Source: an optimization exercise on an open RTL-to-GDS flow (aim: small area). Production flows keep margins and buffers that such runs may drop.
Only simulation tests tie the RTL to the original design; equivalence was not proved.
Power is estimated from default activity; no workload was simulated.

==> design.v <==
`timescale 1ns / 1ps
module alu
(
    input  [3:0]      i_alu_control,
    input  [31:0]     i_alusrcA,
    input  [31:0]     i_alusrcB,
    output reg [31:0] o_alu_result,
    output            o_sign_bit
);
    always @(*) begin
        casex (i_alu_control)
            4'd0 : o_alu_result = i_alusrcA + i_alusrcB;
            4'd1 : o_alu_result = i_alusrcA - i_alusrcB;
            4'd2 : o_alu_result = i_alusrcA << i_alusrcB[4:0];
            4'd3: o_alu_result = $signed(i_alusrcA) - $signed(i_alusrcB);
            4'd4: o_alu_result = $unsigned(i_alusrcA) - $unsigned(i_alusrcB);
            4'd5 : o_alu_result = i_alusrcA ^ i_alusrcB;
            4'd6 : o_alu_result = i_alusrcA >> i_alusrcB[4:0];
            4'd7 : o_alu_result = $signed(i_alusrcA) >>> i_alusrcB[4:0];
            4'd8  : o_alu_result = i_alusrcA | i_alusrcB;
            4'd9 : o_alu_result = i_alusrcA & i_alusrcB;
            default  : o_alu_result = 0;
        endcase
    end
    assign o_sign_bit = (i_alu_control == 4'd3)  ? ($signed(i_alusrcA) < $signed(i_alusrcB)) :
                        (i_alu_control == 4'd4)  ? ($unsigned(i_alusrcA) < $unsigned(i_alusrcB)) : 1'b0;
endmodule
`timescale 1ns / 1ps
module alu_control
(
    input   [6:0]      i_opcode,
    input   [2:0]      i_funct3,
    input   [6:0]      i_funct7,
    output  reg [3:0]  o_alu_control
);
    always @(*) begin
        case(i_opcode)
            7'b0110011: begin
                case(i_funct3)
                    3'b000: begin
                        case(i_funct7) 
                            7'b0000000: o_alu_control = 4'd0;
                            7'b0100000: o_alu_control = 4'd1;
                            default    : o_alu_control = 4'd0;
                        endcase
                    end
                    3'b001    : o_alu_control = 4'd2 ;
                    3'b010    : o_alu_control = 4'd3;
                    3'b011   : o_alu_control = 4'd4;
                    3'b100    : o_alu_control = 4'd5 ;
                    3'b101: begin
                        case(i_funct7) 
                            7'b0000000: o_alu_control = 4'd6;
                            7'b0100000: o_alu_control = 4'd7;
                            default    : o_alu_control = 4'd6;
                        endcase
                    end
                    3'b110     : o_alu_control = 4'd8 ;
                    3'b111    : o_alu_control = 4'd9;
                    default        : o_alu_control = 4'd0;
                endcase
            end
            7'b0010011: begin
                case(i_funct3)
                    3'b000       : o_alu_control = 4'd0; 
                    3'b001       : o_alu_control = 4'd2;  
                    3'b010       : o_alu_control = 4'd3;  
                    3'b011      : o_alu_control = 4'd4;  
                    3'b100       : o_alu_control = 4'd5;  
                    3'b101  : begin
                        case(i_funct7) 
                           7'b0000000: o_alu_control = 4'd6;
                           7'b0100000: o_alu_control = 4'd7;
                           default     : o_alu_control = 4'd6;
                        endcase
                    end
                    3'b110        : o_alu_control = 4'd8;
                    3'b111       : o_alu_control = 4'd9;
                    default            : o_alu_control = 4'd0; 
                endcase
            end
            7'b0100011: o_alu_control = 4'd0;
            7'b0000011  : o_alu_control = 4'd0;
            7'b1100011: begin
                case(i_funct3)
                    3'b000  : o_alu_control = 4'd3;  
                    3'b001  : o_alu_control = 4'd3;  
                    3'b100  : o_alu_control = 4'd3;  
                    3'b101  : o_alu_control = 4'd3;  
                    3'b110 : o_alu_control = 4'd4;  
                    3'b111 : o_alu_control = 4'd4;  
                    default      : o_alu_control = 4'd3;  
                endcase
            end
            7'b1100111  : o_alu_control = 4'd0;   
            7'b1101111   : o_alu_control = 4'd0;   
            7'b0110111   : o_alu_control = 4'd0;   
            7'b0010111 : o_alu_control = 4'd0;   
            default   : o_alu_control = 4'd0;
        endcase
    end
endmodule
`timescale 1ns/1ps
module branch_unit (                        
    input               i_jalr_EX,
    input               i_branch_EX,
    input [2:0]         i_funct3_EX,
    input [4:0]         i_rs1_EX,
    input [4:0]         i_rs2_EX,
    input               i_jump_EX,
    input [4:0]         i_write_reg_MEM,
    input               i_jump_MEM,
    input               i_wb_MEM,
    input               i_slt_MEM,
    input               i_memread_MEM,
    input [31:0]        i_pc_incr4_MEM,
    input [31:0]        i_auipc_lui_data_MEM,
    input [31:0]        i_slt_data_MEM,
    input [31:0]        i_alu_result_MEM,
    input [31:0]        i_dataR_gen,
    input [4:0]         i_write_reg_WB,
    input               i_jump_WB,
    input               i_wb_WB,
    input               i_slt_WB,
    input               i_regwrite_WB,
    input [31:0]        i_pc_incr4_WB,
    input [31:0]        i_auipc_lui_data_WB,
    input [31:0]        i_slt_data_WB,
    input [31:0]        i_alu_result_WB,
    input [31:0]        i_dataD,
    input [31:0]        i_dataA_EX,
    input [31:0]        i_dataB_EX,
    output reg [31:0]   o_rs1_data,
    output reg          o_pcsel1,
    output reg          o_pcsel2
);
    reg [31:0] src_A; 
    reg [31:0] src_B;
    wire rs1_MEM_match; 
    wire rs2_MEM_match; 
    wire rs1_WB_match; 
    wire rs2_WB_match;
    assign rs1_MEM_match = i_rs1_EX == i_write_reg_MEM;
    assign rs2_MEM_match = i_rs2_EX == i_write_reg_MEM;
    assign rs1_WB_match = i_rs1_EX == i_write_reg_WB;
    assign rs2_WB_match = i_rs2_EX == i_write_reg_WB;
    always @(*) begin
        o_pcsel1    = 0;
        o_pcsel2    = 0;
        o_rs1_data  = 0;
        src_A = i_dataA_EX;
        src_B = i_dataB_EX;
        if((!i_jump_EX) && (!i_branch_EX)) begin   
            o_pcsel1 = 0;
            o_pcsel2 = 0;
        end 
        else begin
            if(i_jump_EX) begin 
                if(i_jalr_EX) begin       
                    o_pcsel1 = 1;
                    o_pcsel2 = 1;
                    if(rs1_MEM_match) begin      
                        if(i_jump_MEM) begin
                            o_rs1_data = i_pc_incr4_MEM;
                        end
                        else if(i_wb_MEM) begin
                            o_rs1_data = i_auipc_lui_data_MEM;
                        end
                        else if(i_slt_MEM) begin
                            o_rs1_data = i_slt_data_MEM;
                        end
                        else begin
                            o_rs1_data = i_alu_result_MEM;
                        end
                    end 
                    else if(rs1_WB_match) begin       
                        if(i_jump_WB) begin
                            o_rs1_data = i_pc_incr4_WB;
                        end
                        else if(i_wb_WB) begin
                            o_rs1_data = i_auipc_lui_data_WB;
                        end
                        else if(i_slt_WB) begin
                            o_rs1_data = i_slt_data_WB;
                        end
                        else begin
                            o_rs1_data = i_alu_result_WB;
                        end
                    end 
                    else begin
                        o_rs1_data = i_dataA_EX;
                    end
                end
                else begin           
                    o_pcsel1 = 1;
                    o_pcsel2 = 0;
                    o_rs1_data = i_dataA_EX;
                end
            end
            else if (i_branch_EX) begin       
                o_pcsel2 = 0;
                if (!(rs1_MEM_match || rs2_MEM_match || rs1_WB_match || rs2_WB_match)) begin
                    src_A = i_dataA_EX;
                    src_B = i_dataB_EX;
                end        
                if(rs1_WB_match) begin     
                    if(i_jump_WB) begin
                        src_A = i_pc_incr4_WB;
                    end
                    else if(i_wb_WB) begin
                        src_A = i_auipc_lui_data_WB;
                    end
                    else if(i_slt_WB) begin
                        src_A = i_slt_data_WB;
                    end
                    else begin
                        src_A = i_regwrite_WB ? i_dataD : i_dataA_EX;
                    end
                end
                if(rs2_WB_match) begin     
                    if(i_jump_WB) begin
                        src_B = i_pc_incr4_WB;
                    end
                    else if(i_wb_WB) begin
                        src_B = i_auipc_lui_data_WB;
                    end
                    else if(i_slt_WB) begin
                        src_B = i_slt_data_WB;
                    end
                    else begin
                        src_B = i_regwrite_WB ? i_dataD : i_dataB_EX;
                    end
                end                    
                if(rs1_MEM_match) begin     
                    if(i_jump_MEM) begin
                        src_A = i_pc_incr4_MEM;
                    end
                    else if(i_wb_MEM) begin
                        src_A = i_auipc_lui_data_MEM;
                    end
                    else if(i_slt_MEM) begin
                        src_A = i_slt_data_MEM;
                    end
                    else begin
                        src_A = i_memread_MEM ? i_dataR_gen : i_alu_result_MEM;
                    end
                end
                if(rs2_MEM_match) begin     
                    if(i_jump_MEM) begin
                        src_B = i_pc_incr4_MEM;
                    end
                    else if(i_wb_MEM) begin
                        src_B = i_auipc_lui_data_MEM;
                    end
                    else if(i_slt_MEM) begin
                        src_B = i_slt_data_MEM;
                    end
                    else begin
                        src_B = i_memread_MEM ? i_dataR_gen : i_alu_result_MEM;
                    end
                end
                case (i_funct3_EX)
                    3'b000: o_pcsel1 = src_A == src_B; 
                    3'b001: o_pcsel1 = src_A != src_B; 
                    3'b100: o_pcsel1 = $signed(src_A) < $signed(src_B);  
                    3'b101: o_pcsel1 = $signed(src_A) >= $signed(src_B);  
                    3'b110: o_pcsel1 = src_A < src_B;  
                    3'b111: o_pcsel1 = src_A >= src_B;  
                    default: o_pcsel1 = 1'b0;
                endcase
            end
        end
    end
endmodule
`timescale 1ns / 1ps
module EX_MEM_register(
    input               i_clk,
    input               i_rst_n,
    input               i_enable,
    input               i_regwrite_EX,
    input               i_wb_EX,
    input               i_slt_EX,
    input               i_jump_EX,
    input               i_memtoreg_EX,
    input               i_memwrite_EX, 
    input               i_unsigned_EX, 
    input               i_memread_EX,
    input               i_ls_b_EX,
    input               i_ls_h_EX,
    input               i_jalr_EX, 
    input               i_jal_EX, 
    input               i_branch_EX,
    input [31:0]        i_pc_incr4_EX,
    input [31:0]        i_auipc_lui_data_EX,
    input [31:0]        i_slt_data_EX,
    input [31:0]        i_alu_result_EX,
    input [31:0]        i_dataW_EX,
    input [4:0]         i_write_reg_EX,
    output reg          o_regwrite_MEM,
    output reg          o_wb_MEM,
    output reg          o_slt_MEM,
    output reg          o_jump_MEM,
    output reg          o_memtoreg_MEM,
    output reg          o_memwrite_MEM, 
    output reg          o_unsigned_MEM, 
    output reg          o_memread_MEM,
    output reg          o_ls_b_MEM,
    output reg          o_ls_h_MEM,
    output reg          o_jalr_MEM, 
    output reg          o_jal_MEM, 
    output reg          o_branch_MEM,
    output reg [31:0]   o_pc_incr4_MEM,
    output reg [31:0]   o_auipc_lui_data_MEM,
    output reg [31:0]   o_slt_data_MEM,
    output reg [31:0]   o_alu_result_MEM,
    output reg [31:0]   o_dataW_MEM,
    output reg [4:0]    o_write_reg_MEM
);
    always @(posedge i_clk) begin
        if (!i_rst_n) begin
            o_regwrite_MEM         <= 0;
            o_wb_MEM               <= 0;
            o_slt_MEM              <= 0;
            o_jump_MEM             <= 0;
            o_memtoreg_MEM         <= 0;
            o_memwrite_MEM         <= 0; 
            o_unsigned_MEM         <= 0; 
            o_memread_MEM          <= 0;
            o_ls_b_MEM             <= 0;
            o_ls_h_MEM             <= 0;
            o_jalr_MEM             <= 0; 
            o_jal_MEM              <= 0; 
            o_branch_MEM           <= 0;
            o_pc_incr4_MEM         <= 0;
            o_auipc_lui_data_MEM   <= 0;
            o_slt_data_MEM         <= 0;
            o_alu_result_MEM       <= 0;
            o_dataW_MEM            <= 0;
            o_write_reg_MEM        <= 0;
        end
        else 
        if (i_enable) begin 
            o_regwrite_MEM         <= i_regwrite_EX;
            o_wb_MEM               <= i_wb_EX;
            o_slt_MEM              <= i_slt_EX;
            o_jump_MEM             <= i_jump_EX;
            o_memtoreg_MEM         <= i_memtoreg_EX;
            o_memwrite_MEM         <= i_memwrite_EX;
            o_unsigned_MEM         <= i_unsigned_EX;
            o_memread_MEM          <= i_memread_EX;
            o_ls_b_MEM             <= i_ls_b_EX;
            o_ls_h_MEM             <= i_ls_h_EX;
            o_jalr_MEM             <= i_jalr_EX; 
            o_jal_MEM              <= i_jal_EX; 
            o_branch_MEM           <= i_branch_EX;
            o_pc_incr4_MEM         <= i_pc_incr4_EX;
            o_auipc_lui_data_MEM   <= i_auipc_lui_data_EX;
            o_slt_data_MEM         <= i_slt_data_EX;
            o_alu_result_MEM       <= i_alu_result_EX;
            o_dataW_MEM            <= i_dataW_EX;
            o_write_reg_MEM        <= i_write_reg_EX;
        end
    end
endmodule
`timescale 1ns / 1ps
module forwarding_unit
(
    input [4:0] i_rs1_EX,
    input [4:0] i_rs2_EX,
    input [4:0] i_write_reg_MEM,
    input [4:0] i_write_reg_WB,
    input       i_regwrite_MEM,
    input       i_regwrite_WB,
    input       i_wb_MEM,
    input       i_slt_MEM,
    input       i_jump_MEM,
    input       i_memtoreg_MEM,
    output reg [2:0] o_fwd1,
    output reg [2:0] o_fwd2
);
    always @(*) begin
        if((i_rs1_EX == i_write_reg_MEM) && (i_regwrite_MEM) && (i_write_reg_MEM != 0)) begin
            if({i_wb_MEM, i_slt_MEM, i_jump_MEM, i_memtoreg_MEM} == 4'b0000)
                o_fwd1 = 0;
            else if({i_wb_MEM, i_slt_MEM, i_jump_MEM, i_memtoreg_MEM} == 4'b0100)
                o_fwd1 = 2;
            else if({i_wb_MEM, i_slt_MEM, i_jump_MEM, i_memtoreg_MEM} == 4'b1000)
                o_fwd1 = 3; 
            else if({i_wb_MEM, i_slt_MEM, i_jump_MEM, i_memtoreg_MEM} == 4'b0010)
                o_fwd1 = 4;
            else
                o_fwd1 = 1;     
        end
        else if(i_rs1_EX == i_write_reg_WB && i_regwrite_WB && i_write_reg_WB != 0) begin
            o_fwd1 = 5;
        end
        else begin
            o_fwd1 = 1;  
        end
        if((i_rs2_EX == i_write_reg_MEM) && (i_regwrite_MEM) && (i_write_reg_MEM != 0)) begin
            if({i_wb_MEM, i_slt_MEM, i_jump_MEM, i_memtoreg_MEM} == 4'b0000)
                o_fwd2 = 1;
            else if({i_wb_MEM, i_slt_MEM, i_jump_MEM, i_memtoreg_MEM} == 4'b0100)
                o_fwd2 = 2;
            else if({i_wb_MEM, i_slt_MEM, i_jump_MEM, i_memtoreg_MEM} == 4'b1000)
                o_fwd2 = 3; 
            else if({i_wb_MEM, i_slt_MEM, i_jump_MEM, i_memtoreg_MEM} == 4'b0010)
                o_fwd2 = 4;
            else
                o_fwd2 = 0;
        end
        else if(i_rs2_EX == i_write_reg_WB && i_regwrite_WB && i_write_reg_WB != 0) begin
            o_fwd2 = 5;
        end
        else begin
            o_fwd2 = 0;  
        end
    end
endmodule
`timescale 1ns / 1ps
module hazard_detect_unit
(
    input [4:0] i_rs1,
    input [4:0] i_rs2,
    input       i_memread,
    input [4:0] i_write_reg,
    output      o_stall
);
    assign o_stall = (i_memread) & ((i_rs1 == i_write_reg) | (i_rs2 == i_write_reg));
endmodule
`timescale 1ns / 1ps
module ID_EX_register(
    input               i_clk,
    input               i_rst_n,
    input               i_enable,
    input               i_flush_ID,
    input               i_regwrite_ID,
    input               i_wb_ID,
    input               i_slt_ID,
    input               i_jump_ID,
    input               i_memtoreg_ID,
    input               i_memwrite_ID,
    input               i_unsigned_ID,
    input               i_memread_ID,
    input               i_auipc_lui_ID,
    input               i_alusrc_ID,
    input               i_ls_b_ID,
    input               i_ls_h_ID,
    input               i_jalr_ID, 
    input               i_jal_ID, 
    input               i_branch_ID,
    input [31:0]        i_pc_incr4_ID,
    input [31:0]        i_pc_ID,
    input [31:0]        i_dataA_ID,
    input [31:0]        i_dataB_ID,
    input [31:0]        i_imm_ID,
    input [6:0]         i_opcode_ID,
    input [2:0]         i_funct3_ID,
    input [6:0]         i_funct7_ID,
    input [4:0]         i_write_reg_ID,
    input [4:0]         i_rs1_ID,
    input [4:0]         i_rs2_ID,
    output reg          o_regwrite_EX,   
    output reg          o_wb_EX,       
    output reg          o_slt_EX,      
    output reg          o_jump_EX,     
    output reg          o_memtoreg_EX, 
    output reg          o_memwrite_EX, 
    output reg          o_unsigned_EX, 
    output reg          o_memread_EX,  
    output reg          o_auipc_lui_EX,
    output reg          o_alusrc_EX,
    output reg          o_ls_b_EX,
    output reg          o_ls_h_EX,
    output reg          o_jalr_EX, 
    output reg          o_jal_EX, 
    output reg          o_branch_EX,    
    output reg [31:0]   o_pc_incr4_EX, 
    output reg [31:0]   o_pc_EX,       
    output reg [31:0]   o_dataA_EX,    
    output reg [31:0]   o_dataB_EX,    
    output reg [31:0]   o_imm_EX,
    output reg [6:0]    o_opcode_EX,    
    output reg [2:0]    o_funct3_EX,   
    output reg [6:0]    o_funct7_EX,   
    output reg [4:0]    o_write_reg_EX,    
    output reg [4:0]    o_rs1_EX,      
    output reg [4:0]    o_rs2_EX
);
    always @(posedge i_clk) begin
        if(!i_rst_n) begin
            o_regwrite_EX   <= 0;   
            o_wb_EX         <= 0;       
            o_slt_EX        <= 0;      
            o_jump_EX       <= 0;     
            o_memtoreg_EX   <= 0; 
            o_memwrite_EX   <= 0; 
            o_unsigned_EX   <= 0; 
            o_memread_EX    <= 0;  
            o_auipc_lui_EX  <= 0;
            o_alusrc_EX     <= 0;
            o_ls_b_EX       <= 0;
            o_ls_h_EX       <= 0;
            o_jalr_EX       <= 0; 
            o_jal_EX        <= 0; 
            o_branch_EX     <= 0;
            o_pc_incr4_EX   <= 0; 
            o_pc_EX         <= 0;       
            o_dataA_EX      <= 0;    
            o_dataB_EX      <= 0;    
            o_imm_EX        <= 0;
            o_opcode_EX     <= 0;      
            o_funct3_EX     <= 0;   
            o_funct7_EX     <= 0;   
            o_write_reg_EX  <= 0;    
            o_rs1_EX        <= 0;      
            o_rs2_EX        <= 0;  
        end
        else 
        if (i_enable) begin
            if (i_flush_ID) begin
                o_regwrite_EX   <= 0;
                o_wb_EX         <= 0;
                o_slt_EX        <= 0;
                o_jump_EX       <= 0;
                o_memtoreg_EX   <= 0;
                o_memwrite_EX   <= 0;
                o_unsigned_EX   <= 0;
                o_memread_EX    <= 0;
                o_auipc_lui_EX  <= 0;
                o_alusrc_EX     <= 0;
                o_ls_b_EX       <= 0;
                o_ls_h_EX       <= 0;
                o_jalr_EX       <= 0;
                o_jal_EX        <= 0;
                o_branch_EX     <= 0;
                o_pc_incr4_EX   <= 0;
                o_pc_EX         <= 0;
                o_dataA_EX      <= 0;
                o_dataB_EX      <= 0;
                o_imm_EX        <= 0;
                o_opcode_EX     <= 0;
                o_funct3_EX     <= 0;
                o_funct7_EX     <= 0;
                o_write_reg_EX  <= 0;
                o_rs1_EX        <= 0;
                o_rs2_EX        <= 0;
            end
            else begin 
                o_regwrite_EX   <= i_regwrite_ID; 
                o_wb_EX         <= i_wb_ID;  
                o_slt_EX        <= i_slt_ID;     
                o_jump_EX       <= i_jump_ID;
                o_memtoreg_EX   <= i_memtoreg_ID;
                o_memwrite_EX   <= i_memwrite_ID;
                o_unsigned_EX   <= i_unsigned_ID;
                o_memread_EX    <= i_memread_ID;
                o_auipc_lui_EX  <= i_auipc_lui_ID;
                o_alusrc_EX     <= i_alusrc_ID;
                o_ls_b_EX       <= i_ls_b_ID;
                o_ls_h_EX       <= i_ls_h_ID;
                o_jalr_EX       <= i_jalr_ID; 
                o_jal_EX        <= i_jal_ID; 
                o_branch_EX     <= i_branch_ID;
                o_pc_incr4_EX   <= i_pc_incr4_ID;
                o_pc_EX         <= i_pc_ID;
                o_dataA_EX      <= i_dataA_ID; 
                o_dataB_EX      <= i_dataB_ID;
                o_imm_EX        <= i_imm_ID;
                o_opcode_EX     <= i_opcode_ID;
                o_funct3_EX     <= i_funct3_ID;
                o_funct7_EX     <= i_funct7_ID;
                o_write_reg_EX  <= i_write_reg_ID;
                o_rs1_EX        <= i_rs1_ID;
                o_rs2_EX        <= i_rs2_ID;
            end
        end
    end
endmodule
`timescale 1ns / 1ps
module IF_ID_register
(
    input               i_clk,
    input               i_rst_n,
    input               i_enable,
    input               i_blocking,
    input               i_flush_IF,
    input [31 : 0]      i_pc_incr4_IF,
    input [31 : 0]      i_pc_IF,
    input [31 : 0]      i_inst_IF,
    output reg [31 : 0] o_pc_incr4_ID,
    output reg [31 : 0] o_pc_ID,
    output reg [31 : 0] o_inst_ID 
);
    always @(posedge i_clk) begin
        if(!i_rst_n) begin
            o_pc_incr4_ID <= 32'd0;
            o_pc_ID       <= 32'd0;
            o_inst_ID     <= 32'd0;
        end
        else 
        if (i_enable) begin
            if(i_blocking) begin
                o_pc_incr4_ID <= o_pc_incr4_ID;
                o_pc_ID       <= o_pc_ID;
                o_inst_ID     <= o_inst_ID;
            end
            else if (i_flush_IF) begin
                o_pc_incr4_ID <= 32'd0;
                o_pc_ID       <= 32'd0;
                o_inst_ID     <= 32'd0;
            end
            else begin
                o_pc_incr4_ID <= i_pc_incr4_IF;
                o_pc_ID       <= i_pc_IF;
                o_inst_ID     <= i_inst_IF;
            end
        end
    end
endmodule
`timescale 1ns / 1ps
module imm_gen
(
    input   [6:0]      i_opcode,
    input   [2:0]      i_funct3,
    input   [31:0]     i_instr,
    output  reg [31:0] o_imm_ext
);
    always @(*) begin
        case(i_opcode)
            7'b0010011: begin
                case(i_funct3)
                    3'b001 : o_imm_ext = {27'd0,i_instr[24:20]};  
                    3'b101 : o_imm_ext = {27'd0,i_instr[24:20]};  
                    default: o_imm_ext = {{20{i_instr[31]}}, i_instr[31:20]};
                endcase
            end
            7'b0100011: o_imm_ext = {{20{i_instr[31]}}, i_instr[31:25], i_instr[11:7]};
            7'b0000011  : o_imm_ext = {{20{i_instr[31]}}, i_instr[31:20]};
            7'b1100011: o_imm_ext = {{20{i_instr[31]}}, i_instr[7], i_instr[30:25], i_instr[11:8]};
            7'b1100111  : o_imm_ext = {{20{i_instr[31]}}, i_instr[31:20]};
            7'b1101111   : o_imm_ext = {{12{i_instr[31]}}, i_instr[19:12], i_instr[20], i_instr[30:21]};
            7'b0110111   : o_imm_ext = i_instr[31:12];
            7'b0010111 : o_imm_ext = i_instr[31:12];
            default   : o_imm_ext = 32'd0;
        endcase
    end
endmodule
`timescale 1ns / 1ps
module instr_riscv_axi_wrapper
#(
    parameter ID          = 0,
    parameter DATA_WIDTH  = 32,
    parameter ADDR_WIDTH  = 32,
    parameter ID_WIDTH    = 2,
    parameter USER_WIDTH  = 4,
    parameter STRB_WIDTH  = (DATA_WIDTH/8),
    parameter ADDR_START  = 32'h0000_0000,  
    parameter ADDR_END    = 32'h0000_03FF   
)
(
    input                           ACLK,
    input                           ARESETn,
    input                           enable,
    output                          i_CACHE_EN,
    output reg [ID_WIDTH-1:0]       i_AWID,
    output reg [ADDR_WIDTH-1:0]     i_AWADDR,
    output reg [7:0]                i_AWLEN,
    output reg [2:0]                i_AWSIZE,
    output reg [1:0]                i_AWBURST,
    output reg                      i_AWLOCK,
    output reg [3:0]                i_AWCACHE,
    output reg [2:0]                i_AWPROT,
    output reg [3:0]                i_AWQOS,
    output reg [3:0]                i_AWREGION,
    output reg [USER_WIDTH-1:0]     i_AWUSER,
    output reg                      i_AWVALID,
    input                           i_AWREADY,
    output reg [DATA_WIDTH-1:0]     i_WDATA,
    output reg [STRB_WIDTH-1:0]     i_WSTRB, 
    output reg                      i_WLAST,
    output reg [USER_WIDTH-1:0]     i_WUSER,
    output reg                      i_WVALID,
    input                           i_WREADY,
    input  [ID_WIDTH-1:0]           i_BID,
    input  [1:0]                    i_BRESP,
    input  [USER_WIDTH-1:0]         i_BUSER,
    input                           i_BVALID,
    output reg                      i_BREADY,
    output reg [ID_WIDTH-1:0]       i_ARID,
    output reg [ADDR_WIDTH-1:0]     i_ARADDR,
    output reg [7:0]                i_ARLEN,
    output reg [2:0]                i_ARSIZE,
    output reg [1:0]                i_ARBURST,
    output reg                      i_ARLOCK,
    output reg [3:0]                i_ARCACHE,
    output reg [2:0]                i_ARPROT,
    output reg [3:0]                i_ARQOS,
    output reg [3:0]                i_ARREGION,
    output reg [USER_WIDTH-1:0]     i_ARUSER,
    output reg                      i_ARVALID,
    input                           i_ARREADY,
    input  [ID_WIDTH-1:0]           i_RID,
    input  [DATA_WIDTH-1:0]         i_RDATA,
    input  [1:0]                    i_RRESP,
    input                           i_RLAST,
    input  [USER_WIDTH-1:0]	        i_RUSER,
    input                           i_RVALID,
    output reg                      i_RREADY,
    input                           i_imem_access,   
    input                           i_r0w1,          
    input [ADDR_WIDTH-1:0]          i_pc,            
    input [DATA_WIDTH-1:0]          i_w_data         
);
    localparam  IDLE   = 0;
    localparam  W_ADDR = 1;
    localparam  W_DATA = 3;
    localparam  W_RESP = 2;
    localparam  R_ADDR = 4;
    localparam  R_DATA = 5;
    reg [2:0] state;
    reg [2:0] next_state;
    assign i_CACHE_EN = 1;
    always @(posedge ACLK) begin
        if (!ARESETn) begin
            state <= IDLE;
        end
        else begin
            state <= next_state;
        end
    end
    always @(*) begin
        case (state)
            IDLE    : next_state = (enable & i_imem_access) ? (i_r0w1 ? W_ADDR : R_ADDR) : IDLE;
            W_ADDR  : next_state = i_AWREADY ? W_DATA : W_ADDR;
            W_DATA  : next_state = i_WREADY ? W_RESP : W_DATA;
            W_RESP  : next_state = i_BVALID ? IDLE : W_RESP;
            R_ADDR  : next_state = i_ARREADY ? R_DATA : R_ADDR;
            R_DATA  : next_state = i_RVALID ? IDLE : R_DATA;
            default : next_state = IDLE;
        endcase
    end
    always @(*) begin
        case (state)
            IDLE    : begin
                i_AWID      = ID;
                i_AWADDR    = 0;
                i_AWLEN     = 0;
                i_AWSIZE    = 0;
                i_AWBURST   = 0;
                i_AWLOCK    = 0;
                i_AWCACHE   = 0;
                i_AWPROT    = 0;
                i_AWQOS     = 0;
                i_AWREGION  = 0;
                i_AWUSER    = 0;
                i_AWVALID   = 0;
                i_WDATA     = 0;
                i_WSTRB     = 0; 
                i_WLAST     = 0;
                i_WUSER     = 0;
                i_WVALID    = 0;
                i_BREADY    = 0;
                i_ARID      = ID;
                i_ARADDR    = 0;
                i_ARLEN     = 0;
                i_ARSIZE    = 0;
                i_ARBURST   = 0;
                i_ARLOCK    = 0;
                i_ARCACHE   = 0;
                i_ARPROT    = 0;
                i_ARQOS     = 0;
                i_ARREGION  = 0;
                i_ARUSER    = 0;
                i_ARVALID   = 0;
                i_RREADY    = 0;
            end
            W_ADDR  : begin
                i_AWID      = ID;
                i_AWADDR    = ADDR_START | i_pc;
                i_AWLEN     = 0;
                i_AWSIZE    = 3'h2;
                i_AWBURST   = 2'h1;
                i_AWLOCK    = 0;
                i_AWCACHE   = 4'hF;
                i_AWPROT    = 0;
                i_AWQOS     = 0;
                i_AWREGION  = 0;
                i_AWUSER    = 0;
                i_AWVALID   = 1;
                i_WDATA     = 0;
                i_WSTRB     = 0; 
                i_WLAST     = 0;
                i_WUSER     = 0;
                i_WVALID    = 0;
                i_BREADY    = 0;
                i_ARID      = ID;
                i_ARADDR    = 0;
                i_ARLEN     = 0;
                i_ARSIZE    = 0;
                i_ARBURST   = 0;
                i_ARLOCK    = 0;
                i_ARCACHE   = 0;
                i_ARPROT    = 0;
                i_ARQOS     = 0;
                i_ARREGION  = 0;
                i_ARUSER    = 0;
                i_ARVALID   = 0;
                i_RREADY    = 0;
            end
            W_DATA  : begin
                i_AWID      = ID;
                i_AWADDR    = 0;
                i_AWLEN     = 0;
                i_AWSIZE    = 0;
                i_AWBURST   = 0;
                i_AWLOCK    = 0;
                i_AWCACHE   = 0;
                i_AWPROT    = 0;
                i_AWQOS     = 0;
                i_AWREGION  = 0;
                i_AWUSER    = 0;
                i_AWVALID   = 0;
                i_WDATA     = i_w_data;
                i_WSTRB     = 4'hF; 
                i_WLAST     = 1;
                i_WUSER     = 0;
                i_WVALID    = 1;
                i_BREADY    = 0;
                i_ARID      = ID;
                i_ARADDR    = 0;
                i_ARLEN     = 0;
                i_ARSIZE    = 0;
                i_ARBURST   = 0;
                i_ARLOCK    = 0;
                i_ARCACHE   = 0;
                i_ARPROT    = 0;
                i_ARQOS     = 0;
                i_ARREGION  = 0;
                i_ARUSER    = 0;
                i_ARVALID   = 0;
                i_RREADY    = 0;
            end
            W_RESP  : begin
                i_AWID      = ID;
                i_AWADDR    = 0;
                i_AWLEN     = 0;
                i_AWSIZE    = 0;
                i_AWBURST   = 0;
                i_AWLOCK    = 0;
                i_AWCACHE   = 0;
                i_AWPROT    = 0;
                i_AWQOS     = 0;
                i_AWREGION  = 0;
                i_AWUSER    = 0;
                i_AWVALID   = 0;
                i_WDATA     = 0;
                i_WSTRB     = 0; 
                i_WLAST     = 0;
                i_WUSER     = 0;
                i_WVALID    = 0;
                i_BREADY    = 1;
                i_ARID      = ID;
                i_ARADDR    = 0;
                i_ARLEN     = 0;
                i_ARSIZE    = 0;
                i_ARBURST   = 0;
                i_ARLOCK    = 0;
                i_ARCACHE   = 0;
                i_ARPROT    = 0;
                i_ARQOS     = 0;
                i_ARREGION  = 0;
                i_ARUSER    = 0;
                i_ARVALID   = 0;
                i_RREADY    = 0;
            end
            R_ADDR  : begin
                i_AWID      = ID;
                i_AWADDR    = 0;
                i_AWLEN     = 0;
                i_AWSIZE    = 0;
                i_AWBURST   = 0;
                i_AWLOCK    = 0;
                i_AWCACHE   = 0;
                i_AWPROT    = 0;
                i_AWQOS     = 0;
                i_AWREGION  = 0;
                i_AWUSER    = 0;
                i_AWVALID   = 0;
                i_WDATA     = 0;
                i_WSTRB     = 0; 
                i_WLAST     = 0;
                i_WUSER     = 0;
                i_WVALID    = 0;
                i_BREADY    = 0;
                i_ARID      = ID;
                i_ARADDR    = ADDR_START | i_pc;
                i_ARLEN     = 0;
                i_ARSIZE    = 3'h2;
                i_ARBURST   = 2'h1;
                i_ARLOCK    = 0;
                i_ARCACHE   = 4'hF;
                i_ARPROT    = 0;
                i_ARQOS     = 0;
                i_ARREGION  = 0;
                i_ARUSER    = 0;
                i_ARVALID   = 1;
                i_RREADY    = 0;
            end
            R_DATA  : begin
                i_AWID      = ID;
                i_AWADDR    = 0;
                i_AWLEN     = 0;
                i_AWSIZE    = 0;
                i_AWBURST   = 0;
                i_AWLOCK    = 0;
                i_AWCACHE   = 0;
                i_AWPROT    = 0;
                i_AWQOS     = 0;
                i_AWREGION  = 0;
                i_AWUSER    = 0;
                i_AWVALID   = 0;
                i_WDATA     = 0;
                i_WSTRB     = 0; 
                i_WLAST     = 0;
                i_WUSER     = 0;
                i_WVALID    = 0;
                i_BREADY    = 0;
                i_ARID      = ID;
                i_ARADDR    = 0;
                i_ARLEN     = 0;
                i_ARSIZE    = 0;
                i_ARBURST   = 0;
                i_ARLOCK    = 0;
                i_ARCACHE   = 0;
                i_ARPROT    = 0;
                i_ARQOS     = 0;
                i_ARREGION  = 0;
                i_ARUSER    = 0;
                i_ARVALID   = 0;
                i_RREADY    = 1;
            end
            default : begin
                i_AWID      = ID;
                i_AWADDR    = 0;
                i_AWLEN     = 0;
                i_AWSIZE    = 0;
                i_AWBURST   = 0;
                i_AWLOCK    = 0;
                i_AWCACHE   = 0;
                i_AWPROT    = 0;
                i_AWQOS     = 0;
                i_AWREGION  = 0;
                i_AWUSER    = 0;
                i_AWVALID   = 0;
                i_WDATA     = 0;
                i_WSTRB     = 0; 
                i_WLAST     = 0;
                i_WUSER     = 0;
                i_WVALID    = 0;
                i_BREADY    = 0;
                i_ARID      = ID;
                i_ARADDR    = 0;
                i_ARLEN     = 0;
                i_ARSIZE    = 0;
                i_ARBURST   = 0;
                i_ARLOCK    = 0;
                i_ARCACHE   = 0;
                i_ARPROT    = 0;
                i_ARQOS     = 0;
                i_ARREGION  = 0;
                i_ARUSER    = 0;
                i_ARVALID   = 0;
                i_RREADY    = 0;
            end
        endcase
    end
endmodule
`timescale 1ns / 1ps
module main_control
(
    input           i_stall,
    input   [6:0]   i_opcode,
    input   [2:0]   i_funct3,
    input   [6:0]   i_funct7,
    output          o_regwrite,
    output          o_wb,
    output          o_slt,
    output          o_jump,
    output          o_memtoreg,
    output          o_memwrite,
    output          o_unsigned,
    output          o_memread,
    output          o_auipc_lui,
    output          o_alusrc,
    output          o_ls_b,
    output          o_ls_h,
    output          o_jalr,
    output          o_jal,
    output          o_branch
);
    reg [14:0] temp_control;
    always @(*) begin
        case(i_opcode)
            7'b0110011: begin
                case(i_funct3)
                    3'b000: begin
                        case(i_funct7) 
                            7'b0000000: temp_control = {1'b1, 1'b0, 1'b0, 1'b0, 1'b0, 1'b0, 1'b0, 1'b0, 1'b0, 1'b0, 1'b0, 1'b0, 1'b0, 1'b0, 1'b0};
                            7'b0100000: temp_control = {1'b1, 1'b0, 1'b0, 1'b0, 1'b0, 1'b0, 1'b0, 1'b0, 1'b0, 1'b0, 1'b0, 1'b0, 1'b0, 1'b0, 1'b0};
                            default    : temp_control = {1'b1, 1'b0, 1'b0, 1'b0, 1'b0, 1'b0, 1'b0, 1'b0, 1'b0, 1'b0, 1'b0, 1'b0, 1'b0, 1'b0, 1'b0};
                        endcase
                    end
                    3'b001    : temp_control = {1'b1, 1'b0, 1'b0, 1'b0, 1'b0, 1'b0, 1'b0, 1'b0, 1'b0, 1'b0, 1'b0, 1'b0, 1'b0, 1'b0, 1'b0};
                    3'b010    : temp_control = {1'b1, 1'b0, 1'b1, 1'b0, 1'b0, 1'b0, 1'b0, 1'b0, 1'b0, 1'b0, 1'b0, 1'b0, 1'b0, 1'b0, 1'b0};
                    3'b011   : temp_control = {1'b1, 1'b0, 1'b1, 1'b0, 1'b0, 1'b0, 1'b0, 1'b0, 1'b0, 1'b0, 1'b0, 1'b0, 1'b0, 1'b0, 1'b0};
                    3'b100    : temp_control = {1'b1, 1'b0, 1'b0, 1'b0, 1'b0, 1'b0, 1'b0, 1'b0, 1'b0, 1'b0, 1'b0, 1'b0, 1'b0, 1'b0, 1'b0};
                    3'b101: begin
                        case(i_funct7) 
                            7'b0000000: temp_control = {1'b1, 1'b0, 1'b0, 1'b0, 1'b0, 1'b0, 1'b0, 1'b0, 1'b0, 1'b0, 1'b0, 1'b0, 1'b0, 1'b0, 1'b0};
                            7'b0100000: temp_control = {1'b1, 1'b0, 1'b0, 1'b0, 1'b0, 1'b0, 1'b0, 1'b0, 1'b0, 1'b0, 1'b0, 1'b0, 1'b0, 1'b0, 1'b0};
                            default    : temp_control = {1'b1, 1'b0, 1'b0, 1'b0, 1'b0, 1'b0, 1'b0, 1'b0, 1'b0, 1'b0, 1'b0, 1'b0, 1'b0, 1'b0, 1'b0};
                        endcase
                    end
                    3'b110     : temp_control = {1'b1, 1'b0, 1'b0, 1'b0, 1'b0, 1'b0, 1'b0, 1'b0, 1'b0, 1'b0, 1'b0, 1'b0, 1'b0, 1'b0, 1'b0};
                    3'b111    : temp_control = {1'b1, 1'b0, 1'b0, 1'b0, 1'b0, 1'b0, 1'b0, 1'b0, 1'b0, 1'b0, 1'b0, 1'b0, 1'b0, 1'b0, 1'b0};
                    default        : temp_control = {1'b1, 1'b0, 1'b0, 1'b0, 1'b0, 1'b0, 1'b0, 1'b0, 1'b0, 1'b0, 1'b0, 1'b0, 1'b0, 1'b0, 1'b0};
                endcase
            end
            7'b0010011: begin
                case(i_funct3)
                    3'b000       : temp_control = {1'b1, 1'b0, 1'b0, 1'b0, 1'b0, 1'b0, 1'b0, 1'b0, 1'b0, 1'b1, 1'b0, 1'b0, 1'b0, 1'b0, 1'b0}; 
                    3'b001       : temp_control = {1'b1, 1'b0, 1'b0, 1'b0, 1'b0, 1'b0, 1'b0, 1'b0, 1'b0, 1'b1, 1'b0, 1'b0, 1'b0, 1'b0, 1'b0};  
                    3'b010       : temp_control = {1'b1, 1'b0, 1'b1, 1'b0, 1'b0, 1'b0, 1'b0, 1'b0, 1'b0, 1'b1, 1'b0, 1'b0, 1'b0, 1'b0, 1'b0};  
                    3'b011      : temp_control = {1'b1, 1'b0, 1'b1, 1'b0, 1'b0, 1'b0, 1'b0, 1'b0, 1'b0, 1'b1, 1'b0, 1'b0, 1'b0, 1'b0, 1'b0};  
                    3'b100       : temp_control = {1'b1, 1'b0, 1'b0, 1'b0, 1'b0, 1'b0, 1'b0, 1'b0, 1'b0, 1'b1, 1'b0, 1'b0, 1'b0, 1'b0, 1'b0};  
                    3'b101  : begin
                        case(i_funct7) 
                           7'b0000000: temp_control = {1'b1, 1'b0, 1'b0, 1'b0, 1'b0, 1'b0, 1'b0, 1'b0, 1'b0, 1'b1, 1'b0, 1'b0, 1'b0, 1'b0, 1'b0};
                           7'b0100000: temp_control = {1'b1, 1'b0, 1'b0, 1'b0, 1'b0, 1'b0, 1'b0, 1'b0, 1'b0, 1'b1, 1'b0, 1'b0, 1'b0, 1'b0, 1'b0};
                           default     : temp_control = {1'b1, 1'b0, 1'b0, 1'b0, 1'b0, 1'b0, 1'b0, 1'b0, 1'b0, 1'b1, 1'b0, 1'b0, 1'b0, 1'b0, 1'b0};
                        endcase
                    end
                    3'b110        : temp_control = {1'b1, 1'b0, 1'b0, 1'b0, 1'b0, 1'b0, 1'b0, 1'b0, 1'b0, 1'b1, 1'b0, 1'b0, 1'b0, 1'b0, 1'b0};
                    3'b111       : temp_control = {1'b1, 1'b0, 1'b0, 1'b0, 1'b0, 1'b0, 1'b0, 1'b0, 1'b0, 1'b1, 1'b0, 1'b0, 1'b0, 1'b0, 1'b0};
                    default            : temp_control = {1'b1, 1'b0, 1'b0, 1'b0, 1'b0, 1'b0, 1'b0, 1'b0, 1'b0, 1'b1, 1'b0, 1'b0, 1'b0, 1'b0, 1'b0}; 
                endcase
            end
            7'b0100011: begin
                case(i_funct3)
                    3'b000 : temp_control = {1'b0, 1'b0, 1'b0, 1'b0, 1'b0, 1'b1, 1'b0, 1'b0, 1'b0, 1'b1, 1'b1, 1'b0, 1'b0, 1'b0, 1'b0};
                    3'b001 : temp_control = {1'b0, 1'b0, 1'b0, 1'b0, 1'b0, 1'b1, 1'b0, 1'b0, 1'b0, 1'b1, 1'b0, 1'b1, 1'b0, 1'b0, 1'b0};
                    3'b010 : temp_control = {1'b0, 1'b0, 1'b0, 1'b0, 1'b0, 1'b1, 1'b0, 1'b0, 1'b0, 1'b1, 1'b0, 1'b0, 1'b0, 1'b0, 1'b0};
                    default    : temp_control = {1'b0, 1'b0, 1'b0, 1'b0, 1'b0, 1'b1, 1'b0, 1'b0, 1'b0, 1'b1, 1'b0, 1'b0, 1'b0, 1'b0, 1'b0};
                endcase
            end
            7'b0000011  : begin
                case(i_funct3)
                    3'b000 : temp_control = {1'b1, 1'b0, 1'b0, 1'b0, 1'b1, 1'b0, 1'b0, 1'b1, 1'b0, 1'b1, 1'b1, 1'b0, 1'b0, 1'b0, 1'b0};
                    3'b001 : temp_control = {1'b1, 1'b0, 1'b0, 1'b0, 1'b1, 1'b0, 1'b0, 1'b1, 1'b0, 1'b1, 1'b0, 1'b1, 1'b0, 1'b0, 1'b0};
                    3'b010 : temp_control = {1'b1, 1'b0, 1'b0, 1'b0, 1'b1, 1'b0, 1'b0, 1'b1, 1'b0, 1'b1, 1'b0, 1'b0, 1'b0, 1'b0, 1'b0};
                    3'b100: temp_control = {1'b1, 1'b0, 1'b0, 1'b0, 1'b1, 1'b0, 1'b1, 1'b1, 1'b0, 1'b1, 1'b1, 1'b0, 1'b0, 1'b0, 1'b0};
                    3'b101: temp_control = {1'b1, 1'b0, 1'b0, 1'b0, 1'b1, 1'b0, 1'b1, 1'b1, 1'b0, 1'b1, 1'b0, 1'b1, 1'b0, 1'b0, 1'b0};
                    default    : temp_control = {1'b1, 1'b0, 1'b0, 1'b0, 1'b1, 1'b0, 1'b0, 1'b1, 1'b0, 1'b1, 1'b0, 1'b0, 1'b0, 1'b0, 1'b0};
                endcase
            end
            7'b1100011: begin
                case(i_funct3)
                    3'b000  : temp_control = {1'b0, 1'b0, 1'b0, 1'b0, 1'b0, 1'b0, 1'b0, 1'b0, 1'b0, 1'b0, 1'b0, 1'b0, 1'b0, 1'b0, 1'b1};
                    3'b001  : temp_control = {1'b0, 1'b0, 1'b0, 1'b0, 1'b0, 1'b0, 1'b0, 1'b0, 1'b0, 1'b0, 1'b0, 1'b0, 1'b0, 1'b0, 1'b1}; 
                    3'b100  : temp_control = {1'b0, 1'b0, 1'b0, 1'b0, 1'b0, 1'b0, 1'b0, 1'b0, 1'b0, 1'b0, 1'b0, 1'b0, 1'b0, 1'b0, 1'b1}; 
                    3'b101  : temp_control = {1'b0, 1'b0, 1'b0, 1'b0, 1'b0, 1'b0, 1'b0, 1'b0, 1'b0, 1'b0, 1'b0, 1'b0, 1'b0, 1'b0, 1'b1};
                    3'b110 : temp_control = {1'b0, 1'b0, 1'b0, 1'b0, 1'b0, 1'b0, 1'b1, 1'b0, 1'b0, 1'b0, 1'b0, 1'b0, 1'b0, 1'b0, 1'b1};
                    3'b111 : temp_control = {1'b0, 1'b0, 1'b0, 1'b0, 1'b0, 1'b0, 1'b1, 1'b0, 1'b0, 1'b0, 1'b0, 1'b0, 1'b0, 1'b0, 1'b1};
                    default      : temp_control = {1'b0, 1'b0, 1'b0, 1'b0, 1'b0, 1'b0, 1'b1, 1'b0, 1'b0, 1'b0, 1'b0, 1'b0, 1'b0, 1'b0, 1'b1};
                endcase
            end
            7'b1100111  : temp_control = {1'b1, 1'b0, 1'b0, 1'b1, 1'b0, 1'b0, 1'b0, 1'b0, 1'b0, 1'b0, 1'b0, 1'b0, 1'b1, 1'b0, 1'b0};
            7'b1101111   : temp_control = {1'b1, 1'b0, 1'b0, 1'b1, 1'b0, 1'b0, 1'b0, 1'b0, 1'b0, 1'b0, 1'b0, 1'b0, 1'b0, 1'b1, 1'b0};
            7'b0110111   : temp_control = {1'b1, 1'b1, 1'b0, 1'b0, 1'b0, 1'b0, 1'b0, 1'b0, 1'b1, 1'b0, 1'b0, 1'b0, 1'b0, 1'b0, 1'b0};
            7'b0010111 : temp_control = {1'b1, 1'b1, 1'b0, 1'b0, 1'b0, 1'b0, 1'b0, 1'b0, 1'b0, 1'b0, 1'b0, 1'b0, 1'b0, 1'b0, 1'b0};
            default   : temp_control = {1'b1, 1'b0, 1'b0, 1'b0, 1'b0, 1'b0, 1'b0, 1'b0, 1'b0, 1'b0, 1'b0, 1'b0, 1'b0, 1'b0, 1'b0};
        endcase
    end
    assign {o_regwrite, o_wb, o_slt, o_jump, o_memtoreg, o_memwrite, o_unsigned, o_memread, o_auipc_lui, o_alusrc,   o_ls_b, o_ls_h, o_jalr, o_jal, o_branch} = (i_stall) ? 0 : temp_control;
endmodule
`timescale 1ns / 1ps
`timescale 1ns / 1ps
module MEM_WB_register(
    input               i_clk,
    input               i_rst_n,
    input               i_enable,
    input               i_regwrite_MEM,
    input               i_wb_MEM,
    input               i_slt_MEM,
    input               i_jump_MEM,
    input               i_memtoreg_MEM,
    input [31:0]        i_pc_incr4_MEM,
    input [31:0]        i_auipc_lui_data_MEM,
    input [31:0]        i_slt_data_MEM,
    input [31:0]        i_dataR_gen_MEM,
    input [31:0]        i_alu_result_MEM,
    input [4:0]         i_write_reg_MEM,
    output reg          o_regwrite_WB,
    output reg          o_wb_WB,
    output reg          o_slt_WB,
    output reg          o_jump_WB,
    output reg          o_memtoreg_WB,
    output reg [31:0]   o_pc_incr4_WB,
    output reg [31:0]   o_auipc_lui_data_WB,
    output reg [31:0]   o_slt_data_WB,
    output reg [31:0]   o_dataR_gen_WB,
    output reg [31:0]   o_alu_result_WB,
    output reg [4:0]    o_write_reg_WB
);
    always @(posedge i_clk) begin
        if (!i_rst_n) begin
            o_regwrite_WB         <= 0;
            o_wb_WB               <= 0;
            o_slt_WB              <= 0;
            o_jump_WB             <= 0;
            o_memtoreg_WB         <= 0;
            o_pc_incr4_WB         <= 0;
            o_auipc_lui_data_WB   <= 0;
            o_slt_data_WB         <= 0;
            o_dataR_gen_WB        <= 0;
            o_alu_result_WB       <= 0;
            o_write_reg_WB        <= 0;
        end
        else 
        if (i_enable) begin
            o_regwrite_WB         <= i_regwrite_MEM;
            o_wb_WB               <= i_wb_MEM;
            o_slt_WB              <= i_slt_MEM;
            o_jump_WB             <= i_jump_MEM;
            o_memtoreg_WB         <= i_memtoreg_MEM;
            o_pc_incr4_WB         <= i_pc_incr4_MEM;
            o_auipc_lui_data_WB   <= i_auipc_lui_data_MEM;
            o_slt_data_WB         <= i_slt_data_MEM;
            o_dataR_gen_WB        <= i_dataR_gen_MEM;
            o_alu_result_WB       <= i_alu_result_MEM;
            o_write_reg_WB        <= i_write_reg_MEM;
        end
    end
endmodule
`timescale 1ns / 1ps
module pipeline_control
(
    input       ACLK,
    input       ARESETn,
    input       i_memwrite_EX,
    input       i_memread_EX,
    input       i_d_BVALID,
    input       i_d_RVALID,
    input       i_d_RLAST,
    output  reg o_enable
);
    localparam ENABLE   = 0;
    localparam DISABLE  = 1;
    reg state, next_state;
    always @(posedge ACLK) begin
        if (!ARESETn) begin
            state <= ENABLE;
        end
        else begin
            state <= next_state;
        end
    end
    always @(*) begin
        case (state)
            ENABLE  : next_state = (i_memwrite_EX || i_memread_EX) ?  DISABLE : ENABLE;
            DISABLE : next_state = (i_d_BVALID || (i_d_RVALID && i_d_RLAST)) ? ENABLE : DISABLE;
            default : next_state = ENABLE;
        endcase
    end
    always @(*) begin
        case (state)
            ENABLE  : o_enable = 1 ;
            DISABLE : o_enable = 0;
            default : o_enable = 1 ;
        endcase
    end
endmodule
`timescale 1ns / 1ps
module register_file (
    input  wire        clk,
    input  wire        rst_n,         
    input  wire        reg_rd_en,
    input  wire [4:0]  reg_addr,
    output reg  [31:0] reg_data,
    input  wire        regwrite,
    input  wire [4:0]  write_reg,
    input  wire [31:0] write_data,
    input  wire [4:0]  rs1,
    input  wire [4:0]  rs2,
    output wire [31:0] read_data1,
    output wire [31:0] read_data2
);
    reg [31:0] regfile [0:31];
    integer i;
    always @(posedge clk) begin
        if (!rst_n) begin
            for (i = 0; i < 32; i = i + 1)
                regfile[i] <= 32'b0;
        end 
        else if (regwrite && write_reg != 0) begin
            regfile[write_reg] <= write_data;
        end
    end
    assign read_data1 = (rs1 == 0) ? 32'b0 : (regwrite && (rs1 == write_reg)) ? write_data : regfile[rs1];
    assign read_data2 = (rs2 == 0) ? 32'b0 : (regwrite && (rs2 == write_reg)) ? write_data : regfile[rs2];
    always @(posedge clk) begin
        if (!rst_n) begin
            reg_data <= 0;
        end 
        else if (reg_rd_en) begin
            reg_data <= regfile[reg_addr];
        end
    end
endmodule
`timescale 1ns / 1ps
module riscv_axi_wrapper
#(
    parameter ID          = 0,
    parameter DATA_WIDTH  = 32,
    parameter ADDR_WIDTH  = 32,
    parameter ID_WIDTH    = 2,
    parameter USER_WIDTH  = 4,
    parameter STRB_WIDTH  = (DATA_WIDTH/8),
    parameter SHAREABLE_REGION_START = 32'h0000_1000,  
    parameter SHAREABLE_REGION_END   = 32'h0003_FFFF   
)
(
    input                           ACLK,
    input                           ARESETn,
    output                          d_CACHE_EN,
    output reg [ID_WIDTH-1:0]       d_AWID,
    output reg [ADDR_WIDTH-1:0]     d_AWADDR,
    output reg [7:0]                d_AWLEN,
    output reg [2:0]                d_AWSIZE,
    output reg [1:0]                d_AWBURST,
    output reg                      d_AWLOCK,
    output reg [3:0]                d_AWCACHE,
    output reg [2:0]                d_AWPROT,
    output reg [3:0]                d_AWQOS,
    output reg [3:0]                d_AWREGION,
    output reg [USER_WIDTH-1:0]     d_AWUSER,
    output reg [1:0]                d_AWDOMAIN,
    output reg                      d_AWVALID,
    input                           d_AWREADY,
    output reg [DATA_WIDTH-1:0]     d_WDATA,
    output reg [STRB_WIDTH-1:0]     d_WSTRB, 
    output reg                      d_WLAST,
    output reg [USER_WIDTH-1:0]     d_WUSER,
    output reg                      d_WVALID,
    input                           d_WREADY,
    input  [ID_WIDTH-1:0]           d_BID,
    input  [1:0]                    d_BRESP,
    input  [USER_WIDTH-1:0]         d_BUSER,
    input                           d_BVALID,
    output reg                      d_BREADY,
    output reg [ID_WIDTH-1:0]       d_ARID,
    output reg [ADDR_WIDTH-1:0]     d_ARADDR,
    output reg [7:0]                d_ARLEN,
    output reg [2:0]                d_ARSIZE,
    output reg [1:0]                d_ARBURST,
    output reg                      d_ARLOCK,
    output reg [3:0]                d_ARCACHE,
    output reg [2:0]                d_ARPROT,
    output reg [3:0]                d_ARQOS,
    output reg [3:0]                d_ARREGION,
    output reg [USER_WIDTH-1:0]     d_ARUSER,
    output reg [1:0]                d_ARDOMAIN,
    output reg                      d_ARVALID,
    input                           d_ARREADY,
    input  [ID_WIDTH-1:0]           d_RID,
    input  [DATA_WIDTH-1:0]         d_RDATA,
    input  [1:0]                    d_RRESP,
    input                           d_RLAST,
    input  [USER_WIDTH-1:0]	        d_RUSER,
    input                           d_RVALID,
    output reg                      d_RREADY,
    input                           i_write_dmem,
    input   [31:0]                  i_waddr_dmem,
    input   [31:0]                  i_wdata_dmem,
    input                           i_read_dmem,
    input   [31:0]                  i_raddr_dmem,
    input                           i_ls_b,
    input                           i_ls_h
);
    localparam  IDLE   = 0;
    localparam  W_ADDR = 1;
    localparam  W_DATA = 3;
    localparam  W_RESP = 2;
    localparam  R_ADDR = 4;
    localparam  R_DATA = 5;
    reg [2:0] state;
    reg [2:0] next_state;
    assign d_CACHE_EN = 1;
    always @(posedge ACLK) begin
        if (!ARESETn) begin
            state <= IDLE;
        end
        else begin
            state <= next_state;
        end
    end
    always @(*) begin
        case (state)
            IDLE    : next_state = i_write_dmem ? W_ADDR : (i_read_dmem ? R_ADDR : IDLE);
            W_ADDR  : next_state = d_AWREADY ? W_DATA : W_ADDR;
            W_DATA  : next_state = d_WREADY ? W_RESP : W_DATA;
            W_RESP  : next_state = d_BVALID ? IDLE : W_RESP;
            R_ADDR  : next_state = d_ARREADY ? R_DATA : R_ADDR;
            R_DATA  : next_state = d_RVALID ? IDLE : R_DATA;
            default : next_state = IDLE;
        endcase
    end
    always @(*) begin
        case (state)
            IDLE    : begin
                d_AWID      = ID;
                d_AWADDR    = 0;
                d_AWLEN     = 0;
                d_AWSIZE    = 0;
                d_AWBURST   = 0;
                d_AWLOCK    = 0;
                d_AWCACHE   = 0;
                d_AWPROT    = 0;
                d_AWQOS     = 0;
                d_AWREGION  = 0;
                d_AWUSER    = 0;
                d_AWDOMAIN  = 0;
                d_AWVALID   = 0;
                d_WDATA     = 0;
                d_WSTRB     = 0; 
                d_WLAST     = 0;
                d_WUSER     = 0;
                d_WVALID    = 0;
                d_BREADY    = 0;
                d_ARID      = ID;
                d_ARADDR    = 0;
                d_ARLEN     = 0;
                d_ARSIZE    = 0;
                d_ARBURST   = 0;
                d_ARLOCK    = 0;
                d_ARCACHE   = 0;
                d_ARPROT    = 0;
                d_ARQOS     = 0;
                d_ARREGION  = 0;
                d_ARUSER    = 0;
                d_ARDOMAIN  = 0;
                d_ARVALID   = 0;
                d_RREADY    = 0;
            end
            W_ADDR  : begin
                d_AWID      = ID;
                d_AWADDR    = i_waddr_dmem;
                d_AWLEN     = 0;
                d_AWSIZE    = i_ls_b ? 3'h0 : (i_ls_h ? 3'h1 : 3'h2);
                d_AWBURST   = 2'h1;
                d_AWLOCK    = 0;
                d_AWCACHE   = 4'hF;
                d_AWPROT    = 0;
                d_AWQOS     = 0;
                d_AWREGION  = 0;
                d_AWUSER    = 0;
                d_AWDOMAIN  = (i_waddr_dmem >= SHAREABLE_REGION_START && i_waddr_dmem <= SHAREABLE_REGION_END) ? 2'b10 : 2'b00;
                d_AWVALID   = 1;
                d_WDATA     = 0;
                d_WSTRB     = 0; 
                d_WLAST     = 0;
                d_WUSER     = 0;
                d_WVALID    = 0;
                d_BREADY    = 0;
                d_ARID      = ID;
                d_ARADDR    = 0;
                d_ARLEN     = 0;
                d_ARSIZE    = 0;
                d_ARBURST   = 0;
                d_ARLOCK    = 0;
                d_ARCACHE   = 0;
                d_ARPROT    = 0;
                d_ARQOS     = 0;
                d_ARREGION  = 0;
                d_ARUSER    = 0;
                d_ARDOMAIN  = 0;
                d_ARVALID   = 0;
                d_RREADY    = 0;
            end
            W_DATA  : begin
                d_AWID      = ID;
                d_AWADDR    = 0;
                d_AWLEN     = 0;
                d_AWSIZE    = 0;
                d_AWBURST   = 0;
                d_AWLOCK    = 0;
                d_AWCACHE   = 0;
                d_AWPROT    = 0;
                d_AWQOS     = 0;
                d_AWREGION  = 0;
                d_AWUSER    = 0;
                d_AWDOMAIN  = 0;
                d_AWVALID   = 0;
                d_WDATA     = i_wdata_dmem << ((i_waddr_dmem & 32'h3) * 8);
                d_WSTRB     = (i_ls_b ? 4'h1 : (i_ls_h ? 4'h3 : 4'hF)) << (i_waddr_dmem & 32'h3); 
                d_WLAST     = 1;
                d_WUSER     = 0;
                d_WVALID    = 1;
                d_BREADY    = 0;
                d_ARID      = ID;
                d_ARADDR    = 0;
                d_ARLEN     = 0;
                d_ARSIZE    = 0;
                d_ARBURST   = 0;
                d_ARLOCK    = 0;
                d_ARCACHE   = 0;
                d_ARPROT    = 0;
                d_ARQOS     = 0;
                d_ARREGION  = 0;
                d_ARUSER    = 0;
                d_ARDOMAIN  = 0;
                d_ARVALID   = 0;
                d_RREADY    = 0;
            end
            W_RESP  : begin
                d_AWID      = ID;
                d_AWADDR    = 0;
                d_AWLEN     = 0;
                d_AWSIZE    = 0;
                d_AWBURST   = 0;
                d_AWLOCK    = 0;
                d_AWCACHE   = 0;
                d_AWPROT    = 0;
                d_AWQOS     = 0;
                d_AWREGION  = 0;
                d_AWUSER    = 0;
                d_AWDOMAIN  = 0;
                d_AWVALID   = 0;
                d_WDATA     = 0;
                d_WSTRB     = 0; 
                d_WLAST     = 0;
                d_WUSER     = 0;
                d_WVALID    = 0;
                d_BREADY    = 1;
                d_ARID      = ID;
                d_ARADDR    = 0;
                d_ARLEN     = 0;
                d_ARSIZE    = 0;
                d_ARBURST   = 0;
                d_ARLOCK    = 0;
                d_ARCACHE   = 0;
                d_ARPROT    = 0;
                d_ARQOS     = 0;
                d_ARREGION  = 0;
                d_ARUSER    = 0;
                d_ARDOMAIN  = 0;
                d_ARVALID   = 0;
                d_RREADY    = 0;
            end
            R_ADDR  : begin
                d_AWID      = ID;
                d_AWADDR    = 0;
                d_AWLEN     = 0;
                d_AWSIZE    = 0;
                d_AWBURST   = 0;
                d_AWLOCK    = 0;
                d_AWCACHE   = 0;
                d_AWPROT    = 0;
                d_AWQOS     = 0;
                d_AWREGION  = 0;
                d_AWUSER    = 0;
                d_AWDOMAIN  = 0;
                d_AWVALID   = 0;
                d_WDATA     = 0;
                d_WSTRB     = 0; 
                d_WLAST     = 0;
                d_WUSER     = 0;
                d_WVALID    = 0;
                d_BREADY    = 0;
                d_ARID      = ID;
                d_ARADDR    = i_raddr_dmem;
                d_ARLEN     = 0;
                d_ARSIZE    = i_ls_b ? 3'h0 : (i_ls_h ? 3'h1 : 3'h2);
                d_ARBURST   = 2'h1;
                d_ARLOCK    = 0;
                d_ARCACHE   = 4'hF;
                d_ARPROT    = 0;
                d_ARQOS     = 0;
                d_ARREGION  = 0;
                d_ARUSER    = 0;
                d_ARDOMAIN  = (i_raddr_dmem >= SHAREABLE_REGION_START && i_raddr_dmem <= SHAREABLE_REGION_END) ? 2'b10 : 2'b00;
                d_ARVALID   = 1;
                d_RREADY    = 0;
            end
            R_DATA  : begin
                d_AWID      = ID;
                d_AWADDR    = 0;
                d_AWLEN     = 0;
                d_AWSIZE    = 0;
                d_AWBURST   = 0;
                d_AWLOCK    = 0;
                d_AWCACHE   = 0;
                d_AWPROT    = 0;
                d_AWQOS     = 0;
                d_AWREGION  = 0;
                d_AWUSER    = 0;
                d_AWDOMAIN  = 0;
                d_AWVALID   = 0;
                d_WDATA     = 0;
                d_WSTRB     = 0; 
                d_WLAST     = 0;
                d_WUSER     = 0;
                d_WVALID    = 0;
                d_BREADY    = 0;
                d_ARID      = ID;
                d_ARADDR    = 0;
                d_ARLEN     = 0;
                d_ARSIZE    = 0;
                d_ARBURST   = 0;
                d_ARLOCK    = 0;
                d_ARCACHE   = 0;
                d_ARPROT    = 0;
                d_ARQOS     = 0;
                d_ARREGION  = 0;
                d_ARUSER    = 0;
                d_ARDOMAIN  = 0;
                d_ARVALID   = 0;
                d_RREADY    = 1;
            end
            default : begin
                d_AWID      = ID;
                d_AWADDR    = 0;
                d_AWLEN     = 0;
                d_AWSIZE    = 0;
                d_AWBURST   = 0;
                d_AWLOCK    = 0;
                d_AWCACHE   = 0;
                d_AWPROT    = 0;
                d_AWQOS     = 0;
                d_AWREGION  = 0;
                d_AWUSER    = 0;
                d_AWDOMAIN  = 0;
                d_AWVALID   = 0;
                d_WDATA     = 0;
                d_WSTRB     = 0; 
                d_WLAST     = 0;
                d_WUSER     = 0;
                d_WVALID    = 0;
                d_BREADY    = 0;
                d_ARID      = ID;
                d_ARADDR    = 0;
                d_ARLEN     = 0;
                d_ARSIZE    = 0;
                d_ARBURST   = 0;
                d_ARLOCK    = 0;
                d_ARCACHE   = 0;
                d_ARPROT    = 0;
                d_ARQOS     = 0;
                d_ARREGION  = 0;
                d_ARUSER    = 0;
                d_ARDOMAIN  = 0;
                d_ARVALID   = 0;
                d_RREADY    = 0;
            end
        endcase
    end
endmodule
`timescale 1ns / 1ps
module riscv_processor
#(
    parameter ID          = 0,
    parameter DATA_WIDTH  = 32,
    parameter ADDR_WIDTH  = 32,
    parameter ID_WIDTH    = 2,
    parameter USER_WIDTH  = 4,
    parameter STRB_WIDTH  = (DATA_WIDTH/8),
    parameter SHAREABLE_REGION_START = 32'h0000_1000,  
    parameter SHAREABLE_REGION_END   = 32'h0003_FFFF,   
    parameter CODE_REGION_START = 32'h0000_0000,  
    parameter CODE_REGION_END   = 32'h0000_03FF   
)
(
    input                       ACLK,
    input                       ARESETn,
    input                       enable,
    input                       reg_rd_en,
    input   [4:0]               reg_addr,
    output  [DATA_WIDTH-1:0]    reg_data,
    output                      d_CACHE_EN,
    output                      i_CACHE_EN,
    output   [ID_WIDTH-1:0]     d_AWID,
    output   [ADDR_WIDTH-1:0]   d_AWADDR,
    output   [7:0]              d_AWLEN,
    output   [2:0]              d_AWSIZE,
    output   [1:0]              d_AWBURST,
    output                      d_AWLOCK,
    output   [3:0]              d_AWCACHE,
    output   [2:0]              d_AWPROT,
    output   [3:0]              d_AWQOS,
    output   [3:0]              d_AWREGION,
    output   [USER_WIDTH-1:0]   d_AWUSER,
    output   [1:0]              d_AWDOMAIN,
    output                      d_AWVALID,
    input                       d_AWREADY,
    output   [DATA_WIDTH-1:0]   d_WDATA,
    output   [STRB_WIDTH-1:0]   d_WSTRB, 
    output                      d_WLAST,
    output   [USER_WIDTH-1:0]   d_WUSER,
    output                      d_WVALID,
    input                       d_WREADY,
    input  [ID_WIDTH-1:0]       d_BID,
    input  [1:0]                d_BRESP,
    input  [USER_WIDTH-1:0]     d_BUSER,
    input                       d_BVALID,
    output                      d_BREADY,
    output   [ID_WIDTH-1:0]     d_ARID,
    output   [ADDR_WIDTH-1:0]   d_ARADDR,
    output   [7:0]              d_ARLEN,
    output   [2:0]              d_ARSIZE,
    output   [1:0]              d_ARBURST,
    output                      d_ARLOCK,
    output   [3:0]              d_ARCACHE,
    output   [2:0]              d_ARPROT,
    output   [3:0]              d_ARQOS,
    output   [3:0]              d_ARREGION,
    output   [USER_WIDTH-1:0]   d_ARUSER,
    output   [1:0]              d_ARDOMAIN,
    output                      d_ARVALID,
    input                       d_ARREADY,
    input  [ID_WIDTH-1:0]       d_RID,
    input  [DATA_WIDTH-1:0]     d_RDATA,
    input  [1:0]                d_RRESP,
    input                       d_RLAST,
    input  [USER_WIDTH-1:0]	    d_RUSER,
    input                       d_RVALID,
    output                      d_RREADY,
    output [ID_WIDTH-1:0]       i_AWID,
    output [ADDR_WIDTH-1:0]     i_AWADDR,
    output [7:0]                i_AWLEN,
    output [2:0]                i_AWSIZE,
    output [1:0]                i_AWBURST,
    output                      i_AWLOCK,
    output [3:0]                i_AWCACHE,
    output [2:0]                i_AWPROT,
    output [3:0]                i_AWQOS,
    output [3:0]                i_AWREGION,
    output [USER_WIDTH-1:0]     i_AWUSER,
    output                      i_AWVALID,
    input                       i_AWREADY,
    output [DATA_WIDTH-1:0]     i_WDATA,
    output [STRB_WIDTH-1:0]     i_WSTRB, 
    output                      i_WLAST,
    output [USER_WIDTH-1:0]     i_WUSER,
    output                      i_WVALID,
    input                       i_WREADY,
    input  [ID_WIDTH-1:0]       i_BID,
    input  [1:0]                i_BRESP,
    input  [USER_WIDTH-1:0]     i_BUSER,
    input                       i_BVALID,
    output                      i_BREADY,
    output [ID_WIDTH-1:0]       i_ARID,
    output [ADDR_WIDTH-1:0]     i_ARADDR,
    output [7:0]                i_ARLEN,
    output [2:0]                i_ARSIZE,
    output [1:0]                i_ARBURST,
    output                      i_ARLOCK,
    output [3:0]                i_ARCACHE,
    output [2:0]                i_ARPROT,
    output [3:0]                i_ARQOS,
    output [3:0]                i_ARREGION,
    output [USER_WIDTH-1:0]     i_ARUSER,
    output                      i_ARVALID,
    input                       i_ARREADY,
    input  [ID_WIDTH-1:0]       i_RID,
    input  [DATA_WIDTH-1:0]     i_RDATA,
    input  [1:0]                i_RRESP,
    input                       i_RLAST,
    input  [USER_WIDTH-1:0]	    i_RUSER,
    input                       i_RVALID,
    output                      i_RREADY
);
    wire pipeline_enable;
    wire IF_ready;
    wire is_not_done;
    reg  [31:0] pc;
    wire [31:0] pc1;
    wire [31:0] pc2;
    wire [31:0] pc_ID;
    wire [31:0] pc_EX;
    wire [31:0] pc_incr4;
    wire [31:0] pc_incr4_ID;
    wire [31:0] pc_incr4_EX;
    wire [31:0] pc_incr4_MEM;
    wire [31:0] pc_incr4_WB;
    wire        stall;
    wire        flush_IF_ID;
    wire        pcsel1;
    wire        pcsel2;
    wire [31:0] instr;
    wire [31:0] instr_ID;
    wire [4:0]  rs1;
    wire [4:0]  rs1_EX;
    wire [4:0]  rs2;
    wire [4:0]  rs2_EX;
    wire [4:0]  w_reg;
    wire [4:0]  w_reg_EX;
    wire [4:0]  w_reg_MEM;
    wire [4:0]  w_reg_WB;
    wire [2:0]  funct3;
    wire [2:0]  funct3_EX;
    wire [6:0]  funct7;
    wire [6:0]  funct7_EX;
    wire [31:0] imm;
    wire [31:0] imm_EX;
    wire [31:0] dataA;
    wire [31:0] dataA_EX;
    wire [31:0] dataB;
    wire [31:0] dataB_EX;
    wire [31:0] dataD;
    wire [31:0] dataW;
    wire [31:0] dataW_MEM;
    wire [31:0] dataR;
    wire [31:0] dataR_gen;       
    wire [31:0] dataR_gen_WB;
    wire [31:0] rs1_data;
    reg  [31:0] alusrcA;
    reg  [31:0] alusrcB_temp;
    wire [31:0] alusrcB;
    wire        sign_bit;
    wire [31:0] alu_result;
    wire [31:0] alu_result_MEM;
    wire [31:0] alu_result_WB;
    wire [31:0] slt_data;
    wire [31:0] slt_data_MEM;
    wire [31:0] slt_data_WB;
    wire [31:0] auipc_lui_data;
    wire [31:0] auipc_lui_data_MEM;
    wire [31:0] auipc_lui_data_WB;
    wire regwrite;
    wire regwrite_EX;
    wire regwrite_MEM;
    wire regwrite_WB;
    wire wb;
    wire wb_EX;
    wire wb_MEM;
    wire wb_WB;
    wire slt;
    wire slt_EX;
    wire slt_MEM;
    wire slt_WB;
    wire jump;
    wire jump_EX;
    wire jump_MEM;
    wire jump_WB;
    wire memtoreg;
    wire memtoreg_EX;
    wire memtoreg_MEM;
    wire memtoreg_WB;
    wire memwrite;
    wire memwrite_EX;
    wire memwrite_MEM;
    wire unsigned_ID;
    wire unsigned_EX;
    wire unsigned_MEM;
    wire memread;
    wire memread_EX;
    wire memread_MEM;
    wire auipc_lui;
    wire auipc_lui_EX;
    wire alusrc;
    wire alusrc_EX;
    wire [3:0] alu_control;
    wire ls_b;
    wire ls_b_EX;
    wire ls_b_MEM;
    wire ls_h;
    wire ls_h_EX;
    wire ls_h_MEM;
    wire jalr;
    wire jalr_EX;
    wire jalr_MEM;
    wire jal;
    wire jal_EX;
    wire jal_MEM;
    wire branch;
    wire branch_EX;
    wire branch_MEM;
    wire [2:0] fwd1;
    wire [2:0] fwd2;
    wire [6:0] opcode;
    wire [6:0] opcode_EX;
    reg [DATA_WIDTH-1:0] d_RDATA_reg;
    wire [31:0] dataD_memtoreg;
    wire [31:0] dataD_jump;
    wire [31:0] dataD_slt;
    pipeline_control u_pipeline_control (
        .ACLK              (ACLK),   
        .ARESETn           (ARESETn),   
        .i_memwrite_EX     (memwrite_EX & IF_ready),   
        .i_memread_EX      (memread_EX & IF_ready),   
        .i_d_BVALID        (d_BVALID),   
        .i_d_RVALID        (d_RVALID),   
        .i_d_RLAST         (d_RLAST),   
        .o_enable          (pipeline_enable)    
    );
    assign IF_ready = i_RVALID & i_RLAST & (i_RRESP == 0);
    assign is_not_done = (pc >> 2) < 256;
    reg [31:0] instr_num;
    reg [31:0] runtime_in_cycle;
    always @(posedge ACLK) begin
        if (!ARESETn) begin
            runtime_in_cycle <= 0;
        end
        else begin
            runtime_in_cycle <= runtime_in_cycle + (enable & is_not_done);
        end
    end
    always @(posedge ACLK) begin
        if (!ARESETn) begin
            instr_num <= 0;
        end
        else begin
            instr_num <= instr_num + i_RVALID;
        end
    end
    always @(posedge ACLK) begin
        if(!ARESETn) begin
            pc <= 0;
        end
        else 
        if (pipeline_enable & IF_ready) begin
            if(stall) begin
                pc <= pc;
            end
            else begin
                pc <= (pcsel2) ? pc2 : ((pcsel1) ? pc1 : pc_incr4);
            end
        end
    end
    assign pc_incr4    = pc + 4;
    assign pc1         = pc_EX + (imm_EX << 1);
    assign pc2         = rs1_data + imm_EX;
    assign flush_IF_ID = pcsel1 | pcsel2;
    instr_riscv_axi_wrapper
    #(
        .ID        (ID + 2    ),
        .DATA_WIDTH(DATA_WIDTH),
        .ADDR_WIDTH(ADDR_WIDTH),
        .ID_WIDTH  (ID_WIDTH  ),
        .USER_WIDTH(USER_WIDTH),
        .STRB_WIDTH(DATA_WIDTH/8),
        .ADDR_START(CODE_REGION_START),  
        .ADDR_END  (CODE_REGION_END  )  
    )
    i_cache_axi_wrapper
    (
        .ACLK       (ACLK   ),
        .ARESETn    (ARESETn),
        .enable     (enable),
        .i_CACHE_EN (i_CACHE_EN),
        .i_AWID     (i_AWID    ),
        .i_AWADDR   (i_AWADDR  ),
        .i_AWLEN    (i_AWLEN   ),
        .i_AWSIZE   (i_AWSIZE  ),
        .i_AWBURST  (i_AWBURST ),
        .i_AWLOCK   (i_AWLOCK  ),
        .i_AWCACHE  (i_AWCACHE ),
        .i_AWPROT   (i_AWPROT  ),
        .i_AWQOS    (i_AWQOS   ),
        .i_AWREGION (i_AWREGION),
        .i_AWUSER   (i_AWUSER  ),
        .i_AWVALID  (i_AWVALID ),
        .i_AWREADY  (i_AWREADY ),
        .i_WDATA    (i_WDATA ),
        .i_WSTRB    (i_WSTRB ), 
        .i_WLAST    (i_WLAST ),
        .i_WUSER    (i_WUSER ),
        .i_WVALID   (i_WVALID),
        .i_WREADY   (i_WREADY),
        .i_BID      (i_BID   ),
        .i_BRESP    (i_BRESP ),
        .i_BUSER    (i_BUSER ),
        .i_BVALID   (i_BVALID),
        .i_BREADY   (i_BREADY),
        .i_ARID     (i_ARID    ),
        .i_ARADDR   (i_ARADDR  ),
        .i_ARLEN    (i_ARLEN   ),
        .i_ARSIZE   (i_ARSIZE  ),
        .i_ARBURST  (i_ARBURST ),
        .i_ARLOCK   (i_ARLOCK  ),
        .i_ARCACHE  (i_ARCACHE ),
        .i_ARPROT   (i_ARPROT  ),
        .i_ARQOS    (i_ARQOS   ),
        .i_ARREGION (i_ARREGION),
        .i_ARUSER   (i_ARUSER  ),
        .i_ARVALID  (i_ARVALID ),
        .i_ARREADY  (i_ARREADY ),
        .i_RID      (i_RID   ),
        .i_RDATA    (i_RDATA ),
        .i_RRESP    (i_RRESP ),
        .i_RLAST    (i_RLAST ),
        .i_RUSER    (i_RUSER ),
        .i_RVALID   (i_RVALID),
        .i_RREADY   (i_RREADY),
        .i_imem_access(pipeline_enable & is_not_done),   
        .i_r0w1       (1'b0),   
        .i_pc         (pc),   
        .i_w_data     (0)    
    );
    assign instr = i_RDATA;
    IF_ID_register u_IF_ID_register (
        .i_clk         (ACLK),
        .i_rst_n       (ARESETn),
        .i_enable      (pipeline_enable & IF_ready),
        .i_blocking    (stall),
        .i_flush_IF    (flush_IF_ID),
        .i_pc_incr4_IF (pc_incr4),
        .i_pc_IF       (pc),
        .i_inst_IF     (instr),
        .o_pc_incr4_ID (pc_incr4_ID),
        .o_pc_ID       (pc_ID),
        .o_inst_ID     (instr_ID)
    );
    assign opcode = instr_ID[6:0];
    assign funct3 = instr_ID[14:12];
    assign funct7 = instr_ID[31:25];
    assign rs1    = instr_ID[19:15];
    assign rs2    = instr_ID[24:20];
    assign w_reg  = instr_ID[11:7];
    hazard_detect_unit u_hazard_detect_unit (
        .i_rs1        (rs1),
        .i_rs2        (rs2),
        .i_memread    (memread_EX),
        .i_write_reg  (w_reg_EX),
        .o_stall      (stall)
    );
    main_control u_main_control (
        .i_stall       (stall),
        .i_opcode      (opcode),
        .i_funct3      (funct3),
        .i_funct7      (funct7),
        .o_regwrite    (regwrite),
        .o_wb          (wb),
        .o_slt         (slt),
        .o_jump        (jump),
        .o_memtoreg    (memtoreg),
        .o_memwrite    (memwrite),
        .o_unsigned    (unsigned_ID),    
        .o_memread     (memread),
        .o_auipc_lui   (auipc_lui),
        .o_alusrc      (alusrc),
        .o_ls_b        (ls_b),
        .o_ls_h        (ls_h),
        .o_jalr        (jalr),
        .o_jal         (jal),
        .o_branch      (branch)
    );
    register_file u_register_file (
        .clk         (ACLK),
        .rst_n       (ARESETn),
        .reg_rd_en   (reg_rd_en),
        .reg_addr    (reg_addr ),
        .reg_data    (reg_data ),
        .regwrite    (regwrite_WB),
        .write_reg   (w_reg_WB),
        .write_data  (dataD),
        .rs1         (rs1),
        .rs2         (rs2),
        .read_data1  (dataA),
        .read_data2  (dataB)
    );
    imm_gen u_imm_gen (
        .i_opcode   (opcode),
        .i_funct3   (funct3),
        .i_instr    (instr_ID),
        .o_imm_ext  (imm)
    );
    ID_EX_register u_ID_EX_register (
        .i_clk             (ACLK),
        .i_rst_n           (ARESETn),
        .i_enable          (pipeline_enable & IF_ready),
        .i_flush_ID        (flush_IF_ID),
        .i_regwrite_ID     (regwrite),
        .i_wb_ID           (wb),
        .i_slt_ID          (slt),
        .i_jump_ID         (jump),
        .i_memtoreg_ID     (memtoreg),
        .i_memwrite_ID     (memwrite),
        .i_unsigned_ID     (unsigned_ID),
        .i_memread_ID      (memread),
        .i_auipc_lui_ID    (auipc_lui),
        .i_alusrc_ID       (alusrc),
        .i_ls_b_ID         (ls_b),
        .i_ls_h_ID         (ls_h),
        .i_jalr_ID         (jalr),
        .i_jal_ID          (jal),
        .i_branch_ID       (branch),
        .i_pc_incr4_ID     (pc_incr4_ID),
        .i_pc_ID           (pc_ID),
        .i_dataA_ID        (dataA),
        .i_dataB_ID        (dataB),
        .i_imm_ID          (imm),
        .i_opcode_ID       (opcode),
        .i_funct3_ID       (funct3),
        .i_funct7_ID       (funct7),
        .i_write_reg_ID    (w_reg),
        .i_rs1_ID          (rs1),
        .i_rs2_ID          (rs2),
        .o_regwrite_EX     (regwrite_EX),
        .o_wb_EX           (wb_EX       ),
        .o_slt_EX          (slt_EX      ),
        .o_jump_EX         (jump_EX     ),
        .o_memtoreg_EX     (memtoreg_EX ),
        .o_memwrite_EX     (memwrite_EX ),
        .o_unsigned_EX     (unsigned_EX ),
        .o_memread_EX      (memread_EX  ),
        .o_auipc_lui_EX    (auipc_lui_EX),
        .o_alusrc_EX       (alusrc_EX   ),
        .o_ls_b_EX         (ls_b_EX     ),
        .o_ls_h_EX         (ls_h_EX     ),
        .o_jalr_EX         (jalr_EX     ),
        .o_jal_EX          (jal_EX      ),
        .o_branch_EX       (branch_EX   ),
        .o_pc_incr4_EX     (pc_incr4_EX),
        .o_pc_EX           (pc_EX),
        .o_dataA_EX        (dataA_EX),
        .o_dataB_EX        (dataB_EX),
        .o_imm_EX          (imm_EX),
        .o_opcode_EX       (opcode_EX   ),
        .o_funct3_EX       (funct3_EX   ),
        .o_funct7_EX       (funct7_EX   ),
        .o_write_reg_EX    (w_reg_EX),
        .o_rs1_EX          (rs1_EX      ),
        .o_rs2_EX          (rs2_EX      )
    );
    always @(*) begin
        case(fwd1)
            0: alusrcA = alu_result_MEM;
            1: alusrcA = dataA_EX;
            2: alusrcA = slt_data_MEM;
            3: alusrcA = auipc_lui_data_MEM;
            4: alusrcA = pc_incr4_MEM;
            5: alusrcA = dataD;
            default: alusrcA = dataA_EX;
        endcase
        case(fwd2)
            0: alusrcB_temp = dataB_EX;
            1: alusrcB_temp = alu_result_MEM;
            2: alusrcB_temp = slt_data_MEM;
            3: alusrcB_temp = auipc_lui_data_MEM;
            4: alusrcB_temp = pc_incr4_MEM;
            5: alusrcB_temp = dataD;
            default: alusrcB_temp = dataB_EX;
        endcase
    end
    assign alusrcB = (alusrc_EX) ? imm_EX : alusrcB_temp;
    assign auipc_lui_data = (auipc_lui_EX) ? (imm_EX << 12) : (pc_EX + (imm_EX << 12));
    assign slt_data = (sign_bit) ? 1 : 0;
    assign dataW = alusrcB_temp;
    branch_unit u_branch_unit (
        .i_jalr_EX            (jalr_EX  ),
        .i_branch_EX          (branch_EX),
        .i_funct3_EX          (funct3_EX),
        .i_rs1_EX             (rs1_EX   ),
        .i_rs2_EX             (rs2_EX   ),
        .i_jump_EX            (jump_EX       ),
        .i_write_reg_MEM      (w_reg_MEM         ),
        .i_jump_MEM           (jump_MEM          ),
        .i_wb_MEM             (wb_MEM            ),
        .i_slt_MEM            (slt_MEM           ),
        .i_memread_MEM        (memread_MEM       ),
        .i_pc_incr4_MEM       (pc_incr4_MEM      ),
        .i_auipc_lui_data_MEM (auipc_lui_data_MEM),
        .i_slt_data_MEM       (slt_data_MEM      ),
        .i_alu_result_MEM     (alu_result_MEM    ),
        .i_dataR_gen          (dataR_gen         ),
        .i_write_reg_WB       (w_reg_WB         ),
        .i_jump_WB            (jump_WB          ),
        .i_wb_WB              (wb_WB            ),
        .i_slt_WB             (slt_WB           ),
        .i_regwrite_WB        (regwrite_WB      ),
        .i_pc_incr4_WB        (pc_incr4_WB      ),
        .i_auipc_lui_data_WB  (auipc_lui_data_WB),
        .i_slt_data_WB        (slt_data_WB      ),
        .i_alu_result_WB      (alu_result_WB    ),
        .i_dataD              (dataD            ),
        .i_dataA_EX           (dataA_EX),
        .i_dataB_EX           (dataB_EX),
        .o_rs1_data           (rs1_data),
        .o_pcsel1             (pcsel1  ),
        .o_pcsel2             (pcsel2  )
    );
    alu u_alu (
        .i_alu_control  (alu_control),
        .i_alusrcA      (alusrcA    ),
        .i_alusrcB      (alusrcB    ),
        .o_alu_result   (alu_result ),
        .o_sign_bit     (sign_bit   )
    );
    alu_control u_alu_control (
        .i_opcode       (opcode_EX),
        .i_funct3       (funct3_EX),
        .i_funct7       (funct7_EX),
        .o_alu_control  (alu_control)
    );
    forwarding_unit u_forwarding_unit (
        .i_rs1_EX            (rs1_EX      ),
        .i_rs2_EX            (rs2_EX      ),
        .i_write_reg_MEM     (w_reg_MEM   ),
        .i_write_reg_WB      (w_reg_WB    ),
        .i_regwrite_MEM      (regwrite_MEM),
        .i_regwrite_WB       (regwrite_WB ),
        .i_wb_MEM            (wb_MEM      ),
        .i_slt_MEM           (slt_MEM     ),
        .i_jump_MEM          (jump_MEM    ),
        .i_memtoreg_MEM      (memtoreg_MEM),
        .o_fwd1              (fwd1        ),
        .o_fwd2              (fwd2        )
    );
    EX_MEM_register u_EX_MEM_register (
        .i_clk                (ACLK),
        .i_rst_n              (ARESETn),
        .i_enable             (pipeline_enable & IF_ready),
        .i_regwrite_EX        (regwrite_EX),
        .i_wb_EX              (wb_EX      ),
        .i_slt_EX             (slt_EX     ),
        .i_jump_EX            (jump_EX    ),
        .i_memtoreg_EX        (memtoreg_EX),
        .i_memwrite_EX        (memwrite_EX),
        .i_unsigned_EX        (unsigned_EX),
        .i_memread_EX         (memread_EX ),
        .i_ls_b_EX            (ls_b_EX    ),
        .i_ls_h_EX            (ls_h_EX    ),
        .i_jalr_EX            (jalr_EX    ),
        .i_jal_EX             (jal_EX     ),
        .i_branch_EX          (branch_EX  ),
        .i_pc_incr4_EX        (pc_incr4_EX),
        .i_auipc_lui_data_EX  (auipc_lui_data),
        .i_slt_data_EX        (slt_data),
        .i_alu_result_EX      (alu_result),
        .i_dataW_EX           (dataW),
        .i_write_reg_EX       (w_reg_EX),
        .o_regwrite_MEM       (regwrite_MEM),
        .o_wb_MEM             (wb_MEM      ),
        .o_slt_MEM            (slt_MEM     ),
        .o_jump_MEM           (jump_MEM    ),
        .o_memtoreg_MEM       (memtoreg_MEM),
        .o_memwrite_MEM       (memwrite_MEM),
        .o_unsigned_MEM       (unsigned_MEM),
        .o_memread_MEM        (memread_MEM ),
        .o_ls_b_MEM           (ls_b_MEM    ),
        .o_ls_h_MEM           (ls_h_MEM    ),
        .o_jalr_MEM           (jalr_MEM    ),
        .o_jal_MEM            (jal_MEM     ),
        .o_branch_MEM         (branch_MEM  ),
        .o_pc_incr4_MEM       (pc_incr4_MEM),
        .o_auipc_lui_data_MEM (auipc_lui_data_MEM),
        .o_slt_data_MEM       (slt_data_MEM      ),
        .o_alu_result_MEM     (alu_result_MEM    ),
        .o_dataW_MEM          (dataW_MEM),
        .o_write_reg_MEM      (w_reg_MEM)
    );
    riscv_axi_wrapper #(
        .ID                    (ID        ),
        .DATA_WIDTH            (DATA_WIDTH),
        .ADDR_WIDTH            (ADDR_WIDTH),
        .ID_WIDTH              (ID_WIDTH  ),
        .USER_WIDTH            (USER_WIDTH),
        .STRB_WIDTH            (STRB_WIDTH),
        .SHAREABLE_REGION_START(SHAREABLE_REGION_START),
        .SHAREABLE_REGION_END  (SHAREABLE_REGION_END  )
    ) d_cache_axi_wrapper (
        .ACLK                  (ACLK),
        .ARESETn               (ARESETn),
        .d_CACHE_EN            (d_CACHE_EN),
        .d_AWID                (d_AWID    ),
        .d_AWADDR              (d_AWADDR  ),
        .d_AWLEN               (d_AWLEN   ),
        .d_AWSIZE              (d_AWSIZE  ),
        .d_AWBURST             (d_AWBURST ),
        .d_AWLOCK              (d_AWLOCK  ),
        .d_AWCACHE             (d_AWCACHE ),
        .d_AWPROT              (d_AWPROT  ),
        .d_AWQOS               (d_AWQOS   ),
        .d_AWREGION            (d_AWREGION),
        .d_AWUSER              (d_AWUSER  ),
        .d_AWDOMAIN            (d_AWDOMAIN),
        .d_AWVALID             (d_AWVALID ),
        .d_AWREADY             (d_AWREADY ),
        .d_WDATA               (d_WDATA ),
        .d_WSTRB               (d_WSTRB ),
        .d_WLAST               (d_WLAST ),
        .d_WUSER               (d_WUSER ),
        .d_WVALID              (d_WVALID),
        .d_WREADY              (d_WREADY),
        .d_BID                 (d_BID   ),
        .d_BRESP               (d_BRESP ),
        .d_BUSER               (d_BUSER ),
        .d_BVALID              (d_BVALID),
        .d_BREADY              (d_BREADY),
        .d_ARID                (d_ARID    ),
        .d_ARADDR              (d_ARADDR  ),
        .d_ARLEN               (d_ARLEN   ),
        .d_ARSIZE              (d_ARSIZE  ),
        .d_ARBURST             (d_ARBURST ),
        .d_ARLOCK              (d_ARLOCK  ),
        .d_ARCACHE             (d_ARCACHE ),
        .d_ARPROT              (d_ARPROT  ),
        .d_ARQOS               (d_ARQOS   ),
        .d_ARREGION            (d_ARREGION),
        .d_ARUSER              (d_ARUSER  ),
        .d_ARDOMAIN            (d_ARDOMAIN),
        .d_ARVALID             (d_ARVALID ),
        .d_ARREADY             (d_ARREADY ),
        .d_RID                 (d_RID   ),
        .d_RDATA               (d_RDATA ),
        .d_RRESP               (d_RRESP ),
        .d_RLAST               (d_RLAST ),
        .d_RUSER               (d_RUSER ),
        .d_RVALID              (d_RVALID),
        .d_RREADY              (d_RREADY),
        .i_write_dmem          (memwrite_EX & IF_ready),
        .i_waddr_dmem          (alu_result_MEM),
        .i_wdata_dmem          (dataW_MEM),
        .i_read_dmem           (memread_EX & IF_ready),
        .i_raddr_dmem          (alu_result_MEM),
        .i_ls_b                (ls_b_MEM),
        .i_ls_h                (ls_h_MEM)
    );
    MEM_WB_register u_MEM_WB_register (
        .i_clk                (ACLK),
        .i_rst_n              (ARESETn),
        .i_enable             (pipeline_enable & IF_ready),
        .i_regwrite_MEM       (regwrite_MEM),
        .i_wb_MEM             (wb_MEM      ),
        .i_slt_MEM            (slt_MEM     ),
        .i_jump_MEM           (jump_MEM    ),
        .i_memtoreg_MEM       (memtoreg_MEM),
        .i_pc_incr4_MEM       (pc_incr4_MEM),
        .i_auipc_lui_data_MEM (auipc_lui_data_MEM),
        .i_slt_data_MEM       (slt_data_MEM      ),
        .i_dataR_gen_MEM      (dataR_gen),
        .i_alu_result_MEM     (alu_result_MEM),
        .i_write_reg_MEM      (w_reg_MEM),
        .o_regwrite_WB        (regwrite_WB),
        .o_wb_WB              (wb_WB      ),
        .o_slt_WB             (slt_WB     ),
        .o_jump_WB            (jump_WB    ),
        .o_memtoreg_WB        (memtoreg_WB),
        .o_pc_incr4_WB        (pc_incr4_WB),
        .o_auipc_lui_data_WB  (auipc_lui_data_WB),
        .o_slt_data_WB        (slt_data_WB      ),
        .o_dataR_gen_WB       (dataR_gen_WB),
        .o_alu_result_WB      (alu_result_WB),
        .o_write_reg_WB       (w_reg_WB)
    );
    assign dataD_memtoreg = (memtoreg_WB) ? dataR_gen_WB : alu_result_WB;
    assign dataD_jump     = (jump_WB) ? pc_incr4_WB : dataD_memtoreg;
    assign dataD_slt      = (slt_WB) ? slt_data_WB : dataD_jump;
    assign dataD          = (wb_WB) ? auipc_lui_data_WB : dataD_slt;
    always @(posedge ACLK) begin
        if (d_RVALID && d_RLAST) begin
            d_RDATA_reg <= d_RDATA;
        end
    end
    assign dataR = d_RDATA_reg;
    assign dataR_gen = (unsigned_MEM) ? ((ls_b_MEM) ? dataR[7:0] : ((ls_h_MEM) ? dataR[15:0] : dataR)) : ((ls_b_MEM) ? {{24{dataR[7]}}, dataR[7:0]} : ((ls_h_MEM) ? {{16{dataR[15]}}, dataR[15:0]} : dataR));
endmodule
==> run.sh <==
#!/bin/bash
# synth_recipe.tcl (not shown) runs the flow's synth.tcl, then flattens the netlist and writes it again
# the make line also repeats each setting of config.mk as NAME=value (left out here)
make -C /OpenROAD-flow-scripts/flow DESIGN_CONFIG=/design/flow/config.mk WORK_HOME=/design/flow/orfs CLKGATE_MAP_FILE= SYNTH_SCRIPT=/design/flow/synth_recipe.tcl finish
==> config.mk <==
export PLATFORM = sky130hd
export DESIGN_NAME = riscv_processor
export DESIGN_NICKNAME = riscv_processor
export VERILOG_FILES = /design/flow/design.v
export SDC_FILE = /design/flow/constraint.sdc
export NUM_CORES = 4
export LEC_CHECK = 0
export CAP_MARGIN = 20
export CORE_MARGIN = 2
export CORE_UTILIZATION = 40
export SLEW_MARGIN = 20
==> constraint.sdc <==
create_clock -name core_clock -period 10.0 [get_ports {ACLK}]
set_input_delay 2.0000 -clock core_clock [delete_from_list [all_inputs] [get_ports {ACLK}]]
set_output_delay 2.0000 -clock core_clock [all_outputs]
set_load 0.01 [all_outputs]
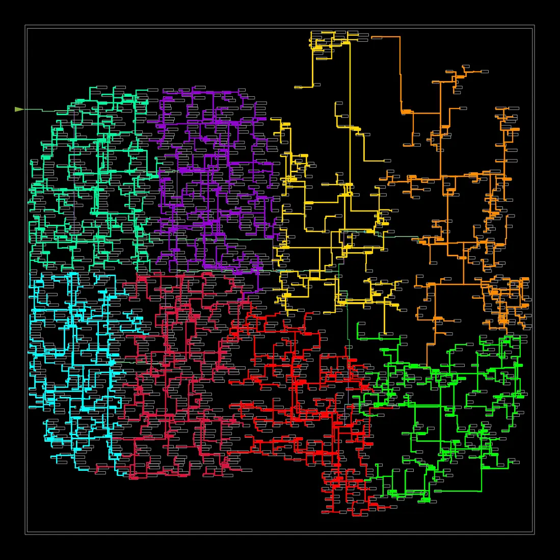
Fig. 1. The clock tree on the layout.
number of H-tree levels: 4
CTS Buf Count: 199
Sink Count: 1705
number of sequential cells: 1705

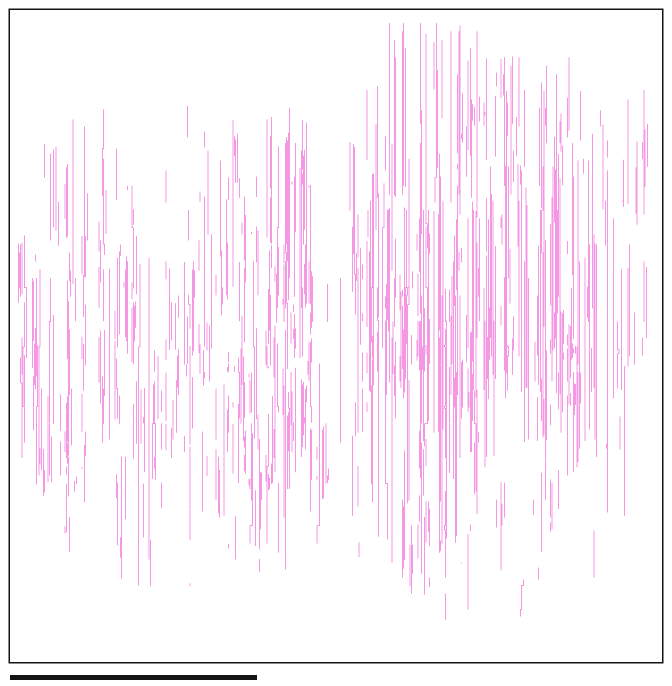
Fig. 2. Signal wires on met4.
Bar = 200 µm.
nets with wire on the layer: 385
main direction: vertical

==> metrics.md <==
| Metric | Value |
|---|---|
| Fmax | `128 MHz` |
| #FFs+latches synth | `1705` |
| Die area | `279000 µm²` |
| Yosys warns | `15` |
| Largest stage delay on the critical path | `0.75 ns` |
| DRC violations left | `0` |
| Worst Path Buf+Inv | `2` |
| Min-Delay Path Class | `register to register` |
| Final core area utilization | `0.449` |
| Outcome | `no timing/DRC/antenna violations` |
| Final Non-Filler Cells | `14.3k` |
| CP Cell Sequence | `xor2_1, nor2_1, nand3_2, buf_4, o31ai_1, a21oi_1, ha_1, nand4_1, nor3_1, o31ai_1, a31oi_1, or2_2, a31oi_1, a41oi_4, buf_12, nand3_1, a31oi_1, a21oi_1, nor2_1` |
| Pwr/cell area | `140 nW/µm²` |
| Min Tclk post-route | `7.84 ns` |
| Syn Std Cell Area | `around 110000 µm²` |
| Pre-CTS setup slack | `2.51 ns` |
| Adder-cell share of the synthesized area | `0.0248` |
| Crit-path leading delay family | `simple AND/OR/NAND/NOR gates` |
| Clock distribution power | `7570 µW` |
| Initial antenna violation count | `34` |
| Switching part of the total | `0.255` |
| M3 GR Usage | `0.0969` |
| Largest net degree at the start of global routing | `195` |
| Top cells by count, synth | `nor2_1, nand2_1, edfxtp_1` |
| Synth top area share | `0.288` |
| Number of diodes | `8` |
| Worst vdd ir | `between 0.15 and 0.2 mV` |
| Final net count | `10.9k` |
| Reg2reg start | `u_MEM_WB_register.o_write_reg_WB[3]$_SDFFE_PN0P_` |
| Clk latency of the worst-skew pair | `0.92 ns` |
| Die Y-Extent | `528 µm` |
| Synth Instances | `10.8k` |
| Combinational cell fraction of total power | `0.098` |
| DP Cell Count | `14.0k` |
| Die width | `528 µm` |
| Overflow after GRT | `0` |
| Combinational family with the most area after synthesis | `multiplexers` |
| Initial Utilization | `0.402` |
| Avg WL per Cell | `34.4 µm` |
| Post-CTS Hold Buffers | `0` |
| Final TNS setup | `0 ns` |
| Slew @ Worst Pin | `around 1.2 ns` |
| TritonCTS clock tree | `yes` |
| Register share of the cell area | `0.364` |
| Total stage count of the critical path | `19` |
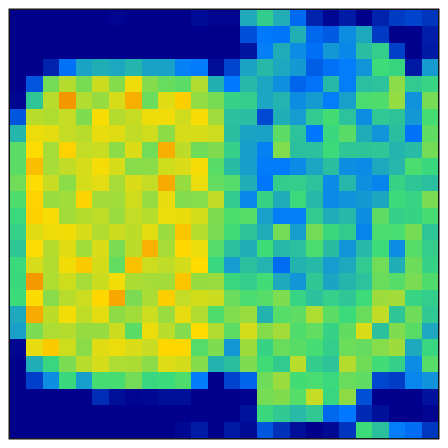
Fig. 3. Cell area per tile.
The die is cut into 26 by 26 equal tiles; dark blue is low, red is high, 0 to 100% covered.
densest ninth of the die: left middle
nearly empty tiles: 15%
fullest tile: 83%
mean over tiles: 42%

port drivers added, routing unchanged:
The flow's constraints put no driver on any port. The routed layout listed below was extracted and timed again, unchanged, in two steps. Step 1 assumes that a clkbuf_16 drives the clock port and a buf_2 every other input. Step 2 adds t to the input delays and takes it off the output delays; t is the mean of the earliest and latest rising clock arrival at the registers after step 1. Input paths then give back, and output paths get back, about the clock's delay inside the block. a / b / c = ideal / step 1 / step 2; a / b = the first two.
t (ns): 0.981
slack for setup (ns): 2.162 / 2.162 / 2.162
worst hold slack (ns): 0.432 / 0.432 / 0.432
worst register clock-pin slew, ns: 0.07 / 0.07
worst data-port slew with drivers (ns): 0.10
After both steps this run still meets setup and hold. For this run, drivers alone change the setup slack by 0.000 ns; drivers and shift together by 0.000 ns.
